This design comes from an exercise in tuning for small area on the open sky130 flow, not from production work.
In this exercise RTL edits were held to simulation tests only and were not proved equivalent to the original.
The series may have gaps, and a smaller design here may also do less where the tests do not look.
No activity file was given, so power comes from the tool's default toggle rates.

### Placement density heat map, run 1

23 x 23 tiles, from white (low) to dark blue (high), 0 to 100% covered.
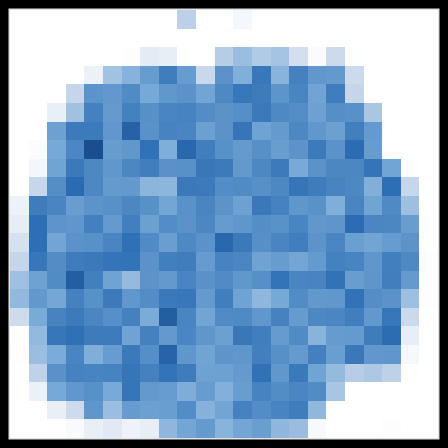
### IR drop over the die, run 1

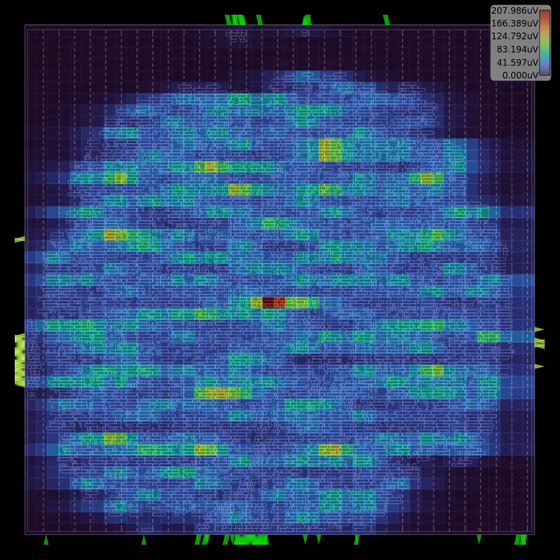
### Pin placement, run 1

Drawn at 1 px/um. Pins as bars across the die edge, other pins in gray.
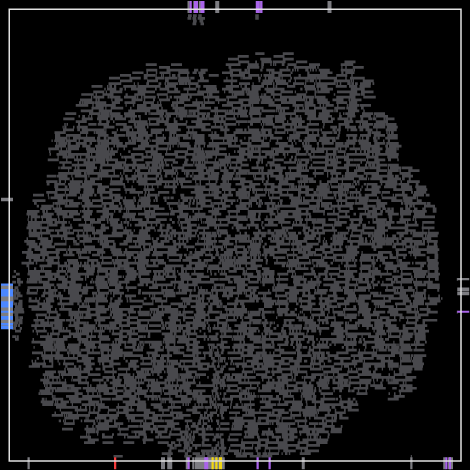
[design/flow/config.mk]
export PLATFORM = sky130hd
export DESIGN_NAME = mem_elwro_sram
export DESIGN_NICKNAME = mem_elwro_sram
export VERILOG_FILES = /design/flow/design.v
export SDC_FILE = /design/flow/constraint.sdc
export NUM_CORES = 4
export LEC_CHECK = 0
export CAP_MARGIN = 30
export CORE_MARGIN = 2
export CORE_UTILIZATION = 40
export SLEW_MARGIN = 45
[design/flow/constraint.sdc]
create_clock -name core_clock -period 10.0 [get_ports {clk}]
set_input_delay 2.0000 -clock core_clock [delete_from_list [all_inputs] [get_ports {clk}]]
set_output_delay 2.0000 -clock core_clock [all_outputs]
set_load 0.01 [all_outputs]
[design/flow/design.v]
module memcfg(
	input clk,
	input rst,
	input reset,
	output reset_hold,
	input s,
	input [0:7] cfg_page,
	input [0:7] cfg_frame,
	input [0:7] page,
	output reg cfgok,
	output [0:7] frame,
	output pvalid
);
	parameter MODULE_ADDR_WIDTH = 2;
	parameter FRAME_ADDR_WIDTH = 3;
	reg [0:7] addr;
	always @ (*) begin
		case ({reset, s})
			2'b00: addr = page;			 
			2'b01: addr = cfg_page;	 
			2'b10: addr = clr_cnt;	 
			2'b11: addr = clr_cnt;	 
		endcase
	end
	reg map_wr;
	reg [0:7] rd_addr;
	reg [0:7] map [0:255];
	integer i;
	always @ (posedge clk) begin
		if (rst) begin
			for (i=0 ; i<256 ; i=i+1) begin
				if (i == 1) map[i] <= 8'd1;
				else map[i] <= 8'd0;
			end
			rd_addr <= 8'd0;
		end else begin
			if (map_wr) map[addr] <= cfg_frame & frame_clear;
			rd_addr <= addr;
		end
	end
	assign frame = map[rd_addr];
	localparam mmask = 2**MODULE_ADDR_WIDTH - 1;
	localparam fmask = 2**FRAME_ADDR_WIDTH - 1;
	localparam [3:0] frame_addr_mask = fmask[3:0];
	localparam [3:0] module_addr_mask = mmask[3:0];
	localparam [7:0] invalidity_mask = ~{module_addr_mask, frame_addr_mask};
	assign pvalid = (addr < 2) || (frame != 0);
	wire frame_addr_valid = (cfg_frame & invalidity_mask) == 8'd0;
	wire cfg_cmd_valid = s && (cfg_page > 1) && frame_addr_valid;
	localparam CIDLE	= 3'd0;
	localparam CCFG		= 3'd1;
	localparam COK		= 3'd2;
	localparam RESET	= 3'd3;
	localparam CLEAR	= 3'd4;
	reg [2:0] cstate;
	reg [7:0] clr_cnt;
	reg [7:0] frame_clear;
	assign reset_hold = (cstate == CLEAR) | (cstate == RESET);
	always @ (posedge clk) begin
		if (rst) begin
			cstate <= CIDLE;
			map_wr <= 0;
			cfgok <= 0;
			clr_cnt <= 8'd0;
			frame_clear <= 8'd0;
		end else if (reset & ~reset_hold) cstate <= RESET;
		else case (cstate)
			CIDLE: begin
				frame_clear <= 8'hff;
				if (cfg_cmd_valid) begin
					map_wr <= 1;
					cstate <= CCFG;
				end
			end
			CCFG: begin
				map_wr <= 0;
				cfgok <= 1;
				cstate <= COK;
			end
			COK: begin
				if (~s) begin
					cfgok <= 0;
					cstate <= CIDLE;
				end
			end
			RESET: begin
				clr_cnt <= 2;
				map_wr <= 1;
				frame_clear <= 8'd0;
				cstate <= CLEAR;
			end
			CLEAR: begin
				if (clr_cnt == 8'hff) begin
					cstate <= CIDLE;
					map_wr <= 0;
				end else begin
					clr_cnt <= clr_cnt + 1'b1;
				end
			end
		endcase
	end
endmodule
module mem_elwro_sram(
	input clk,
	input rst,
	input reset,
	output reset_hold,
	output ram_ce, ram_oe, ram_we,
	output [17:0] ram_a,
	input [15:0] ram_d_in,
	output [15:0] ram_d_out,
	input [0:3] nb,
	input [0:15] ad,
	output [0:15] ddt,
	input [0:15] rdt,
	input w, r, s,
	output ok
);
	wire [0:7] cfg_page = { rdt[12:15], rdt[0:3] };
	wire [0:7] cfg_frame = { ad[11:14], 1'b0, ad[8:10] };
	wire [0:7] page = { nb, ad[0:3] };
	wire [0:7] frame;
	wire cfgok;
	wire pvalid;
	memcfg #(
		.MODULE_ADDR_WIDTH(2),
		.FRAME_ADDR_WIDTH(3)
	) MEMCFG(
		.clk(clk),
		.rst(rst),
		.reset(reset),
		.reset_hold(reset_hold),
		.s(s & ad[15]),
		.cfg_page(cfg_page),
		.cfg_frame(cfg_frame),
		.page(page),
		.frame(frame),
		.cfgok(cfgok),
		.pvalid(pvalid)
	);
	localparam IDLE	= 2'd0;
	localparam MAP	= 2'd1;
	localparam OK1	= 2'd2;
	localparam OK2	= 2'd3;
	reg [0:2] state;
	wire rw = r | w;
	always @ (posedge clk) begin
		if (rst) state <= IDLE;
		else case (state)
			IDLE:
				if (rw) state <= MAP;
			MAP:
				if (pvalid) state <= OK1;
				else state <= IDLE;
			OK1:
				state <= OK2;
			OK2:
				if (~rw) state <= IDLE;
		endcase
	end
	wire we = w & (state == OK1);
	wire rwok = rw & ((state == OK1) || (state == OK2));
	assign ok = rwok | cfgok;
	assign ddt = r ? ram_d_in : 16'h0000;
	assign ram_ce = 1;
	assign ram_we = we;
	assign ram_oe = 1;  
	assign ram_a[17:0] = { frame[2:7], ad[4:15] };
	assign ram_d_out = rdt;
endmodule
[design/flow/run.sh]
#!/bin/bash
# synth_recipe.tcl (not shown) runs the flow's synth.tcl, then flattens the netlist and writes it again
# the make line also repeats each setting of config.mk as NAME=value (left out here)
make -C /OpenROAD-flow-scripts/flow DESIGN_CONFIG=/design/flow/config.mk WORK_HOME=/design/flow/orfs CLKGATE_MAP_FILE= SYNTH_SCRIPT=/design/flow/synth_recipe.tcl finish
==> impl_metrics.toml, run 1 <==
[global_routing]
grt_max_degree = 126
grt_first_pass_wirelength_mm = 358
grt-ovfl-total = 0
grt_antenna_before_repair = 11
grt_pass1_vias = 50100

[sta]
tns_ns = 0
fin_crit_ns = 7.51
fin_worst_skew_ns = 0.0482
layout_worst_path_cycle_share = 0.751
slew_headroom = 0.342
hold_viol_final = 0
fmax_mhz = 133
worstMarginPinSlew_ns = 0.979
report.final.slew_viol_count = 0
setup_viol = 0
rsz0062_at_grt = "no"

[synthesis]
ys_ff_latch = 1816
async_flop_share = 0
yosysSeqAreaShare = 0.681
yosysTopAreaCellShare = 0.675
ys_types = 70
synth_enable_flop_cells = 1792
post-synth-top-area-cell = "edfxtp_1"
avgSynthCellArea_um2 = 13.0
synth_cells = 6119
synth_area_leaders = "edfxtp_1 68%, nor2_1 9.4%, mux4_2 7.8%, nand2b_1 2.2%, nand2_1 1.7%"
ys_warn_count = 2

[run_status]
status = "finished clean"

[placement]
dp_hpwl_mm = 158
dpl.cell_count = 8482
placedInstanceArea_um2 = 83100

[cts]
cts_hold_buf = 0
cts.clk_slew.worst_paths_ns = 0.07
cts_tree = "done"
clockBufferDepth = 3
numCtsBuffers = 190
cts_resized = 0
cts.root.buffer_cell = "clkbuf_16"
cts-htree-levels = 4
cts.sinks = 1816

[layout]
final_cell_mix = "1977 x nor2_1, 1792 x edfxtp_1, 362 x nand2_1, 276 x mux4_2, 270 x nand2b_1"
drive_above_1_share = 0.122
fillers = 17600
nets = 6095
fin_area_um2 = 89500
fin_util = 0.453
synthToLayoutAreaGrowth_pct = 12.3
multi_input_area_um2 = 23500
register_area_um2 = 54300
instances_no_fill = 8849

[floorplanning]
pin_count = 113
die_area_um2 = 203000
rows = 163

[setup_path]
crit_path_end_kind = "output pin"
cp_slowest_cell = "dfxtp_4"
start_kind = "flip-flop"
max_stage_delay_ns = 0.67
critical_path_class = "reg -> out"
worst-path-buf-inv = 4
cp_data_required_time_ns = 8.00
path_delay_family = "buffers and inverters"

[hold_path]
hp-class = "reg -> reg"

[detailed_routing]
drcViolationCount = 0
dr.pass1.iters = 6
antenna_left = 0
wl_per_cell_um = 28.0
vias = 52000
vias_per_cell = 5.88
drt_iter0_drc = 7336
drt_wl_total_mm = 248

[run]
drv_cap = 0

[power_and_ir_drop]
ir_drop_mv = 0.163
leakage_nw = 28.7
Back to the opening pictures, 'Placement density heat map':
2.3% of the tiles are over 75% full. The mean over all tiles is 43%. 25% of the tiles are nearly empty. The fullest tile reaches 88%.
Initial Util: 0.403
CORE AREA: 198000 um^2

Back to the opening pictures, 'IR drop over the die':
internal power: 13.2 mW
PwrDens: 197 nW/um^2
Psw: 4.46 mW
Power Total: 17.7 mW

Back to the opening pictures, 'Pin placement':
Key: ram_a = purple [pins 18, direction output, edge 10 top, 7 bottom, 1 right]; rst = red [pins 1, direction input, edge bottom]; nb = yellow [pins 4, direction input, edge bottom]; ddt = blue [pins 16, direction output, edge left]
All pins by edge: 52 bottom, 35 left, 20 top, 6 right.
# port buffers: 85
Die W: 450 um
Die Ht: 450 um

run 1: worst register-to-register path: cells and delay by family (launching register included):
| kind | cells | cell delay (ns) |
|---|---|---|
| and+or+nand+nor | 3 | 0.99 |
| DFF | 1 | 0.72 |
| AOI/OAI and AO/OA | 6 | 2.50 |
| buffers and inverters | 2 | 1.13 |
run 1: path summary, 6_finish.rpt:
kind / from / to / slack (ns) / depth (start not counted)
max: flip-flop / ram_a[17] / 2.49 / 12
min: MEMCFG.cfgok$_SDFFE_PP0P_ / MEMCFG.cfgok$_SDFFE_PP0P_ / 0.51 / 2
max reg2reg: flip-flop / flip-flop / 4.56 / 11
min reg2reg: MEMCFG.cfgok$_SDFFE_PP0P_ / MEMCFG.cfgok$_SDFFE_PP0P_ / 0.51 / 2
run 1: power by group:
part	internal (mW)	switching, mW	total (mW)
sequential	8.59	0.109	8.70
combinational	0.453	1.23	1.68
clock	4.16	3.13	7.29
run 1: sequential cells by signal, indices dropped and copies added, names as in the netlist, named ones only:
register,flops
MEMCFG.map,1792
MEMCFG.clr_cnt,8
MEMCFG.cstate,3
MEMCFG.cfgok,1
MEMCFG.frame_clear,1
MEMCFG.map_wr,1
state,1
run 1: metrics by stage:
stage	hold slack, ns	setup WS [ns]
final	0.508	2.49
after global routing	0.539	2.50
after CTS	0.516	2.48
after detailed placement	0.488	3.40
after global placement	0.490	3.17
after floorplan	0.448	5.38
run 1: layout make-up:
cell class                 instances  share of cell area
sequential                      1816               0.607
multi-input combinational       3822               0.262
clock buffer                     229              0.0559
tap                             2640              0.0369
timing repair buffer             197              0.0224
clock inverter                   127              0.0153
inverter                           9            0.000377
antenna                            9            0.000252
run 1: synth_stat cells (17+ instances only):
master	number
dfxtp_1	24
mux2i_1	119
a21oi_1	113
a211oi_1	65
nand3_1	28
nor2_1	1991
mux4_2	276
buf_4	56
buf_6	17
a22oi_1	34
buf_2	73
o221ai_1	34
clkbuf_1	319
nor3_1	160
o21ai_0	78
and2_1	21
nand2_1	370
nand2b_1	274
o22ai_1	35
a31oi_1	24
edfxtp_1	1792
run 1: logic make-up after synthesis:
group                    count (synthesis)  synth area share
multiplexers                           410            0.0966
XOR/XNOR                                 4          0.000440
adder cells (fa/ha/maj)                  1          0.000157
AND/OR/NAND/NOR                       2924             0.153
buffers and inverters                  482            0.0285
flip-flops                            1816             0.681
other                                    2         0.0000942
AO/OA/AOI/OAI                          480            0.0401
run 1: per-layer routing:
metal / global-route usage / up-vias / share of wire
met5: 0 / - / 0.00012
met4: 0.100 / 6 / 0.045
met3: 0.0509 / 470 / 0.11
met2: 0.374 / 3156 / 0.46
met1: 0.331 / 26300 / 0.38
li1: - / 22000 / -
--- run 2 (changed files replaced; the others as in run 1) ---
==> design/flow/design.v <==
module memcfg(
	input clk,
	input rst,
	input reset,
	output reset_hold,
	input s,
	input [0:7] cfg_page,
	input [0:7] cfg_frame,
	input [0:7] page,
	output reg cfgok,
	output [4:0] frame,
	output pvalid
);
	reg [0:7] addr;
	always @ (*) begin
		case ({reset, s})
			2'b00: addr = page;			 
			2'b01: addr = cfg_page;	 
			2'b10: addr = clr_cnt;	 
			2'b11: addr = clr_cnt;	 
		endcase
	end
	wire [5:0] grp = addr[0:5];
	wire [1:0] sub = addr[6:7];
	reg map_wr;
	reg [20:0] map [0:63];
	wire [20:0] code = map[grp];
	integer g;
	wire ce = code[20];
	wire [3:0] m = code[3:0];
	wire [4:0] f0 = code[4:0];
	wire [4:0] f1 = code[9:5];
	wire [4:0] f2 = code[14:10];
	wire [4:0] f3 = code[19:15];
	wire [3:0] hi = ce ? m : 4'd0;
	wire [4:0] d0 = ~ce ? f0 : m[0] ? 5'd0 : m[1] ? f1 : m[2] ? f2 : f3;
	wire [4:0] d1 = hi[1] ? 5'd0 : f1;
	wire [4:0] d2 = hi[2] ? 5'd0 : f2;
	wire [4:0] d3 = hi[3] ? 5'd0 : f3;
	reg [4:0] rd_d;
	always @ (*) begin
		case (sub)
			2'd0: rd_d = d0;
			2'd1: rd_d = d1;
			2'd2: rd_d = d2;
			2'd3: rd_d = d3;
		endcase
	end
	wire rd_nz = hi[sub] | (|rd_d);
	reg frame_clear;
	wire [4:0] wd = {cfg_frame[2:3], cfg_frame[5:7]} & {5{frame_clear}};
	wire wnz = frame_clear & (|cfg_frame);
	wire whi = wnz & ~(|wd);
	wire [3:0] nhi = {sub == 2'd3 ? whi : hi[3], sub == 2'd2 ? whi : hi[2], sub == 2'd1 ? whi : hi[1], sub == 2'd0 ? whi : hi[0]};
	wire [4:0] n0 = sub == 2'd0 ? wd : d0;
	wire [4:0] n1 = sub == 2'd1 ? wd : d1;
	wire [4:0] n2 = sub == 2'd2 ? wd : d2;
	wire [4:0] n3 = sub == 2'd3 ? wd : d3;
	wire ne = |nhi;
	wire [4:0] n0m = nhi[0] ? 5'd0 : n0;
	wire [20:0] ncode = ~ne ? {1'b0, n3, n2, n1, n0} : {
		1'b1,
		nhi[3] & ~nhi[2] & ~nhi[1] ? n0m : n3,
		nhi[2] & ~nhi[1] ? n0m : n2,
		nhi[1] ? n0m : n1,
		1'b0, nhi
	};
	wire [20:0] wcode = rst ? 21'd0 : ncode;
	wire [20:0] wcode0 = rst ? 21'h000020 : ncode;
	wire wr = map_wr & ~rst;
	always @ (posedge clk) begin
		for (g=0 ; g<64 ; g=g+1)
			if (rst | (wr & (grp == g)))
				map[g] <= (g == 0) ? wcode0 : wcode;
	end
	reg [4:0] fd;
	reg fnz;
	always @ (posedge clk) begin
		if (rst) begin
			fd <= 5'd0;
			fnz <= 1'b0;
		end else if (map_wr) begin
			fd <= wd;
			fnz <= wnz;
		end else begin
			fd <= rd_d;
			fnz <= rd_nz;
		end
	end
	assign frame = fd;
	assign pvalid = (addr[0:6] == 7'd0) || fnz;
	wire frame_addr_valid = ~cfg_frame[0] & ~cfg_frame[1];
	wire cfg_cmd_valid = s && (cfg_page[0:6] != 7'd0) && frame_addr_valid;
	localparam CIDLE	= 3'd0;
	localparam CCFG		= 3'd1;
	localparam COK		= 3'd2;
	localparam RESET	= 3'd3;
	localparam CLEAR	= 3'd4;
	reg [2:0] cstate;
	reg [7:0] clr_cnt;
	assign reset_hold = (cstate == CLEAR) | (cstate == RESET);
	always @ (posedge clk) begin
		if (rst) begin
			cstate <= CIDLE;
			map_wr <= 0;
			cfgok <= 0;
			clr_cnt <= 8'd0;
			frame_clear <= 1'b0;
		end else if (reset & ~reset_hold) cstate <= RESET;
		else case (cstate)
			CIDLE: begin
				frame_clear <= 1'b1;
				if (cfg_cmd_valid) begin
					map_wr <= 1;
					cstate <= CCFG;
				end
			end
			CCFG: begin
				map_wr <= 0;
				cfgok <= 1;
				cstate <= COK;
			end
			COK: begin
				if (~s) begin
					cfgok <= 0;
					cstate <= CIDLE;
				end
			end
			RESET: begin
				clr_cnt <= 2;
				map_wr <= 1;
				frame_clear <= 1'b0;
				cstate <= CLEAR;
			end
			CLEAR: begin
				if (clr_cnt == 8'hff) begin
					cstate <= CIDLE;
					map_wr <= 0;
				end else begin
					clr_cnt <= clr_cnt + 1'b1;
				end
			end
		endcase
	end
endmodule
module mem_elwro_sram(
	input clk,
	input rst,
	input reset,
	output reset_hold,
	output ram_ce, ram_oe, ram_we,
	output [17:0] ram_a,
	input [15:0] ram_d_in,
	output [15:0] ram_d_out,
	input [0:3] nb,
	input [0:15] ad,
	output [0:15] ddt,
	input [0:15] rdt,
	input w, r, s,
	output ok
);
	wire [0:7] cfg_page = { rdt[12:15], rdt[0:3] };
	wire [0:7] cfg_frame = { ad[11:14], 1'b0, ad[8:10] };
	wire [0:7] page = { nb, ad[0:3] };
	wire [4:0] frame;	 
	wire cfgok;
	wire pvalid;
	memcfg MEMCFG(
		.clk(clk),
		.rst(rst),
		.reset(reset),
		.reset_hold(reset_hold),
		.s(s & ad[15]),
		.cfg_page(cfg_page),
		.cfg_frame(cfg_frame),
		.page(page),
		.frame(frame),
		.cfgok(cfgok),
		.pvalid(pvalid)
	);
	localparam IDLE	= 2'd0;
	localparam MAP	= 2'd1;
	localparam OK1	= 2'd2;
	localparam OK2	= 2'd3;
	reg [1:0] state;
	wire rw = r | w;
	always @ (posedge clk) begin
		if (rst) state <= IDLE;
		else case (state)
			IDLE:
				if (rw) state <= MAP;
			MAP:
				if (pvalid) state <= OK1;
				else state <= IDLE;
			OK1:
				state <= OK2;
			OK2:
				if (~rw) state <= IDLE;
		endcase
	end
	wire we = w & (state == OK1);
	wire rwok = rw & state[1];
	assign ok = rwok | cfgok;
	assign ddt = r ? ram_d_in : 16'h0000;
	assign ram_ce = 1;
	assign ram_we = we;
	assign ram_oe = 1;  
	assign ram_a[17:0] = { frame[4:3], 1'b0, frame[2:0], ad[4:15] };
	assign ram_d_out = rdt;
endmodule
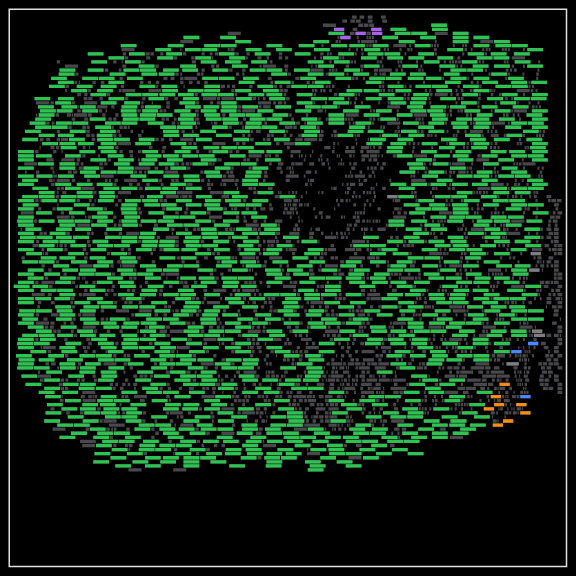
*Register map, names as in the netlist, run 2*
Drawn at 1.5 px/um.
Key: MEMCFG.fd = purple [flops 5]; MEMCFG.map = green [flops 1344]; MEMCFG.cstate = blue [flops 3]; MEMCFG.clr_cnt = orange [flops 8]
Seq/total area: 0.656
sequential cell area: 40800 um^2

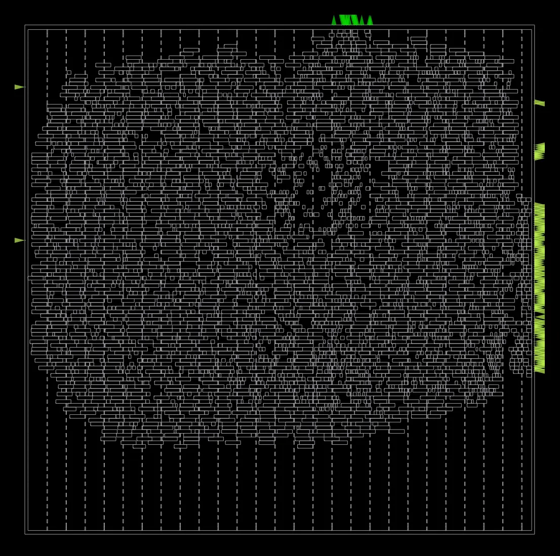
*Cell placement, run 2*
Tapcells: 1768
Rows: 134

==> run 2 against run 1 <==
Against the previous run:
- largest cell class unchanged
- worst setup slack worse by 0.71 ns
- area after synthesis is 33% lower
- hold slack improved by 0.0033 ns
- still clean on timing, DRC and antenna
- clock-buffer cell count fell by 63
- highest routed layer unchanged
- final area is 31% lower
- power fell by 17%
- synthesized cell count is 43% lower
- clock skew fell by 0.018 ns
==> impl_metrics.toml, run 2 <==
[synthesis]
ys_warn_count = 3
async_flop_share = 0
synthAdderAreaFrac = 0.000233
synth.cell_area_um2 = 53800
post-synth-top-area-cell = "edfxtp_1"
ys_types = 78
synth_cells = 3508
synthMuxAreaShare = 0.00277
synth_top_family_by_area = "simple AND/OR/NAND/NOR gates"
yosysTopAreaCellShare = 0.751
ys_ff_latch = 1366
synth_enable_flop_cells = 1344
synth_top_flop_cell = "edfxtp_1"
avgSynthCellArea_um2 = 15.3
yosysMostFrequentCell = "edfxtp_1"
yosysSeqAreaShare = 0.759
synth_xor_area_frac = 0.000978
netlist_top_cells_count = "1344 x edfxtp_1, 478 x nand3_1, 294 x a22oi_1, 189 x nand4_1, 160 x clkbuf_1"
yosys.area_share.simple = 0.123
synth_area_leaders = "edfxtp_1 75%, nand3_1 4.5%, a22oi_1 4.1%, nand4_1 2.2%, and3_1 1.8%"
synth_compound_area_frac = 0.0889

[sta]
setup_ws_ns = 1.77
tns_ns = 0
fmax_mhz = 122
worstMarginPinSlew_ns = 0.879
report.final.slew_viol_count = 0
fin_worst_skew_ns = 0.0299
rsz0062_at_grt = "no"
slew_headroom = 0.414
setup_viol = 0
fin_crit_ns = 8.23
hold_viol_final = 0
layout_worst_path_cycle_share = 0.823

[cts]
clockBufferDepth = 3
cts_resized = 0
cts.root.buffer_cell = "clkbuf_16"
cts_tree = "done"
cts_hold_buf = 0
cts.clk_slew.worst_paths_ns = 0.06
clkLatencyLatePin_ns = 0.79
numCtsBuffers = 136
cts-htree-levels = 4
cts.sinks = 1366
postCtsSetupBuffers = 0

[power_and_ir_drop]
ir_drop_mv = 0.230
p_per_area_nw_per_um2 = 235
leakage_nw = 22.1

[global_routing]
grt_first_pass_wirelength_mm = 308
grt_util_all_layers = 0.332
grt-ovfl-total = 0
grt_antenna_before_repair = 10
grt_max_degree = 81
grt_pass1_vias = 35200

[layout]
drive_above_1_share = 0.152
multi_input_area_um2 = 12200
fillers = 11600
top_regs = "MEMCFG.map x1344, MEMCFG.clr_cnt x8, MEMCFG.fd x5"
top_register = "MEMCFG.map"
nets = 3738
largest_register_ffs = 1344
final_cell_mix = "1344 x edfxtp_1, 478 x nand3_1, 294 x a22oi_1, 215 x buf_4, 189 x nand4_1"
final_common_cell = "edfxtp_1"
synthToLayoutAreaGrowth_pct = 15.7

[setup_path]
r2r_cells = 17
cp_max_fo = 30
r2r_setup_slack_ns = 3.49
reg2reg_from = "MEMCFG.clr_cnt[6]$_SDFFE_PP0P_"
crit_start = "ad[15]"
start_kind = "primary input"
r2r-end = "MEMCFG.map[59][4]$_DFFE_PP_"
crit_path_end_kind = "flip-flop"
critical_path_class = "in -> reg"
crit_end = "MEMCFG.map[2][15]$_DFFE_PP_"
crit_arrival_ns = 8.74
cp_data_required_time_ns = 10.51

[floorplanning]
start_util = 0.403
die_area_um2 = 137000
core-area_um2 = 133000
pin_count = 113

[detailed_routing]
wl_per_cell_um = 41.6
drt_wl_total_mm = 231
vias = 38700
drcViolationCount = 0
drt_iter0_drc = 7670
vias_per_cell = 6.96
dr.pass1.iters = 6
antenna_left = 0

[placement]
pre_cts_slack_ns = 1.27
portBuffers = 85
dp_hpwl_mm = 138
place_congestion = 0.981

[run]
drv_cap = 0

[hold_path]
hp-class = "reg -> reg"

[run_status]
status = "finished clean"
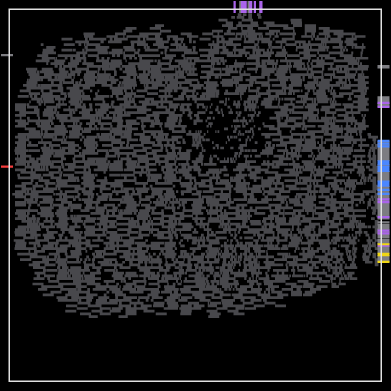
*Pin placement, run 2*
Drawn at 1 px/um. Pins as bars across the die edge, other pins in gray.
Key: ddt = blue [pins 16, direction output, edge right]; nb = yellow [pins 4, direction input, edge right]; rst = red [pins 1, direction input, edge left]; ram_a = purple [pins 18, direction output, edge 10 top, 8 right]
All pins by edge: 96 right, 15 top, 2 left.
Die Ht: 371 um
Die W: 371 um

-- run 2: power breakdown --
group / total [mW] / internal (mW) / switching, mW
combinational: 1.77 / 0.366 / 1.40
sequential: 7.81 / 7.53 / 0.271
clock: 5.02 / 2.77 / 2.25
-- run 2: logic make-up after synthesis --
kind of cell,after synthesis
multiplexers,14
XOR/XNOR,6
AO/OA/AOI/OAI,628
adder cells (fa/ha/maj),1
other,2
AND/OR/NAND/NOR,1202
flip-flops,1366
buffers and inverters,289
-- run 2: layer usage --
metal	share of wire	global-route usage	vias to the layer above
met1	0.35	0.437	19500
met2	0.41	0.467	3761
li1	-	-	14600
met3	0.16	0.121	844
met5	0.00039	0	-
met4	0.074	0.203	14
-- run 2: stage by stage --
stage / hold WS, ns / total power [mW] / cells / utilization / area, um^2
floorplan: 0.457 / 8.61 / 3509 / - / 53800
global placement: 0.485 / 9.53 / 5296 / 0.432 / 57600
detailed placement: 0.507 / 9.60 / 5307 / 0.434 / 57900
CTS: 0.516 / 14.5 / 5550 / 0.465 / 62100
global route: 0.555 / 14.9 / 5552 / 0.466 / 62200
finish: 0.511 / 14.6 / 5558 / 0.466 / 62200
-- run 2: critical path, cell delays in order --
cell and delay (ns):
clkdlybuf4s50_1 0.66, nand2_4 0.25, o311ai_4 0.73, buf_4 0.41
nor4_2 0.06, buf_4 0.23, buf_4 0.31, and2_1 0.29
buf_4 0.26, a22oi_1 0.24, nand4_1 0.11, or4_1 0.74
o22ai_1 0.57, o211ai_1 0.15, a21oi_1 0.43, nand2_1 0.26
a31oi_1 0.43, nor2_4 0.12, buf_16 0.21, buf_8 0.17
-- run 2: how the worst min path moves through the flow --
stage | startpoint | end | cells past startpoint
floorplan | MEMCFG.cfgok$_SDFFE_PP0P_ | MEMCFG.cfgok$_SDFFE_PP0P_ | 2
global placement | flip-flop | flip-flop | 2
detailed placement | flip-flop | flip-flop | 2
CTS | flip-flop | flip-flop | 2
global route | flip-flop | flip-flop | 2
finish | flip-flop | flip-flop | 2
-- run 2: cell type report --
type | count | share of cell area
antenna | 6 | 0.000241
inverter | 5 | 0.000302
sequential | 1366 | 0.656
tap | 1768 | 0.0356
clock buffer | 166 | 0.0582
timing repair buffer | 316 | 0.0442
multi-input combinational | 1854 | 0.196
clock inverter | 77 | 0.00978
==> run 3: changes to the inputs <==
--- a/design/flow/design.v
+++ b/design/flow/design.v
@@ -23,9 +23,37 @@
 	wire [5:0] grp = addr[0:5];
 	wire [1:0] sub = addr[6:7];
 	reg map_wr;
-	reg [20:0] map [0:63];
-	wire [20:0] code = map[grp];
-	integer g;
+	wire [20:0] wcode, wcode0;	 
+	wire [63:0] sel;
+	genvar gi, bi;
+	generate for (gi=0 ; gi<64 ; gi=gi+1) begin: dec
+		assign sel[gi] = rst | (grp == gi);
+	end endgenerate
+	wire wr = map_wr | rst;
+	wire [63:0] ld = sel & {64{wr}};
+	wire [63:0] hd = ~ld;
+	wire [20:0] q [0:63];
+	generate for (gi=0 ; gi<64 ; gi=gi+1) begin: row
+		wire [20:0] d = (gi == 0) ? wcode0 : wcode;
+		for (bi=0 ; bi<21 ; bi=bi+1) begin: b
+			map_bit u(.clk(clk), .h(hd[gi]), .l(ld[gi]), .d(d[bi]), .q(q[gi][bi]));
+		end
+	end endgenerate
+	wire [21:0] rdn [0:20];
+	generate for (bi=0 ; bi<21 ; bi=bi+1) begin: rd
+		for (gi=0 ; gi<21 ; gi=gi+1) begin: t
+			map_aoi222 u(
+				.a1(sel[3*gi]), .a2(q[3*gi][bi]),
+				.b1(sel[3*gi+1]), .b2(q[3*gi+1][bi]),
+				.c1(sel[3*gi+2]), .c2(q[3*gi+2][bi]),
+				.y(rdn[bi][gi]));
+		end
+		assign rdn[bi][21] = ~(sel[63] & q[63][bi]);
+	end endgenerate
+	wire [20:0] code;
+	generate for (bi=0 ; bi<21 ; bi=bi+1) begin: rdo
+		assign code[bi] = ~&rdn[bi];
+	end endgenerate
 	wire ce = code[20];
 	wire [3:0] m = code[3:0];
 	wire [4:0] f0 = code[4:0];
@@ -65,14 +93,8 @@
 		nhi[1] ? n0m : n1,
 		1'b0, nhi
 	};
-	wire [20:0] wcode = rst ? 21'd0 : ncode;
-	wire [20:0] wcode0 = rst ? 21'h000020 : ncode;
-	wire wr = map_wr & ~rst;
-	always @ (posedge clk) begin
-		for (g=0 ; g<64 ; g=g+1)
-			if (rst | (wr & (grp == g)))
-				map[g] <= (g == 0) ? wcode0 : wcode;
-	end
+	assign wcode = rst ? 21'd0 : ncode;
+	assign wcode0 = rst ? 21'h000020 : ncode;
 	reg [4:0] fd;
 	reg fnz;
 	always @ (posedge clk) begin
@@ -142,6 +164,22 @@
 			end
 		endcase
 	end
+endmodule
+module map_bit(
+	input clk,
+	input h,
+	input l,
+	input d,
+	output reg q
+);
+	always @ (posedge clk)
+		q <= (q & h) | (d & l);
+endmodule
+module map_aoi222(
+	input a1, a2, b1, b2, c1, c2,
+	output y
+);
+	assign y = ~((a1 & a2) | (b1 & b2) | (c1 & c2));
 endmodule
 module mem_elwro_sram(
 	input clk,
--- a/design/flow/config.mk
+++ b/design/flow/config.mk
@@ -9,3 +9,5 @@
 export CORE_MARGIN = 2
 export CORE_UTILIZATION = 40
 export SLEW_MARGIN = 45
+export SYNTH_HIERARCHICAL = 1
+export SYNTH_MINIMUM_KEEP_SIZE = 0
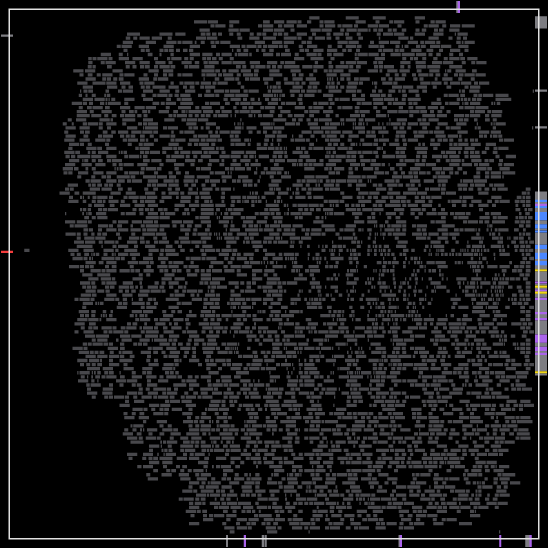
*Pin placement, run 3*
Drawn at 1.5 px/um. Pins as bars across the die edge, other pins in gray.
Key: rst = red [pins 1, direction input, edge left]; nb = yellow [pins 4, direction input, edge right]; ram_a = purple [pins 18, direction output, edge 13 right, 4 bottom, 1 top]; ddt = blue [pins 16, direction output, edge right]
All pins by edge: 98 right, 11 bottom, 2 top, 2 left.
Die Ht: 352 um
Die W: 352 um

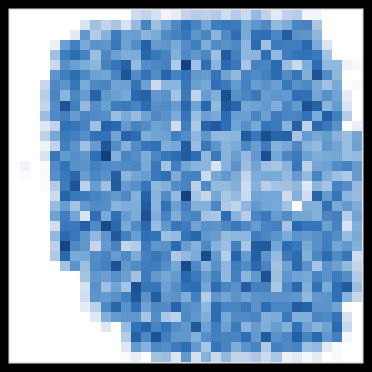
*Placement density heat map, run 3*
Drawn at 1 px/um. 35 x 35 tiles, from white (low) to dark blue (high), 0 to 100% covered.
The mean over all tiles is 45%. The emptiest ninth of the die: lower left. 9.1% of the tiles are over 75% full.
CORE AREA: 120000 um^2
Initial Util: 0.404
final core occ: 0.484

==> run 3 against run 2 <==
Against the previous run:
- routed wire length fell by 18%
- global-route usage decreased by 4.1 points
- clock-buffer cell count increased by 51
- synthesized cell count rose by 17%
- hold slack worse by 0.031 ns
- still clean on timing, DRC and antenna
- utilization increased by 1.8 points
- clock power increased by 6.4%
- via count rose by 9.4%
- non-clock buffer count increased by 17
- largest power group unchanged
==> impl_metrics.toml, run 3 <==
[setup_path]
crit_path_end_kind = "flip-flop"
crit_arrival_ns = 9.27
r2r_cells = 19
crit_top_cell = "nand2_1"
r2r-end = "MEMCFG.row[10].b[12].u.q$_DFF_P_"
start_kind = "primary input"
max_stage_delay_ns = 0.76
r2r_setup_slack_ns = 3.62
cp_data_required_time_ns = 10.70
cp_max_fo = 30
worst-path-buf-inv = 5
critical_path_class = "in -> reg"
reg2reg_from = "MEMCFG.clr_cnt[7]$_SDFFE_PP0P_"
cp_slowest_cell = "nor4_1"
path_delay_family = "simple AND/OR/NAND/NOR gates"
crit_cells = 22
cp_cell_sequence = "clkdlybuf4s50_1, and2_1, mux2i_1, o21ai_0, nand2_1, nor2_1, nand2_1, nand2_1, buf_4, a222oi_1, nand4_1, nor4_1, nand2_1, a221oi_2, buf_4, o31ai_1, nor3b_1, buf_4, a21oi_1, nor2_4, buf_12, a22o_1"

[power_and_ir_drop]
power_frac_comb = 0.156
p_per_area_nw_per_um2 = 238
swShare = 0.280
leakage_nw = 22.6
clockPowerShare = 0.387
p_int_mw = 9.93
switchingPower_mw = 3.87
p_total_mw = 13.8
ir_drop_mv = 0.127
seqPwrFrac = 0.457

[cts]
cts.clk_slew.worst_paths_ns = 0.06
cts.root.buffer_cell = "clkbuf_16"
cts_hold_buf = 0
cts_resized = 0
numCtsBuffers = 139
cts.sinks = 1366
cts-htree-levels = 4
cts_tree = "done"
postCtsSetupBuffers = 0
clkLatencyLatePin_ns = 0.77
clockBufferDepth = 3

[sta]
setup_ws_ns = 1.43
fin_worst_skew_ns = 0.0343
layout_worst_path_cycle_share = 0.857
rsz0062_at_grt = "no"
tns_ns = 0
worstMarginPinSlew_ns = 0.921
setup_viol = 0
report.final.slew_viol_count = 0
fin_crit_ns = 8.57
slew_headroom = 0.386
hold_viol_final = 0
fmax_mhz = 117

[synthesis]
synth_cells = 4092
synth.cell_area_um2 = 48400
yosysTopAreaCellShare = 0.565
avgSynthCellArea_um2 = 11.8
post-synth-top-area-cell = "dfxtp_1"
yosysSeqAreaShare = 0.565
ys_types = 68
synth_enable_flop_cells = 0
synth_area_leaders = "dfxtp_1 56%, a22o_1 24%, a222oi_1 9.1%, nand2_1 1.7%, nand4_1 1.1%"
synth_top_flop_cell = "dfxtp_1"
yosysMostFrequentCell = "dfxtp_1"
ys_ff_latch = 1366
async_flop_share = 0
netlist_top_cells_count = "1366 x dfxtp_1, 1344 x a22o_1, 441 x a222oi_1, 217 x nand2_1, 95 x nor2_1"
ys_warn_count = 9

[run_status]
status = "finished clean"

[layout]
fin_area_um2 = 58100
drive_above_1_share = 0.123
multi_input_area_um2 = 20600
synthToLayoutAreaGrowth_pct = 19.9
top_regs = "MEMCFG.row.b.u.q x1344, MEMCFG.clr_cnt x8, MEMCFG.fd x5"
top_register = "MEMCFG.row.b.u.q"
register_area_um2 = 27400
fillers = 10900
final_cell_mix = "1365 x dfxtp_1, 1344 x a22o_1, 441 x a222oi_1, 215 x nand2_1, 200 x buf_4"
final_common_cell = "dfxtp_1"
largest_register_ffs = 1344
nets = 4542
instances_no_fill = 6207

[detailed_routing]
wl_met3_mm = 18.3
drt_iter0_drc = 6487
drcViolationCount = 0
routed.top_layer = "met5"
dr.pass1.iters = 9
antenna_left = 0
wl_met1_mm = 81.3
wl_met2_mm = 81.5
vias_per_cell = 6.81

[global_routing]
grt_max_degree = 56
grt_first_pass_wirelength_mm = 276
grt_pass1_vias = 39500
grt_antenna_before_repair = 3
grt-ovfl-total = 0

[floorplanning]
rows = 127
die_area_um2 = 124000
pin_count = 113

[hold_path]
hold_end = "MEMCFG.cfgok$_SDFFE_PP0P_"
holdPathStages = 2
hold_start = "MEMCFG.cfgok$_SDFFE_PP0P_"
hp-class = "reg -> reg"

[placement]
placedInstanceArea_um2 = 53400
dp_hpwl_mm = 119
pre_cts_slack_ns = 0.810
dpl.cell_count = 5951
place_congestion = 0.948
portBuffers = 85

[run]
drv_cap = 0
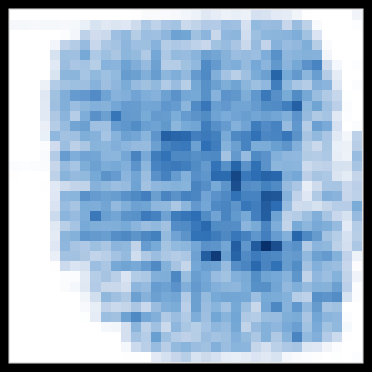
*Wire density map, run 3*
Drawn at 1 px/um. 35 x 35 tiles, from white (low) to dark blue (high), scaled to the fullest tile. Values are wire area over tile area, all layers added.
The mean over all tiles is 0.26. 29% of the tiles are over half the peak. 19% of the tiles are nearly empty. The densest ninth of the die: center. The fullest tile reaches 0.73.
DR WL/cell: 30.5 um
Vias: 42.3k
Total Routing Usage GR: 0.290
total length of routed wires: 189 mm

==> run 3: changes by cell type after synthesis, sizes merged, moves of 150 or more <==
| cell | change |
|---|---|
| a222oi | +437 |
| nand3 | -447 |
| a22oi | -291 |
| edfxtp | -1344 |
| a22o | +1334 |
| and3 | -150 |
| dfxtp | +1344 |
==> run 3: cell type report <==
class / instances / share of cell area
sequential: 1366 / 0.471
multi-input combinational: 2569 / 0.355
clock buffer: 217 / 0.0733
timing repair buffer: 333 / 0.0538
tap: 1612 / 0.0347
clock inverter: 34 / 0.00694
inverter: 74 / 0.00478
antenna: 2 / 0.0000862
==> run 3: cell families after synthesis <==
logic type | Yosys count | synth area share
adder cells (fa/ha/maj) | 1 | 0.000258
multiplexers | 11 | 0.00230
XOR/XNOR | 5 | 0.000904
AO/OA/AOI/OAI | 2032 | 0.367
other | 2 | 0.000155
buffers and inverters | 159 | 0.0151
flip-flops | 1366 | 0.565
AND/OR/NAND/NOR | 516 | 0.0500
==> run 3: worst max-delay path by stage <==
stage	slack (ns)	end	startpoint
3_3_place_gp	0.77	MEMCFG.row[29].b[9].u.q$_DFF_P_	ad[15]
4_1_cts	1.62	MEMCFG.row[41].b[5].u.q$_DFF_P_	ad[15]
3_5_place_dp	0.81	MEMCFG.row[55].b[3].u.q$_DFF_P_	ad[15]
2_1_floorplan	0.05	MEMCFG.row[0].b[6].u.q$_DFF_P_	s
6_report	1.43	MEMCFG.row[55].b[3].u.q$_DFF_P_	ad[15]
5_1_grt	1.17	MEMCFG.row[41].b[5].u.q$_DFF_P_	ad[15]
==> run 3: power by group through the flow <==
stage,Clock [mW],Combinational (mW),Sequential (mW)
after floorplan,0,1.22,6.32
after global placement,0,2.05,6.40
after detailed placement,0,2.09,6.41
after CTS,5.37,2.09,6.30
after global routing,5.58,2.23,6.36
final,5.34,2.15,6.31
==> run 3: Yosys stat by module (local to each module, per instance) <==
module | flip-flops and latches | cells inside | times used
map_bit | 1 | 2 | 1344
memcfg | 20 | 899 | 1
map_aoi222 | 0 | 1 | 441
mem_elwro_sram | 2 | 64 | 1
==> run 3: routing by layer <==
metal | track usage | up-vias
met3 | 0.0640 | 367
met1 | 0.408 | 21400
met4 | 0.126 | 4
met2 | 0.426 | 2260
met5 | 0 | -
li1 | - | 18300
==> run 3: worst register-to-register path, delay by kind of cell (launching register included) <==
family | cells | cell delay (ns)
buf+inv | 3 | 0.92
simple gates | 10 | 2.53
compound gates | 6 | 2.48
flops | 1 | 0.37
==> run 3: per-stage QoR <==
stage	hold slack, ns	util
2_1_floorplan	0.446	-
3_3_place_gp	0.465	0.443
3_5_place_dp	0.469	0.445
4_1_cts	0.484	0.484
5_1_grt	0.490	0.484
6_report	0.480	0.484
==> run 4: changes to the inputs <==
--- a/design/flow/design.v
+++ b/design/flow/design.v
@@ -24,17 +24,29 @@
 	wire [1:0] sub = addr[6:7];
 	reg map_wr;
 	wire [20:0] wcode, wcode0;	 
-	wire [63:0] sel;
+	wire [7:0] pa, pb;
 	genvar gi, bi;
-	generate for (gi=0 ; gi<64 ; gi=gi+1) begin: dec
-		assign sel[gi] = rst | (grp == gi);
+	generate for (gi=0 ; gi<8 ; gi=gi+1) begin: pre
+		assign pa[gi] = rst | (grp[5:3] == gi);
+		assign pb[gi] = rst | (grp[2:0] == gi);
 	end endgenerate
 	wire wr = map_wr | rst;
-	wire [63:0] ld = sel & {64{wr}};
-	wire [63:0] hd = ~ld;
+	wire [20:0] nwcode = ~wcode;
+	wire [20:0] wq [0:3];
+	generate for (gi=0 ; gi<4 ; gi=gi+1) begin: wdrv
+		for (bi=0 ; bi<21 ; bi=bi+1) begin: b
+			map_inv u(.a(nwcode[bi]), .y(wq[gi][bi]));
+		end
+	end endgenerate
+	wire [63:0] sel, hd, ld;
 	wire [20:0] q [0:63];
 	generate for (gi=0 ; gi<64 ; gi=gi+1) begin: row
-		wire [20:0] d = (gi == 0) ? wcode0 : wcode;
+		wire nsel;
+		map_nand2 u_ns(.a(pa[gi/8]), .b(pb[gi%8]), .y(nsel));
+		map_inv u_s(.a(nsel), .y(sel[gi]));
+		map_nand2 u_h(.a(sel[gi]), .b(wr), .y(hd[gi]));
+		map_inv u_l(.a(hd[gi]), .y(ld[gi]));
+		wire [20:0] d = (gi == 0) ? wcode0 : wq[gi/16];
 		for (bi=0 ; bi<21 ; bi=bi+1) begin: b
 			map_bit u(.clk(clk), .h(hd[gi]), .l(ld[gi]), .d(d[bi]), .q(q[gi][bi]));
 		end
@@ -180,6 +192,18 @@
 	output y
 );
 	assign y = ~((a1 & a2) | (b1 & b2) | (c1 & c2));
+endmodule
+module map_inv(
+	input a,
+	output y
+);
+	assign y = ~a;
+endmodule
+module map_nand2(
+	input a, b,
+	output y
+);
+	assign y = ~(a & b);
 endmodule
 module mem_elwro_sram(
 	input clk,
--- a/design/flow/config.mk
+++ b/design/flow/config.mk
@@ -8,6 +8,9 @@
 export CAP_MARGIN = 30
 export CORE_MARGIN = 2
 export CORE_UTILIZATION = 40
+export CTS_BUF_LIST = sky130_fd_sc_hd__clkbuf_16
+export CTS_CLUSTER_DIAMETER = 50
+export CTS_CLUSTER_SIZE = 20
 export SLEW_MARGIN = 45
 export SYNTH_HIERARCHICAL = 1
 export SYNTH_MINIMUM_KEEP_SIZE = 0
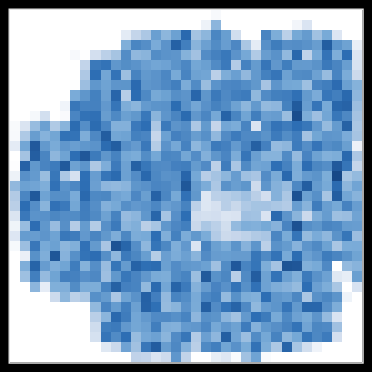
*Placement density heat map, run 4*
Drawn at 1 px/um. 35 x 35 tiles, from white (low) to dark blue (high), 0 to 100% covered.
6.9% of the tiles are over 75% full. 18% of the tiles are nearly empty. The mean over all tiles is 44%.
Initial Util: 0.404
CORE AREA: 120000 um^2
final core occ: 0.473

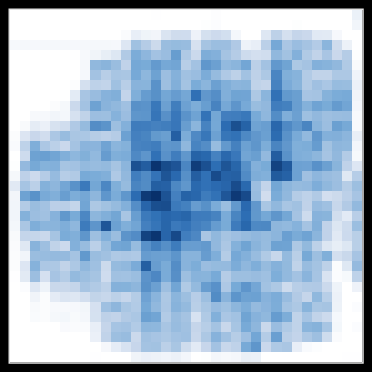
*Wire density map, run 4*
Drawn at 1 px/um. 35 x 35 tiles, from white (low) to dark blue (high), scaled to the fullest tile. Values are wire area over tile area, all layers added.
The emptiest ninth of the die: upper left. 17% of the tiles are nearly empty. 25% of the tiles are over half the peak.
total length of routed wires: 186 mm
Vias: 41.5k
DR WL/cell: 30.2 um
Total Routing Usage GR: 0.286

==> run 4 against run 3 <==
Against the previous run:
- combinational power increased by 16%
- clock skew increased by 0.022 ns
- critical path type unchanged
- fmax decreased by 6.3%
- worst setup slack got worse by 0.58 ns
- largest power group unchanged
- sequential power increased by 3.8%
- via count decreased by 1.9%
- sequential cell count unchanged
==> impl_metrics.toml, run 4 <==
[run_status]
status = "finished clean"

[layout]
register_area_um2 = 27300
nets = 4517
antenna_cells = 0
final_cell_mix = "1366 x dfxtp_1, 1346 x a22o_1, 441 x a222oi_1, 186 x nand2_1, 185 x buf_4"
fillers = 11100
top_regs = "MEMCFG.row.b.u.q x1344, MEMCFG.clr_cnt x8, MEMCFG.fd x5"
largest_register_ffs = 1344
multi_input_area_um2 = 20100
drive_above_1_share = 0.109
top_register = "MEMCFG.row.b.u.q"
final_common_cell = "dfxtp_1"
synthToLayoutAreaGrowth_pct = 17.3

[setup_path]
crit_path_end_kind = "flip-flop"
r2r_cells = 18
cp_max_fo = 16
cp_data_required_time_ns = 10.63
start_kind = "primary input"
critical_path_class = "in -> reg"
crit_arrival_ns = 9.78

[global_routing]
grt-ovfl-total = 0
grt_first_pass_wirelength_mm = 271
grt_pass1_vias = 38800
grt_antenna_before_repair = 3
grt_max_degree = 56

[synthesis]
yosysTopAreaCellShare = 0.564
synth_area_leaders = "dfxtp_1 56%, a22o_1 24%, a222oi_1 9.1%, inv_1 1.7%, nand2_1 1.7%"
yosysSeqAreaShare = 0.564
async_flop_share = 0
synth_cells = 4117
synth.cell_area_um2 = 48500
synth_enable_flop_cells = 0
ys_types = 70
post-synth-top-area-cell = "dfxtp_1"
ys_ff_latch = 1366
synth_top_flop_cell = "dfxtp_1"
netlist_top_cells_count = "1366 x dfxtp_1, 1346 x a22o_1, 441 x a222oi_1, 224 x inv_1, 219 x nand2_1"
avgSynthCellArea_um2 = 11.8
ys_warn_count = 9
yosysMostFrequentCell = "dfxtp_1"

[floorplanning]
die_area_um2 = 124000
chipWidth_um = 352
die_h_um = 352
rows = 127
pin_count = 113

[cts]
cts_tree = "done"
cts_resized = 0
cts-htree-levels = 3
postCtsSetupBuffers = 0
clockBufferDepth = 3
numCtsBuffers = 120
cts.root.buffer_cell = "clkbuf_16"
cts.clk_slew.worst_paths_ns = 0.08
clkLatencyLatePin_ns = 0.78
cts.sinks = 1366
cts_hold_buf = 0

[sta]
hold_viol_final = 0
fmax_mhz = 109
layout_worst_path_cycle_share = 0.914
fin_worst_skew_ns = 0.0562
worstMarginPinSlew_ns = 0.976
fin_crit_ns = 9.14
tns_ns = 0
setup_ws_ns = 0.855
slew_headroom = 0.344
setup_viol = 0
rsz0062_at_grt = "no"
report.final.slew_viol_count = 0

[placement]
portBuffers = 85
place_congestion = 0.996
dp_hpwl_mm = 122
pre_cts_slack_ns = 0.472

[detailed_routing]
vias_per_cell = 6.72
dr.pass1.iters = 9
drcViolationCount = 0
drt_iter0_drc = 6649
antenna_left = 0

[hold_path]
holdPathStages = 1
hp-class = "reg -> reg"

[run]
drv_cap = 0

[power_and_ir_drop]
ir_drop_mv = 0.178
leakage_nw = 23.0
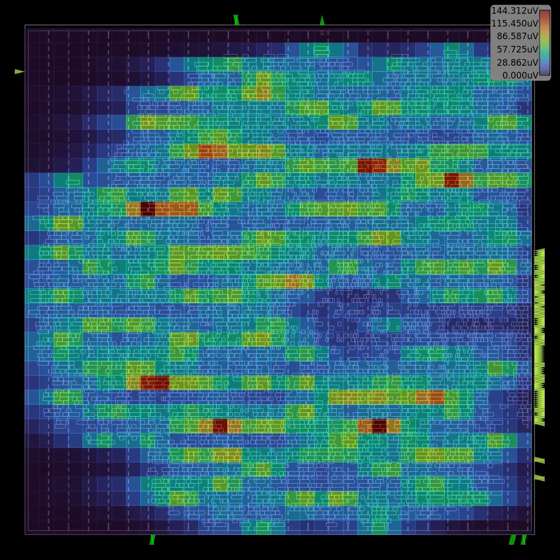
*IR drop over the die, run 4*
Psw: 4.39 mW
Power Total: 14.1 mW
internal power: 9.66 mW
PwrDens: 247 nW/um^2

## run 4: layout make-up
type	instances	area share
well taps	1612	0.0355
clock inverters	107	0.0214
flip-flops and latches	1366	0.481
multi-input cells	2468	0.353
inverters	224	0.0148
clock buffers	121	0.0532
repair buffers	278	0.0413
## run 4: worst paths after layout
kind / slack (ns) / from / to
max: 0.86 / ad[15] / MEMCFG.row[47].b[16].u.q$_DFF_P_
min: 0.48 / MEMCFG.row[61].b[7].u.q$_DFF_P_ / MEMCFG.row[61].b[7].u.q$_DFF_P_
max reg2reg: 3.18 / MEMCFG.clr_cnt[7]$_SDFFE_PP0P_ / MEMCFG.row[47].b[16].u.q$_DFF_P_
min reg2reg: 0.48 / MEMCFG.row[61].b[7].u.q$_DFF_P_ / MEMCFG.row[61].b[7].u.q$_DFF_P_
## run 4: stage by stage
| stage | hold slack [ns] | total power [mW] | cell area [um^2] | std cells |
|---|---|---|---|---|
| floorplan | 0.455 | 7.95 | 48500 | 4119 |
| global placement | 0.465 | 9.04 | 52500 | 5945 |
| detailed placement | 0.469 | 9.07 | 52600 | 5946 |
| CTS | 0.487 | 14.0 | 56800 | 6174 |
| global route | 0.494 | 14.4 | 56900 | 6176 |
| finish | 0.484 | 14.1 | 56900 | 6176 |
## run 4: critical path, cell delays in order
cell             delay [ns]
clkdlybuf4s50_1        0.49
and2_1                 0.50
mux2i_1                0.32
nor2_1                 0.08
a21oi_1                0.61
inv_1                  0.23
a31o_2                 0.41
nand2_1                0.23
inv_1                  0.27
buf_4                  0.28
a222oi_1               0.64
nand4_1                0.36
nor4_1                 0.60
nand2_1                0.46
a31oi_1                0.46
nand2_1                0.16
nor2_1                 0.11
buf_4                  0.18
mux2i_1                0.26
nand2b_1               0.31
inv_1                  0.42
a22o_1                 0.33
## run 4: per-layer routing
layer  vias to the layer above  part of all wire  wire (um)  global-route usage
met5                         -          0.000064         12                   0
met2                      2215              0.43      79400               0.419
met4                         2             0.054      10100               0.141
li1                      18000                 -          -                   -
met3                       402             0.093      17400              0.0549
met1                     20800              0.43      79500               0.402
## run 4: modules after synthesis, one instance, submodules excluded
module / times used / flops+latches
map_bit: 1344 / 1
map_aoi222: 441 / 0
mem_elwro_sram: 1 / 2
map_inv: 212 / 0
memcfg: 1 / 20
map_nand2: 128 / 0
## run 4: where the power goes
part | switching (mW) | internal, mW | leakage (nW)
clock | 2.44 | 2.57 | 2.03
combinational | 1.56 | 0.947 | 9.82
sequential | 0.399 | 6.15 | 11.2
total | 4.39 | 9.66 | 23.0
## run 4: kinds of logic after synthesis
kind of cell	Yosys count	synth area share
flops	1366	0.564
buf+inv	285	0.0251
compound gates	1954	0.358
other cells	2	0.000155
fa+ha+maj	2	0.000464
xor+xnor	6	0.00108
simple gates	483	0.0476
mux	19	0.00403
==> run 5: changes to the inputs <==
==> design/flow/flow/run.sh (new file) <==
#!/bin/bash
# The standard layout (standard.sh, with its own synthesis), with two changes:
# - the clock tree uses small clusters of sinks per clkbuf_8 and no dummy loads,
# - the port buffers are buf_1 cells.
# make's full output goes to make.log; each ORFS step keeps its own log under orfs/logs/.
set -euo pipefail
bash standard.sh \
  "CTS_ARGS=-sink_clustering_enable -repair_clock_nets -dont_use_dummy_load -sink_clustering_size 12 -sink_clustering_max_diameter 40 -buf_list sky130_fd_sc_hd__clkbuf_8" \
  "BUFFER_PORTS_ARGS=-buffer_cell sky130_fd_sc_hd__buf_1" \
  finish > make.log 2>&1
==> design/flow/standard.sh (new file) <==
#!/bin/bash
# synth_recipe.tcl (not shown) runs the flow's synth.tcl, then flattens the netlist and writes it again
# the make line also repeats each setting of config.mk as NAME=value (left out here)
make -C /OpenROAD-flow-scripts/flow DESIGN_CONFIG=/design/flow/config.mk WORK_HOME=/design/flow/orfs CLKGATE_MAP_FILE= SYNTH_SCRIPT=/design/flow/synth_recipe.tcl "${@:-finish}"
--- a/design/flow/config.mk
+++ b/design/flow/config.mk
@@ -8,9 +8,6 @@
 export CAP_MARGIN = 30
 export CORE_MARGIN = 2
 export CORE_UTILIZATION = 40
-export CTS_BUF_LIST = sky130_fd_sc_hd__clkbuf_16
-export CTS_CLUSTER_DIAMETER = 50
-export CTS_CLUSTER_SIZE = 20
 export SLEW_MARGIN = 45
 export SYNTH_HIERARCHICAL = 1
 export SYNTH_MINIMUM_KEEP_SIZE = 0
removed: design/flow/run.sh
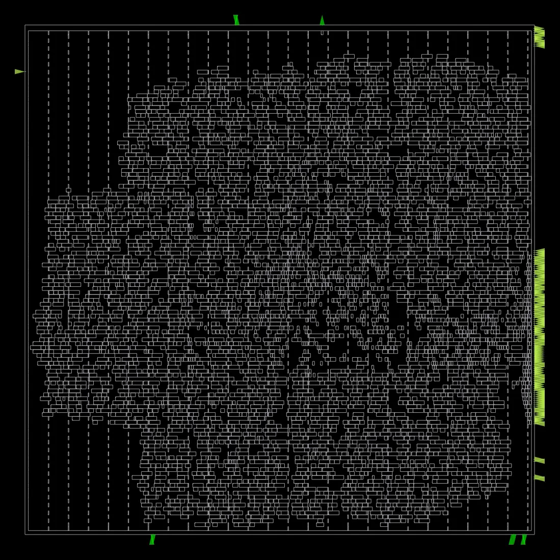
*Cell placement, run 5*
final core occ: 0.451
Layout Cells excl Fill: 6096

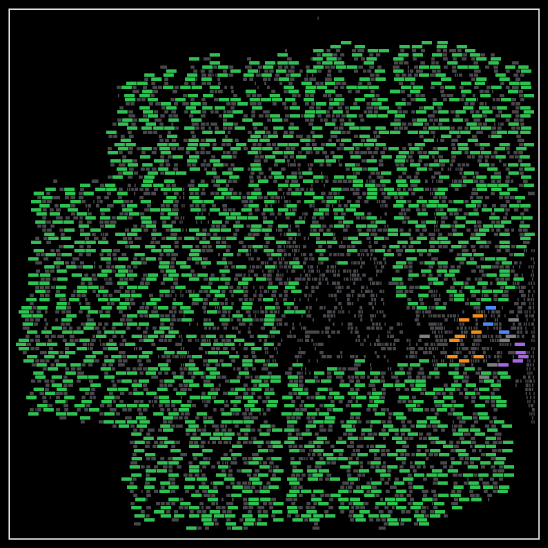
*Register map, names as in the netlist, run 5*
Drawn at 1.5 px/um.
Key: MEMCFG.cstate = blue [flops 3]; MEMCFG.fd = purple [flops 5]; MEMCFG.clr_cnt = orange [flops 8]; MEMCFG.row.b.u.q = green [flops 1344, where spread over the die]
Power Sequential: 6.55 mW
sequential cell area: 27300 um^2
Seq/total area: 0.505

==> run 5 against run 4 <==
Against the previous run:
- clock skew grew 0.056 ns
- critical endpoint is now MEMCFG.row[18].b[15].u.q$_DFF_P_
- area after synthesis unchanged
- still clean on timing, DRC and antenna
- utilization fell by 2.2 points
- clock-buffer cell count rose by 42
- sequential cell count unchanged
==> impl_metrics.toml, run 5 <==
[cts]
clkLatencyLatePin_ns = 0.93
numCtsBuffers = 163
cts_resized = 0
cts.root.buffer_cell = "clkbuf_8"
cts.sinks = 1366
postCtsSetupBuffers = 0
clockBufferDepth = 3

[synthesis]
yosysTopAreaCellShare = 0.564
ys_warn_count = 9
synth_top_flop_cell = "dfxtp_1"
yosysMostFrequentCell = "dfxtp_1"
post-synth-top-area-cell = "dfxtp_1"
netlist_top_cells_count = "1366 x dfxtp_1, 1346 x a22o_1, 441 x a222oi_1, 224 x inv_1, 219 x nand2_1"
avgSynthCellArea_um2 = 11.8
async_flop_share = 0
synth.cell_area_um2 = 48500

[setup_path]
crit_arrival_ns = 9.35
cp_cell_sequence = "buf_1, and2_1, mux2i_1, nor2_1, a21oi_1, o21ai_4, nand2_1, clkinv_1, a222oi_1, nand4_1, or4_4, a2111oi_4, nand2_1, a211oi_2, o31a_2, nor3_2, or3_1, inv_1, buf_12, a22o_1"
cp_data_required_time_ns = 10.81
cp_slowest_cell = "or4_4"
cp_max_fo = 22
path_delay_family = "compound AO/OA/AOI/OAI gates"
crit_path_end_kind = "flip-flop"
worst-path-buf-inv = 4
start_kind = "primary input"
crit_top_cell = "nand2_1"

[layout]
synthToLayoutAreaGrowth_pct = 11.7
nets = 4540
top_register = "MEMCFG.row.b.u.q"
largest_register_ffs = 1344
drive_above_1_share = 0.0998
final_common_cell = "dfxtp_1"
top_regs = "MEMCFG.row.b.u.q x1344, MEMCFG.clr_cnt x8, MEMCFG.fd x5"
final_cell_mix = "1366 x dfxtp_1, 1346 x a22o_1, 441 x a222oi_1, 180 x nand2_1, 163 x clkbuf_8"

[hold_path]
hp-class = "reg -> reg"

[power_and_ir_drop]
leakage_nw = 21.7
p_total_mw = 12.3
ir_drop_mv = 0.167
swShare = 0.312
switchingPower_mw = 3.85
p_int_mw = 8.50
p_per_area_nw_per_um2 = 228
seqPwrFrac = 0.530

[sta]
tns_ns = 0
hold_ws_ns = 0.481
rsz0062_at_grt = "no"
slew_headroom = 0.425
layout_worst_path_cycle_share = 0.854
setup_ws_ns = 1.46
report.final.slew_viol_count = 0

[global_routing]
grt-ovfl-total = 0
grt_pass1_vias = 38600

[detailed_routing]
dr.pass1.iters = 19

[run_status]
status = "finished clean"

[placement]
place_congestion = 0.956
pre_cts_slack_ns = 0.945
placedInstanceArea_um2 = 51900
dp_hpwl_mm = 120

[floorplanning]
core-area_um2 = 120000
pin_count = 113
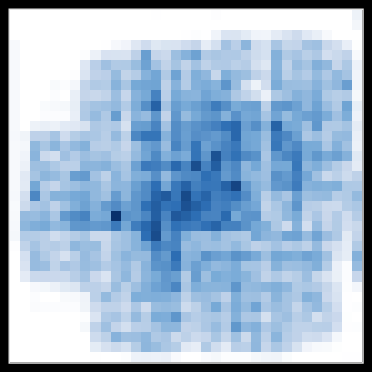
*Wire density map, run 5*
Drawn at 1 px/um. 35 x 35 tiles, from white (low) to dark blue (high), scaled to the fullest tile. Values are wire area over tile area, all layers added.
The densest ninth of the die: center. The mean over all tiles is 0.26. The emptiest ninth of the die: upper left. The fullest tile reaches 0.80. 18% of the tiles are nearly empty.
Total Routing Usage GR: 0.285
total length of routed wires: 186 mm
Vias: 41.4k

-- run 5: cell counts after synthesis --
Identical to the previous run, type by type.
-- run 5: Yosys stat by module, one instance, submodules excluded --
module          flops+latches  cell area, um^2  copies in the design
memcfg                     20             3660                     1
map_inv                     0             3.75                   212
mem_elwro_sram              2              460                     1
map_nand2                   0             3.75                   128
map_bit                     1             28.8                  1344
map_aoi222                  0             10.0                   441
-- run 5: logic make-up (layout without fill, tap and decap cells) --
family	Yosys count	in the layout	share of synthesized area
buffers and inverters	285	645	0.0251
other	2	9	0.000155
and+or+nand+nor	483	483	0.0476
AOI/OAI and AO/OA	1954	1954	0.358
adders and majority gates	2	2	0.000464
DFF	1366	1366	0.564
muxes	19	19	0.00403
xor gates and xnor gates	6	6	0.00108
-- run 5: area by class of cell --
class | instances | area, um^2 | area share
Multi-Input combinational cell | 2468 | 20100 | 0.371
Sequential cell | 1366 | 27300 | 0.505
Timing Repair Buffer | 258 | 1630 | 0.0301
Tap cell | 1612 | 2020 | 0.0372
Clock buffer | 163 | 2240 | 0.0414
Antenna cell | 5 | 12.5 | 0.000231
Inverter | 224 | 841 | 0.0155
-- run 5: per-layer routing --
layer,up-vias,track usage,part of all wire
li1,18000,-,-
met1,20800,0.398,0.42
met2,2267,0.405,0.42
met3,409,0.0618,0.098
met4,0,0.157,0.057
met5,-,0,0
-- run 5: final timing paths --
path | from | to | slack, ns | cells past startpoint
setup / recovery | ad[15] | MEMCFG.row[18].b[15].u.q$_DFF_P_ | 1.46 | 20
hold / removal | MEMCFG.row[62].b[4].u.q$_DFF_P_ | MEMCFG.row[62].b[4].u.q$_DFF_P_ | 0.48 | 1
setup reg to reg | MEMCFG.clr_cnt[3]$_SDFFE_PP0P_ | MEMCFG.row[18].b[15].u.q$_DFF_P_ | 3.36 | 16
hold reg to reg | MEMCFG.row[62].b[4].u.q$_DFF_P_ | MEMCFG.row[62].b[4].u.q$_DFF_P_ | 0.48 | 1
-- run 5: power groups by stage --
stage	clock [mW]	sequential, mW	combinational [mW]
3_3_place_gp	0	6.64	2.33
6_report	3.34	6.55	2.46
4_1_cts	3.38	6.53	2.36
3_5_place_dp	0	6.64	2.36
5_1_grt	3.58	6.62	2.53
2_1_floorplan	0	6.53	1.41
==> run 6: changes to the inputs <==
--- a/design/flow/config.mk
+++ b/design/flow/config.mk
@@ -7,7 +7,8 @@
 export LEC_CHECK = 0
 export CAP_MARGIN = 30
 export CORE_MARGIN = 2
-export CORE_UTILIZATION = 40
+export CORE_UTILIZATION = 60
+export PLACE_DENSITY = 0.8
 export SLEW_MARGIN = 45
 export SYNTH_HIERARCHICAL = 1
 export SYNTH_MINIMUM_KEEP_SIZE = 0
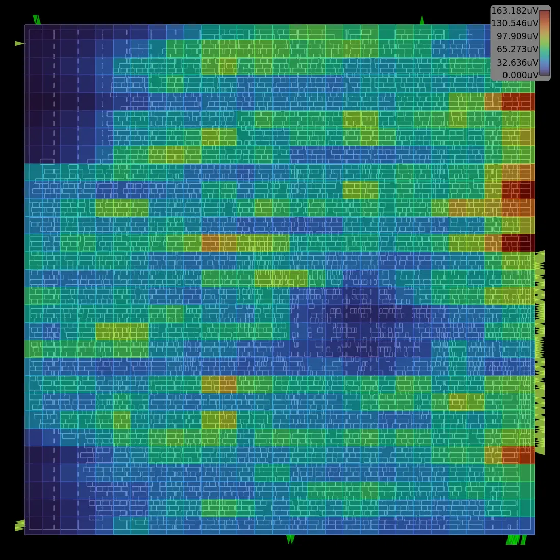
*IR drop over the die, run 6*
Psw: 3.75 mW
internal power: 8.39 mW
PwrDens: 229 nW/um^2
Power Total: 12.1 mW

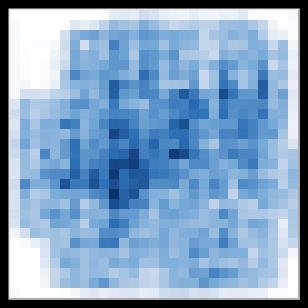
*Wire density map, run 6*
Drawn at 1 px/um. 29 x 29 tiles, from white (low) to dark blue (high), scaled to the fullest tile. Values are wire area over tile area, all layers added.
The emptiest ninth of the die: upper left. The densest ninth of the die: center. The mean over all tiles is 0.37.
DR WL/cell: 31.4 um
total length of routed wires: 173 mm

==> run 6 against run 5 <==
Against the previous run:
- still clean
- final area is 2.0% lower
- fmax is 7.4% lower
- register-to-register slack worse by 1.1 ns
- area after synthesis stayed put
==> impl_metrics.toml, run 6 <==
[synthesis]
synth_enable_flop_cells = 0
yosysMostFrequentCell = "dfxtp_1"
ys_warn_count = 9
synth.cell_area_um2 = 48500
netlist_top_cells_count = "1366 x dfxtp_1, 1346 x a22o_1, 441 x a222oi_1, 224 x inv_1, 219 x nand2_1"
post-synth-top-area-cell = "dfxtp_1"
avgSynthCellArea_um2 = 11.8
yosysTopAreaCellShare = 0.564
async_flop_share = 0
ys_types = 70
synth_top_flop_cell = "dfxtp_1"

[placement]
pre_cts_slack_ns = 1.04
place_congestion = 1.01
dp_hpwl_mm = 111

[sta]
report.final.slew_viol_count = 0
layout_worst_path_cycle_share = 0.922
slew_headroom = 0.394
rsz0062_at_grt = "no"
tns_ns = 0
hold_viol_final = 0
setup_ws_ns = 0.775

[global_routing]
grt_busiest_layer = "met2"
grt_util_all_layers = 0.398
grt_pass1_vias = 38400
grtUsageMet2 = 0.571
grt_use_met3 = 0.112
use_met1 = 0.531
grt-ovfl-total = 0

[layout]
final_cell_mix = "1366 x dfxtp_1, 1346 x a22o_1, 441 x a222oi_1, 187 x inv_1, 186 x nand2_1"
final_common_cell = "dfxtp_1"
largest_register_ffs = 1344
drive_above_1_share = 0.0860
nets = 4505
top_register = "MEMCFG.row.b.u.q"
top_regs = "MEMCFG.row.b.u.q x1344, MEMCFG.clr_cnt x8, MEMCFG.fd x5"
synthToLayoutAreaGrowth_pct = 9.49

[cts]
numCtsBuffers = 152
postCtsSetupBuffers = 0
clockBufferDepth = 3
cts_resized = 0
cts.clk_slew.worst_paths_ns = 0.07
cts-htree-levels = 4
cts.sinks = 1366
clkLatencyLatePin_ns = 0.88
cts.root.buffer_cell = "clkbuf_8"

[setup_path]
start_kind = "primary input"
crit_arrival_ns = 9.88
cp_data_required_time_ns = 10.66
cp_max_fo = 22
crit_path_end_kind = "flip-flop"

[power_and_ir_drop]
clockPowerShare = 0.262
swShare = 0.309
seqPwrFrac = 0.540
ir_drop_mv = 0.158
leakage_nw = 21.6

[run_status]
status = "finished clean"

[detailed_routing]
vias_per_cell = 7.65
dr.pass1.iters = 10
drcViolationCount = 0
vias = 42200

[floorplanning]
pin_count = 113

[hold_path]
hp-class = "reg -> reg"
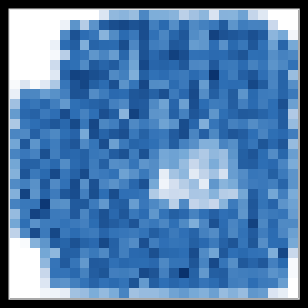
*Placement density heat map, run 6*
Drawn at 1 px/um. 29 x 29 tiles, from white (low) to dark blue (high), 0 to 100% covered.
The fullest tile reaches 99%. The mean over all tiles is 62%. 36% of the tiles are over 75% full. 6.9% of the tiles are nearly empty.
Initial Util: 0.604
CORE AREA: 80300 um^2
final core occ: 0.661

run 6: power groups by stage:
stage          clock network (mW)  registers [mW]  logic (mW)
2_1_floorplan                   0            6.53        1.41
6_report                     3.18            6.56        2.41
3_5_place_dp                    0            6.65        2.26
4_1_cts                      3.15            6.54        2.26
5_1_grt                      3.35            6.62        2.46
3_3_place_gp                    0            6.63        2.22
run 6: area by class of cell:
class | count | area (um^2) | area share
diodes | 4 | 10.0 | 0.000189
clock buffers | 152 | 2090 | 0.0394
inverters | 224 | 841 | 0.0158
multi-input cells | 2468 | 20100 | 0.378
flip-flops and latches | 1366 | 27300 | 0.515
well taps | 1060 | 1330 | 0.0250
repair buffers | 234 | 1410 | 0.0266
run 6: kinds of logic after synthesis:
kind of cell / Yosys count / share of synthesized area
xor gates and xnor gates: 6 / 0.00108
buffers and inverters: 285 / 0.0251
DFF: 1366 / 0.564
AOI/OAI and AO/OA: 1954 / 0.358
and+or+nand+nor: 483 / 0.0476
other: 2 / 0.000155
muxes: 19 / 0.00403
adders and majority gates: 2 / 0.000464
run 6: worst max-delay path, stage by stage:
cell	delay (ns)
buf_1	0.09
and2_1	0.18
buf_4	0.19
mux2i_1	0.16
o21ai_0	0.62
nor2_1	0.11
nand2_1	0.11
nand2_1	0.53
nand2_1	0.22
clkinv_1	0.59
a222oi_1	0.73
nand3_1	0.36
nor4_1	0.75
nand2_1	0.41
a31oi_1	0.58
nand2_1	0.17
nor2_1	0.14
buf_4	0.19
mux2i_1	0.26
nand2b_1	0.30
clkinv_1	0.74
a22o_1	0.45
run 6: final timing paths:
kind	from	to	slack, ns	cells after the start
worst max-delay path	s	MEMCFG.row[15].b[16].u.q$_DFF_P_	0.78	22
worst min-delay path	MEMCFG.row[35].b[2].u.q$_DFF_P_	MEMCFG.row[35].b[2].u.q$_DFF_P_	0.48	1
worst max register to register	MEMCFG.clr_cnt[4]$_SDFFE_PP0P_	MEMCFG.row[15].b[16].u.q$_DFF_P_	2.27	18
worst min register to register	MEMCFG.row[35].b[2].u.q$_DFF_P_	MEMCFG.row[35].b[2].u.q$_DFF_P_	0.48	1
run 6: Yosys stat by module (local to each module, per instance):
module,cells inside,times used,flip-flops and latches,area [um^2]
map_bit,2,1344,1,28.8
map_nand2,1,128,0,3.75
memcfg,584,1,20,3660
map_aoi222,1,441,0,10.0
mem_elwro_sram,64,1,2,460
map_inv,1,212,0,3.75
run 6: routing by layer:
layer | vias up | routed length, um
li1 | 17900 | -
met1 | 20700 | 65800
met2 | 3063 | 71900
met3 | 575 | 23400
met4 | 6 | 11800
met5 | - | 39
run 6: metrics by stage:
stage	util	std cells	total power, mW	hold slack [ns]	cell area (um^2)
after global placement	0.633	5336	8.85	0.465	50800
after detailed placement	0.634	5340	8.91	0.469	50900
after floorplan	-	4119	7.95	0.455	48500
after global routing	0.661	5505	12.4	0.492	53100
final	0.661	5508	12.1	0.483	53100
after CTS	0.660	5492	12.0	0.483	53000
==> run 7: changes to the inputs <==
==> design/flow/flow/run.sh (replaced) <==
#!/bin/bash
# The standard layout (standard.sh, with its own synthesis), with two changes:
# - the clock tree uses small clusters of sinks per clkbuf_8 and no dummy loads,
# - the port buffers are buf_1 cells.
# make's full output goes to make.log; each ORFS step keeps its own log under orfs/logs/.
set -euo pipefail
bash standard.sh \
  "CTS_ARGS=-sink_clustering_enable -repair_clock_nets -dont_use_dummy_load -sink_clustering_size 16 -sink_clustering_max_diameter 50 -buf_list sky130_fd_sc_hd__clkbuf_8" \
  "BUFFER_PORTS_ARGS=-buffer_cell sky130_fd_sc_hd__buf_1" \
  finish > make.log 2>&1
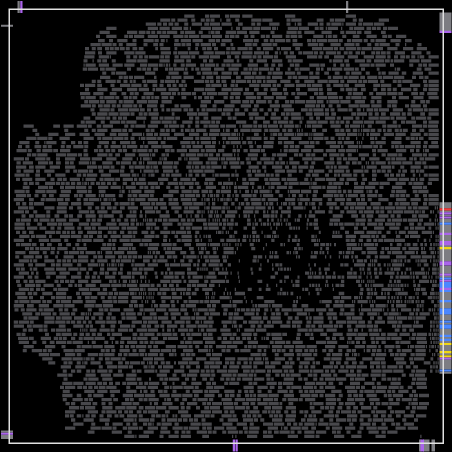
*Pin placement, run 7*
Drawn at 1.5 px/um. Pins as bars across the die edge, other pins in gray.
Key: ram_a = purple [pins 18, direction output, edge 12 right, 4 bottom, 1 top, 1 left]; rst = red [pins 1, direction input, edge right]; ddt = blue [pins 16, direction output, edge right]; nb = yellow [pins 4, direction input, edge right]
Die Ht: 288 um
Die W: 288 um

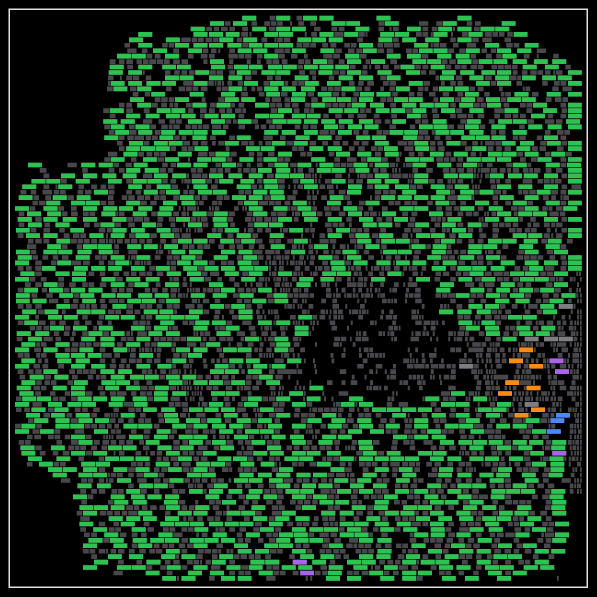
*Register map, names as in the netlist, run 7*
Drawn at 2 px/um.
Key: MEMCFG.row.b.u.q = green [flops 1344, where spread over the die]; MEMCFG.fd = purple [flops 5]; MEMCFG.cstate = blue [flops 3]; MEMCFG.clr_cnt = orange [flops 8]
Another 6 sequential cells are not colored.
Seq/total area: 0.520
final core occ: 0.655

==> run 7 against run 6 <==
Against the previous run:
- register-to-register slack gained 0.11 ns
- worst setup slack lost 0.0022 ns
- largest power group unchanged
- clock skew shrank 0.017 ns
- final cell count shrank 0.69%
- still clean
- fmax is essentially flat
- clock power shrank 14%
- non-clock buffer count shrank 2
- highest routed layer unchanged
- global-route usage shrank 0.32 points
- die area is the same
- first-iteration DRC count grew 5.1%
- sequential power is essentially flat
==> impl_metrics.toml, run 7 <==
[sta]
tns_ns = 0
hold_viol_final = 0
layout_worst_path_cycle_share = 0.923
hold_ws_ns = 0.485
fin_worst_skew_ns = 0.111
report.final.slew_viol_count = 0
setup_viol = 0
slew_headroom = 0.360
fmax_mhz = 108
rsz0062_at_grt = "no"

[layout]
synthToLayoutAreaGrowth_pct = 8.44
top_register = "MEMCFG.row.b.u.q"
drive_above_1_share = 0.0776
nets = 4466
final_common_cell = "dfxtp_1"
final_cell_mix = "1366 x dfxtp_1, 1346 x a22o_1, 441 x a222oi_1, 186 x nand2_1, 186 x inv_1"
top_regs = "MEMCFG.row.b.u.q x1344, MEMCFG.clr_cnt x8, MEMCFG.fd x5"
register_area_um2 = 27300
fillers = 6241
multi_input_area_um2 = 20100
largest_register_ffs = 1344

[synthesis]
yosysMostFrequentCell = "dfxtp_1"
synth_top_family_by_area = "compound AO/OA/AOI/OAI gates"
synth_compound_area_frac = 0.358
post-synth-top-area-cell = "dfxtp_1"
async_flop_share = 0
ys_types = 70
yosysSeqAreaShare = 0.564
synth_top_flop_cell = "dfxtp_1"
yosysTopAreaCellShare = 0.564
synth_cells = 4117
avgSynthCellArea_um2 = 11.8
synth_xor_area_frac = 0.00108
synth.cell_area_um2 = 48500
ys_ff_latch = 1366
synth_enable_flop_cells = 0
ys_warn_count = 9
netlist_top_cells_count = "1366 x dfxtp_1, 1346 x a22o_1, 441 x a222oi_1, 224 x inv_1, 219 x nand2_1"
synthAdderAreaFrac = 0.000464
synthMuxAreaShare = 0.00403
yosys.area_share.simple = 0.0476
synth_area_leaders = "dfxtp_1 56%, a22o_1 24%, a222oi_1 9.1%, inv_1 1.7%, nand2_1 1.7%"

[global_routing]
grt_first_pass_wirelength_mm = 249
grt_pass1_vias = 38000
grt-ovfl-total = 0
grt_max_degree = 56
grt_antenna_before_repair = 7

[cts]
clockBufferDepth = 3
cts_tree = "done"
cts_resized = 0
postCtsSetupBuffers = 0
cts_hold_buf = 0
cts-htree-levels = 3
cts.root.buffer_cell = "clkbuf_8"
cts.clk_slew.worst_paths_ns = 0.08
numCtsBuffers = 115
clkLatencyLatePin_ns = 0.85
cts.sinks = 1366

[setup_path]
worst-path-buf-inv = 5
crit_top_cell = "nand2_1"
crit_arrival_ns = 9.88
cp_slowest_cell = "a222oi_1"
reg2reg_from = "MEMCFG.clr_cnt[4]$_SDFFE_PP0P_"
path_delay_family = "simple AND/OR/NAND/NOR gates"
crit_cells = 22
r2r_cells = 18
start_kind = "primary input"
crit_start = "s"
critical_path_class = "in -> reg"
crit_path_end_kind = "flip-flop"
max_stage_delay_ns = 0.82
cp_data_required_time_ns = 10.65
cp_max_fo = 22
cp_cell_sequence = "buf_1, and2_1, buf_4, mux2i_1, o21ai_0, nor2_1, nand2_1, nand2_1, nand2_1, clkinv_1, a222oi_1, nand3_1, nor4_1, nand2_2, a31oi_1, nand2_1, nor2_1, buf_4, mux2i_1, nand2b_1, clkinv_1, a22o_1"

[hold_path]
hold_start = "MEMCFG.row[10].b[12].u.q$_DFF_P_"
hp-class = "reg -> reg"
holdPathStages = 1

[power_and_ir_drop]
p_total_mw = 11.7
p_per_area_nw_per_um2 = 223
ir_drop_mv = 0.173
leakage_nw = 21.3

[detailed_routing]
vias_per_cell = 7.63
dr.pass1.iters = 9
drcViolationCount = 0

[placement]
place_congestion = 1.01
dp_hpwl_mm = 111

[floorplanning]
core-area_um2 = 80300
die_area_um2 = 83100
pin_count = 113
start_util = 0.604

[run]
drv_cap = 0

[run_status]
status = "finished clean"
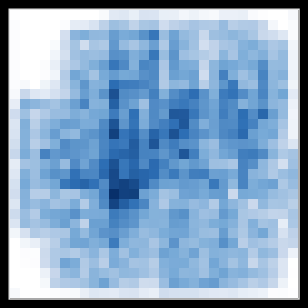
*Wire density map, run 7*
Drawn at 1 px/um. 29 x 29 tiles, from white (low) to dark blue (high), scaled to the fullest tile. Values are wire area over tile area, all layers added.
The fullest tile reaches 0.90. 7.7% of the tiles are nearly empty. The emptiest ninth of the die: upper left. 35% of the tiles are over half the peak. The densest ninth of the die: center.
Vias: 41.7k
Total Routing Usage GR: 0.395
DR WL/cell: 31.5 um
total length of routed wires: 172 mm

-- run 7: path summary, 6_finish.rpt --
kind                                                         end  slack [ns]
worst max-delay path            MEMCFG.row[15].b[16].u.q$_DFF_P_        0.77
worst min-delay path            MEMCFG.row[10].b[12].u.q$_DFF_P_        0.48
worst max register to register  MEMCFG.row[15].b[16].u.q$_DFF_P_        2.38
worst min register to register  MEMCFG.row[10].b[12].u.q$_DFF_P_        0.48
-- run 7: cell type report --
| cell class | count | share of cell area |
|---|---|---|
| Antenna cell | 5 | 0.000238 |
| Multi-Input combinational cell | 2468 | 0.382 |
| Clock buffer | 115 | 0.0301 |
| Tap cell | 1060 | 0.0252 |
| Sequential cell | 1366 | 0.520 |
| Timing Repair Buffer | 232 | 0.0267 |
| Inverter | 224 | 0.0160 |
-- run 7: kinds of logic (layout without fill, tap and decap cells) --
kind of cell	Yosys count	after routing
buffers and inverters	285	571
flip-flops	1366	1366
AND/OR/NAND/NOR	483	483
XOR/XNOR	6	6
AO/OA/AOI/OAI	1954	1954
other	2	9
multiplexers	19	19
adder cells (fa/ha/maj)	2	2
-- run 7: layer usage --
layer,vias to the layer above,global-route usage,part of all wire
met2,3018,0.568,0.42
li1,17800,-,-
met1,20400,0.533,0.38
met5,-,0,0.00027
met4,8,0.233,0.067
met3,548,0.106,0.13
-- run 7: where the power goes --
part           switching, mW  total (mW)  internal [mW]
Sequential             0.403        6.55           6.15
Clock                   1.73        2.75           1.02
Combinational           1.52        2.41          0.890
Total                   3.65        11.7           8.06
-- run 7: worst register-to-register path, delay by kind of cell (launching register included) --
| family | cells | cell delay, ns |
|---|---|---|
| flip-flops | 1 | 0.36 |
| AND/OR/NAND/NOR | 10 | 2.92 |
| AO/OA/AOI/OAI | 4 | 2.45 |
| multiplexers | 1 | 0.26 |
| buffers and inverters | 3 | 1.54 |
-- run 7: modules after synthesis, one instance, submodules excluded --
module | area, um^2 | cells inside
memcfg | 3660 | 584
map_aoi222 | 10.0 | 1
map_bit | 28.8 | 2
map_inv | 3.75 | 1
map_nand2 | 3.75 | 1
mem_elwro_sram | 460 | 64
-- run 7: metrics by stage --
step,util,setup slack (ns),std cells,cell area (um^2)
2_1_floorplan,-,3.14,4119,48500
3_3_place_gp,0.633,1.05,5336,50800
3_5_place_dp,0.634,1.04,5340,50900
4_1_cts,0.653,1.81,5455,52400
5_1_grt,0.655,0.825,5467,52600
6_report,0.655,0.773,5470,52600
==> run 8: changes to the inputs <==
--- a/design/flow/config.mk
+++ b/design/flow/config.mk
@@ -5,10 +5,10 @@
 export SDC_FILE = /design/flow/constraint.sdc
 export NUM_CORES = 4
 export LEC_CHECK = 0
-export CAP_MARGIN = 30
+export CAP_MARGIN = 20
 export CORE_MARGIN = 2
 export CORE_UTILIZATION = 60
 export PLACE_DENSITY = 0.8
-export SLEW_MARGIN = 45
+export SLEW_MARGIN = 20
 export SYNTH_HIERARCHICAL = 1
 export SYNTH_MINIMUM_KEEP_SIZE = 0
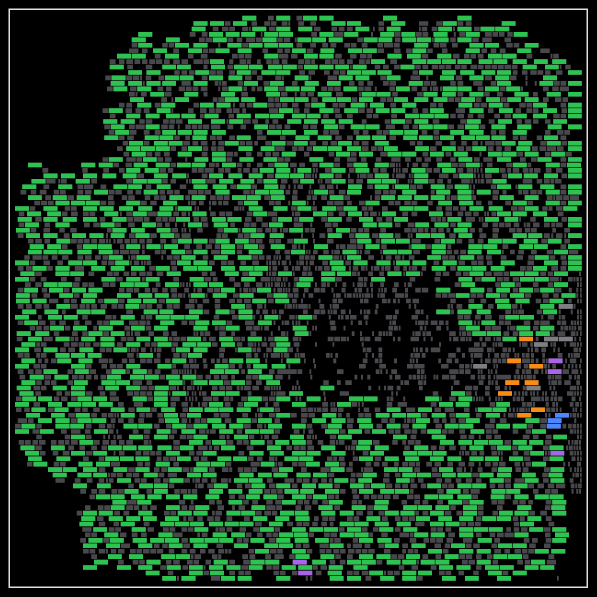
*Register map, names as in the netlist, run 8*
Drawn at 2 px/um.
Key: MEMCFG.clr_cnt = orange [flops 8]; MEMCFG.cstate = blue [flops 3]; MEMCFG.row.b.u.q = green [flops 1344, where spread over the die]; MEMCFG.fd = purple [flops 5]
Another 6 sequential cells are not colored.
final core occ: 0.652
Seq/total area: 0.522

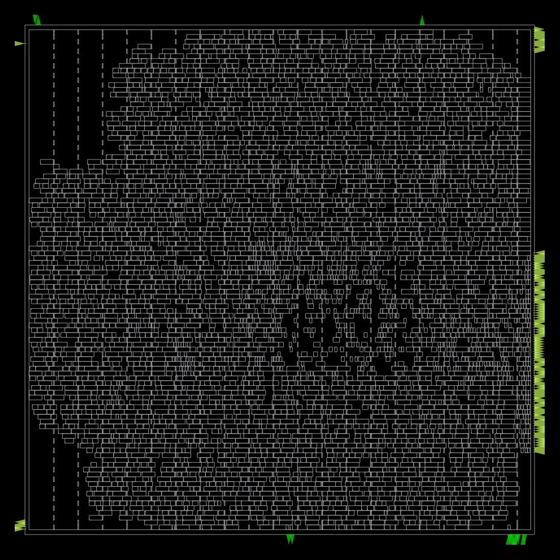
*Cell placement, run 8*
Tapcells: 1060
# fillers: 6238
Seq cells: 1366
Rows: 104
Layout Cells excl Fill: 5455

==> run 8 against run 7 <==
Against the previous run:
- largest power group unchanged
- clock power is 1% lower
- still clean on timing, DRC and antenna
- final area is 0.43% lower
- worst setup slack better by 0.45 ns
- utilization is 0.28 points lower
- clock-buffer cell count is 4 lower
- critical path depth is 1 higher
- non-clock buffer count is 11 lower
- critical endpoint is now MEMCFG.row[24].b[15].u.q$_DFF_P_
- global-route usage is 0.22 points higher
- fmax is 5.1% higher
- largest cell class unchanged
- routed wire length is 0.24% higher
- sequential power hardly changed
- first-iteration DRC count is 1.0% lower
==> impl_metrics.toml, run 8 <==
[floorplanning]
chipWidth_um = 288
core-area_um2 = 80300
die_area_um2 = 83100
die_h_um = 288
start_util = 0.604
pin_count = 113

[placement]
pre_cts_slack_ns = 1.11
dp_hpwl_mm = 111
portBuffers = 85
place_congestion = 1.01

[synthesis]
synth_enable_flop_cells = 0
ys_types = 70
ys_warn_count = 9
yosysMostFrequentCell = "dfxtp_1"
avgSynthCellArea_um2 = 11.8
synth_area_leaders = "dfxtp_1 56%, a22o_1 24%, a222oi_1 9.1%, inv_1 1.7%, nand2_1 1.7%"
yosysTopAreaCellShare = 0.564
async_flop_share = 0
synth_top_flop_cell = "dfxtp_1"
netlist_top_cells_count = "1366 x dfxtp_1, 1346 x a22o_1, 441 x a222oi_1, 224 x inv_1, 219 x nand2_1"
post-synth-top-area-cell = "dfxtp_1"
synth.cell_area_um2 = 48500
yosysSeqAreaShare = 0.564
ys_ff_latch = 1366
synth_cells = 4117

[detailed_routing]
dr.pass1.iters = 19
drcViolationCount = 0
vias_per_cell = 7.65
drt_wl_total_mm = 173

[hold_path]
hp-class = "reg -> reg"

[global_routing]
grt_antenna_before_repair = 10
grt-ovfl-total = 0
grt_pass1_vias = 38000
grt_first_pass_wirelength_mm = 250
grt_max_degree = 56

[layout]
nets = 4451
final_cell_mix = "1366 x dfxtp_1, 1346 x a22o_1, 441 x a222oi_1, 224 x inv_1, 219 x nand2_1"
drive_above_1_share = 0.0629
register_area_um2 = 27300
largest_register_ffs = 1344
multi_input_area_um2 = 20000
final_common_cell = "dfxtp_1"
top_register = "MEMCFG.row.b.u.q"
top_regs = "MEMCFG.row.b.u.q x1344, MEMCFG.clr_cnt x8, MEMCFG.fd x5"
synthToLayoutAreaGrowth_pct = 7.97

[setup_path]
crit_top_cell = "buf_4"
cp_slowest_cell = "a222oi_1"
critical_path_class = "in -> reg"
cp_data_required_time_ns = 10.67
max_stage_delay_ns = 0.88
start_kind = "primary input"
cp_max_fo = 16
cp_cell_sequence = "buf_1, and2_1, buf_4, mux2i_1, nor2_1, a21oi_1, o31ai_1, buf_4, nand2_1, inv_1, buf_4, a222oi_1, nand4_1, nor4_1, nand2_1, a31oi_1, nand2_1, nor2_1, buf_4, a311oi_1, or3_1, inv_1, a22o_1"
crit_path_end_kind = "flip-flop"
crit_arrival_ns = 9.45

[cts]
cts_tree = "done"
clkLatencyLatePin_ns = 0.84
cts_hold_buf = 0
numCtsBuffers = 111
cts.root.buffer_cell = "clkbuf_8"
cts_resized = 0
cts.clk_slew.worst_paths_ns = 0.08
postCtsSetupBuffers = 0
cts-htree-levels = 3
cts.sinks = 1366
clockBufferDepth = 3

[sta]
tns_ns = 0
report.final.slew_viol_count = 0
setup_ws_ns = 1.22
worstMarginPinSlew_ns = 1.39
rsz0062_at_grt = "no"
hold_viol_final = 0
fmax_mhz = 114
setup_viol = 0
slew_headroom = 0.0688
fin_worst_skew_ns = 0.136
layout_worst_path_cycle_share = 0.878

[power_and_ir_drop]
switchingPower_mw = 3.65
clockPowerShare = 0.232
seqPwrFrac = 0.562
leakage_nw = 21.4
p_int_mw = 8.02
power_frac_comb = 0.206
ir_drop_mv = 0.148
swShare = 0.313
p_per_area_nw_per_um2 = 223

[run]
drv_cap = 0

[run_status]
status = "finished clean"
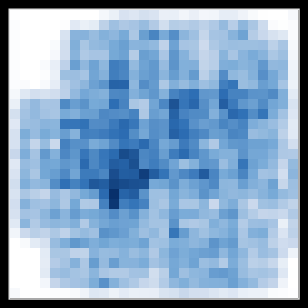
*Wire density map, run 8*
Drawn at 1 px/um. 29 x 29 tiles, from white (low) to dark blue (high), scaled to the fullest tile. Values are wire area over tile area, all layers added.
34% of the tiles are over half the peak. 7.6% of the tiles are nearly empty. The mean over all tiles is 0.37. The fullest tile reaches 0.92.
Total Routing Usage GR: 0.397
Vias: 41.7k
DR WL/cell: 31.6 um

==> run 8: metal layers <==
layer / vias up / share of wire / global-route usage
met5: - / 0.00051 / 0
met4: 14 / 0.071 / 0.243
met3: 556 / 0.13 / 0.117
met2: 2928 / 0.41 / 0.562
met1: 20500 / 0.38 / 0.534
li1: 17700 / - / -
==> run 8: modules after synthesis, one instance, submodules excluded <==
module / cells inside / copies in the design / flops+latches / area, um^2
map_aoi222: 1 / 441 / 0 / 10.0
map_bit: 2 / 1344 / 1 / 28.8
map_inv: 1 / 212 / 0 / 3.75
map_nand2: 1 / 128 / 0 / 3.75
mem_elwro_sram: 64 / 1 / 2 / 460
memcfg: 584 / 1 / 20 / 3660
==> run 8: path summary, 6_finish.rpt <==
kind	from	endpoint	slack [ns]	cells after the start
hold reg to reg	MEMCFG.row[61].b[7].u.q$_DFF_P_	MEMCFG.row[61].b[7].u.q$_DFF_P_	0.49	1
setup reg to reg	MEMCFG.clr_cnt[4]$_SDFFE_PP0P_	MEMCFG.row[24].b[15].u.q$_DFF_P_	2.82	19
setup / recovery	ad[15]	MEMCFG.row[24].b[15].u.q$_DFF_P_	1.22	23
hold / removal	MEMCFG.row[61].b[7].u.q$_DFF_P_	MEMCFG.row[61].b[7].u.q$_DFF_P_	0.49	1
==> run 8: logic make-up (layout without fill, tap and decap cells) <==
logic type                 after synthesis  after routing  synth area share
buffers and inverters                  285            556            0.0251
and+or+nand+nor                        483            483            0.0476
xor gates and xnor gates                 6              6           0.00108
AOI/OAI and AO/OA                     1954           1954             0.358
muxes                                   19             19           0.00403
other                                    2              9          0.000155
adders and majority gates                2              2          0.000464
DFF                                   1366           1366             0.564
==> run 8: through the flow <==
stage / instance area, um^2 / hold WS, ns / cells / power (mW)
2_1_floorplan: 48500 / 0.455 / 4119 / 7.95
3_3_place_gp: 50800 / 0.465 / 5336 / 8.85
3_5_place_dp: 50800 / 0.469 / 5336 / 8.90
4_1_cts: 52300 / 0.485 / 5447 / 11.5
5_1_grt: 52300 / 0.494 / 5451 / 12.0
6_report: 52400 / 0.485 / 5455 / 11.7
==> run 8: power groups by stage <==
stage,combinational (mW),sequential (mW),clock [mW]
finish,2.41,6.55,2.71
global placement,2.22,6.63,0
global route,2.46,6.62,2.88
floorplan,1.41,6.53,0
CTS,2.26,6.53,2.69
detailed placement,2.25,6.65,0
==> run 8: final cells by class <==
cell class                 count  area share
sequential                  1366       0.522
multi-input combinational   2468       0.381
clock buffer                 111      0.0292
timing repair buffer         221      0.0255
tap                         1060      0.0253
inverter                     224      0.0161
antenna                        5    0.000239
==> run 8: critical path, delay by kind of cell <==
family,cells,cell delay [ns]
mux,1,0.27
buf+inv,7,1.88
compound gates,6,2.49
simple gates,9,2.77
==> run 9: changes to the inputs <==
==> design/flow/flow/run.sh (replaced) <==
#!/bin/bash
# The standard layout (standard.sh, with its own synthesis), with three changes:
# - before global placement, flow/drivers.tcl gives the high-fanout inverters
#   and nand2 gates (the map's row and column drivers) a stronger cell,
# - the clock tree uses small clusters of sinks per clkbuf_8 and no dummy loads,
# - the port buffers are buf_1 cells.
# make's full output goes to make.log; each ORFS step keeps its own log under orfs/logs/.
set -euo pipefail
bash standard.sh \
  "PRE_GLOBAL_PLACE_TCL=$PWD/flow/drivers.tcl" \
  "CTS_ARGS=-sink_clustering_enable -repair_clock_nets -dont_use_dummy_load -sink_clustering_size 16 -sink_clustering_max_diameter 50 -buf_list sky130_fd_sc_hd__clkbuf_8" \
  "BUFFER_PORTS_ARGS=-buffer_cell sky130_fd_sc_hd__buf_1" \
  finish > make.log 2>&1
==> design/flow/flow/drivers.tcl (new file) <==
# Before global placement: an inverter that drives many pins (the map's row
# and column drivers) becomes inv_2, which has the same area as inv_1; a nand2
# that does becomes nand2_2.
set db [ord::get_db]
set inv2 [$db findMaster sky130_fd_sc_hd__inv_2]
set nand22 [$db findMaster sky130_fd_sc_hd__nand2_2]
set n_inv 0; set n_nand 0
foreach inst [[ord::get_db_block] getInsts] {
  set m [[$inst getMaster] getName]
  if {$m ne "sky130_fd_sc_hd__inv_1" && $m ne "sky130_fd_sc_hd__clkinv_1" && $m ne "sky130_fd_sc_hd__nand2_1"} continue
  set fo 0
  foreach it [$inst getITerms] {
    if {[$it isOutputSignal] && [$it getNet] ne "NULL"} { set fo [expr {[llength [[$it getNet] getITerms]] - 1}] }
  }
  if {$fo < 12} continue
  if {$m eq "sky130_fd_sc_hd__nand2_1"} { $inst swapMaster $nand22; incr n_nand } else { $inst swapMaster $inv2; incr n_inv }
}
puts "drivers.tcl: $n_inv inverters to inv_2, $n_nand nand2 to nand2_2"
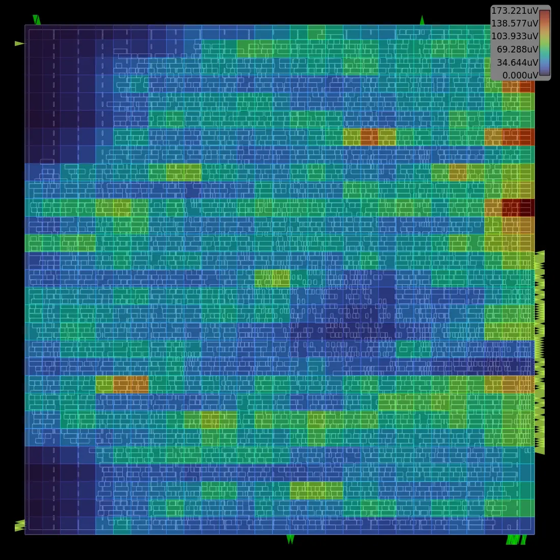
*IR drop over the die, run 9*
Psw: 3.66 mW
Power Total: 11.7 mW

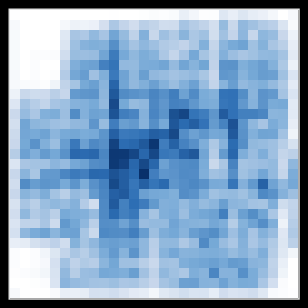
*Wire density map, run 9*
Drawn at 1 px/um. 29 x 29 tiles, from white (low) to dark blue (high), scaled to the fullest tile. Values are wire area over tile area, all layers added.
The densest ninth of the die: center. The fullest tile reaches 0.88. The mean over all tiles is 0.36. The emptiest ninth of the die: upper left. 7.3% of the tiles are nearly empty. 34% of the tiles are over half the peak.
Total Routing Usage GR: 0.392
DR WL/cell: 31.8 um
Vias: 41.2k
total length of routed wires: 170 mm

==> run 9 against run 8 <==
Against the previous run:
- still clean
- final area fell by 1.3%
- worst setup slack improved by 0.36 ns
- clock skew is 0.0033 ns lower
- global-route usage decreased by 0.53 points
- register-to-register slack gained 0.45 ns
- largest power group unchanged
==> impl_metrics.toml, run 9 <==
[sta]
setup_viol = 0
report.final.slew_viol_count = 0
layout_worst_path_cycle_share = 0.842
fin_worst_skew_ns = 0.133
tns_ns = 0
hold_viol_final = 0
slew_headroom = 0.198
worstMarginPinSlew_ns = 1.20
hold_ws_ns = 0.482
fmax_mhz = 119
rsz0062_at_grt = "no"

[global_routing]
grt_max_degree = 56
grt_antenna_before_repair = 4
grt_pass1_vias = 37600
grt_first_pass_wirelength_mm = 246

[synthesis]
synth_area_leaders = "dfxtp_1 56%, a22o_1 24%, a222oi_1 9.1%, inv_1 1.7%, nand2_1 1.7%"
ys_types = 70
post-synth-top-area-cell = "dfxtp_1"
synth_top_flop_cell = "dfxtp_1"
ys_ff_latch = 1366
synth_cells = 4117
yosysMostFrequentCell = "dfxtp_1"
synth.cell_area_um2 = 48500
avgSynthCellArea_um2 = 11.8
yosysSeqAreaShare = 0.564
synth_enable_flop_cells = 0
async_flop_share = 0
yosysTopAreaCellShare = 0.564

[hold_path]
hold_end = "MEMCFG.row[49].b[13].u.q$_DFF_P_"
hold_start = "MEMCFG.row[49].b[13].u.q$_DFF_P_"
holdPathStages = 1
hp-class = "reg -> reg"

[cts]
clkLatencyLatePin_ns = 0.86
cts.clk_slew.worst_paths_ns = 0.04
cts-htree-levels = 3
cts_hold_buf = 0
numCtsBuffers = 115
postCtsSetupBuffers = 0
clockBufferDepth = 3
cts_tree = "done"
cts.sinks = 1366
cts_resized = 0
cts.root.buffer_cell = "clkbuf_8"

[floorplanning]
chipWidth_um = 288
rows = 104
pin_count = 113
core-area_um2 = 80300
die_h_um = 288
die_area_um2 = 83100
start_util = 0.604

[setup_path]
crit_top_cell = "nand2_1"
max_stage_delay_ns = 1.08
crit_path_end_kind = "flip-flop"
critical_path_class = "in -> reg"
cp_cell_sequence = "buf_1, and2_1, buf_4, mux2i_1, o21ai_0, nor2_1, nand2_1, nand2_1, nand2_1, inv_2, a222oi_1, nand4_1, or4_4, a2111oi_4, nand2_1, a211oi_2, o31a_2, nor3_2, or3_1, inv_2, a22o_1"
crit_arrival_ns = 9.10
cp_data_required_time_ns = 10.67
cp_slowest_cell = "a222oi_1"
start_kind = "primary input"
r2r_setup_slack_ns = 3.27
reg2reg_from = "MEMCFG.clr_cnt[4]$_SDFFE_PP0P_"
r2r-end = "MEMCFG.row[17].b[15].u.q$_DFF_P_"

[power_and_ir_drop]
ir_drop_mv = 0.142
leakage_nw = 20.5
p_per_area_nw_per_um2 = 226

[layout]
instances_no_fill = 5343
top_regs = "MEMCFG.row.b.u.q x1344, MEMCFG.clr_cnt x8, MEMCFG.fd x5"
final_common_cell = "dfxtp_1"
largest_register_ffs = 1344
top_register = "MEMCFG.row.b.u.q"
fillers = 6319
synthToLayoutAreaGrowth_pct = 6.62
drive_above_1_share = 0.103

[detailed_routing]
wl_met2_mm = 71.1
vias_per_cell = 7.72
drcViolationCount = 0
routed.top_layer = "met5"
wl_met1_mm = 66.2
wl_met3_mm = 21.5
dr.pass1.iters = 9

[placement]
dp_hpwl_mm = 106
portBuffers = 85
dpl.cell_count = 5225
place_congestion = 1.02

[run]
drv_cap = 0

[run_status]
status = "finished clean"
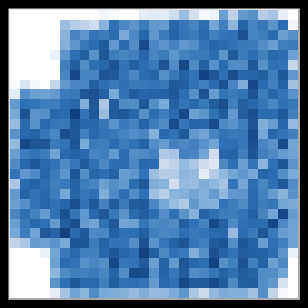
*Placement density heat map, run 9*
Drawn at 1 px/um. 29 x 29 tiles, from white (low) to dark blue (high), 0 to 100% covered.
The emptiest ninth of the die: upper left. The mean over all tiles is 61%. The fullest tile reaches 94%. 7.7% of the tiles are nearly empty. 30% of the tiles are over 75% full.
final core occ: 0.644

==> run 9: cell counts after synthesis <==
No cell type changed its count.
==> run 9: through the flow <==
| step | power, mW | worst slack (ns) | cell area [um^2] |
|---|---|---|---|
| after global routing | 12.0 | 1.53 | 51700 |
| final | 11.7 | 1.58 | 51700 |
| after detailed placement | 8.87 | 1.20 | 50100 |
| after floorplan | 7.95 | 3.14 | 48500 |
| after CTS | 11.5 | 1.93 | 51700 |
| after global placement | 8.81 | 1.24 | 50100 |
==> run 9: Yosys stat by module (local to each module, per instance) <==
module / area [um^2] / times used
map_bit: 28.8 / 1344
map_inv: 3.75 / 212
mem_elwro_sram: 460 / 1
memcfg: 3660 / 1
map_aoi222: 10.0 / 441
map_nand2: 3.75 / 128
==> run 9: cell type report <==
cell class | instances | area (um^2) | area share
diodes | 2 | 5.00 | 0.0000968
clock buffers | 115 | 1580 | 0.0306
inverters | 224 | 841 | 0.0163
multi-input cells | 2468 | 20100 | 0.389
flip-flops and latches | 1366 | 27300 | 0.529
well taps | 1060 | 1330 | 0.0257
repair buffers | 108 | 490 | 0.00949
==> run 9: power breakdown <==
| part | switching [mW] | internal (mW) | total [mW] |
|---|---|---|---|
| logic | 1.52 | 0.851 | 2.37 |
| clock network | 1.75 | 1.02 | 2.77 |
| registers | 0.393 | 6.15 | 6.54 |
| total | 3.66 | 8.02 | 11.7 |
==> run 9: routing by layer <==
layer / up-vias / track usage
li1: 17500 / -
met1: 20400 / 0.533
met2: 2866 / 0.561
met3: 470 / 0.105
met4: 4 / 0.226
met5: - / 0
==> run 9: worst max-delay path by stage <==
stage | startpoint | end | slack, ns
floorplan | s | MEMCFG.row[16].b[15].u.q$_DFF_P_ | 3.14
global placement | s | MEMCFG.row[47].b[15].u.q$_DFF_P_ | 1.24
detailed placement | s | MEMCFG.row[23].b[15].u.q$_DFF_P_ | 1.20
CTS | s | MEMCFG.row[17].b[15].u.q$_DFF_P_ | 1.93
global route | ad[15] | MEMCFG.row[17].b[15].u.q$_DFF_P_ | 1.53
finish | s | MEMCFG.row[17].b[15].u.q$_DFF_P_ | 1.58
==> run 9: cell families (layout without fill, tap and decap cells) <==
logic type,Yosys count,after routing,synth area share
AOI/OAI and AO/OA,1954,1954,0.358
xor gates and xnor gates,6,6,0.00108
adders and majority gates,2,2,0.000464
buffers and inverters,285,447,0.0251
DFF,1366,1366,0.564
muxes,19,19,0.00403
other,2,6,0.000155
and+or+nand+nor,483,483,0.0476
==> run 9: worst max-delay path: cells and delay by family <==
family | cells | cell delay [ns]
muxes | 1 | 0.19
buffers and inverters | 4 | 0.85
and+or+nand+nor | 10 | 2.90
AOI/OAI and AO/OA | 6 | 3.07

==> layout pictures side by side <==
Pin placement.
Drawn at 1.5 px/um. Pins as bars across the die edge, other pins in gray.
image #1
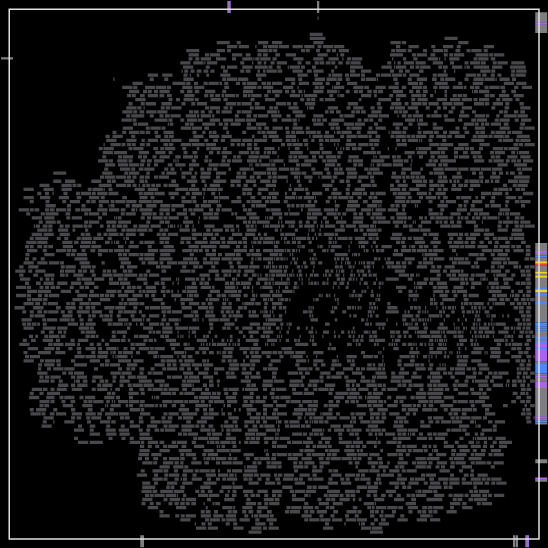
image #2
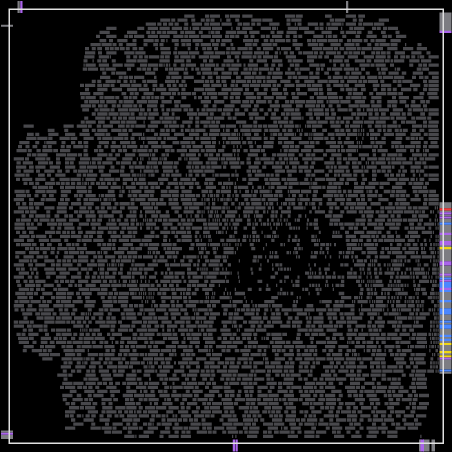
Image #2 is run 6.
Image #1 is run 4.
- largest die: image #1

Key to image #1:
Key: nb = yellow [pins 4, direction input, edge right]; rst = red [pins 1, direction input, edge right]; ram_a = purple [pins 18, direction output, edge 16 right, 1 top, 1 bottom]; ddt = blue [pins 16, direction output, edge right]

==> re-timing with driven ports <==
Ports are ideal in the flow. The routed layouts listed here were re-timed in OpenROAD.
Step 1 assumes that a clkbuf_16 drives the clock port and a buf_2 every other input.
Step 2 adds t to the input delays and takes it off the output delays; t is the mean of the earliest and latest rising clock arrival at the registers after step 1. Input paths then give back, and output paths get back, about the clock's delay inside the block.
a / b / c = ideal / step 1 / step 2; a / b = the first two.
run | t, ns | setup WS [ns] | worst setup path after step 2 | pins driven straight from the clock port
run 1 | 0.912 | 2.486 / 2.397 / 3.309 | register to output | 1
run 2 | 0.850 | 1.771 / 1.813 / 0.963 | input to register | 1
run 3 | 0.831 | 1.433 / 1.482 / 0.651 | input to register | 1
run 4 | 0.827 | 0.855 / 0.905 / 0.078 | input to register | 1
run 5 | 0.941 | 1.458 / 1.504 / 0.563 | input to register | 1
run 6 | 0.877 | 0.775 / 0.821 / -0.057 | input to register | 1
run 7 | 0.853 | 0.773 / 0.813 / -0.040 | input to register | 1
run 8 | 0.834 | 1.221 / 1.258 / 0.424 | input to register | 1
run 9 | 0.865 | 1.577 / 1.624 / 0.759 | input to register | 1
Met with ideal ports but missed after step 2: setup timing in run 6 and run 7. For run 5, which loses most, drivers alone change the setup slack by +0.046 ns; drivers and shift together by -0.895 ns.
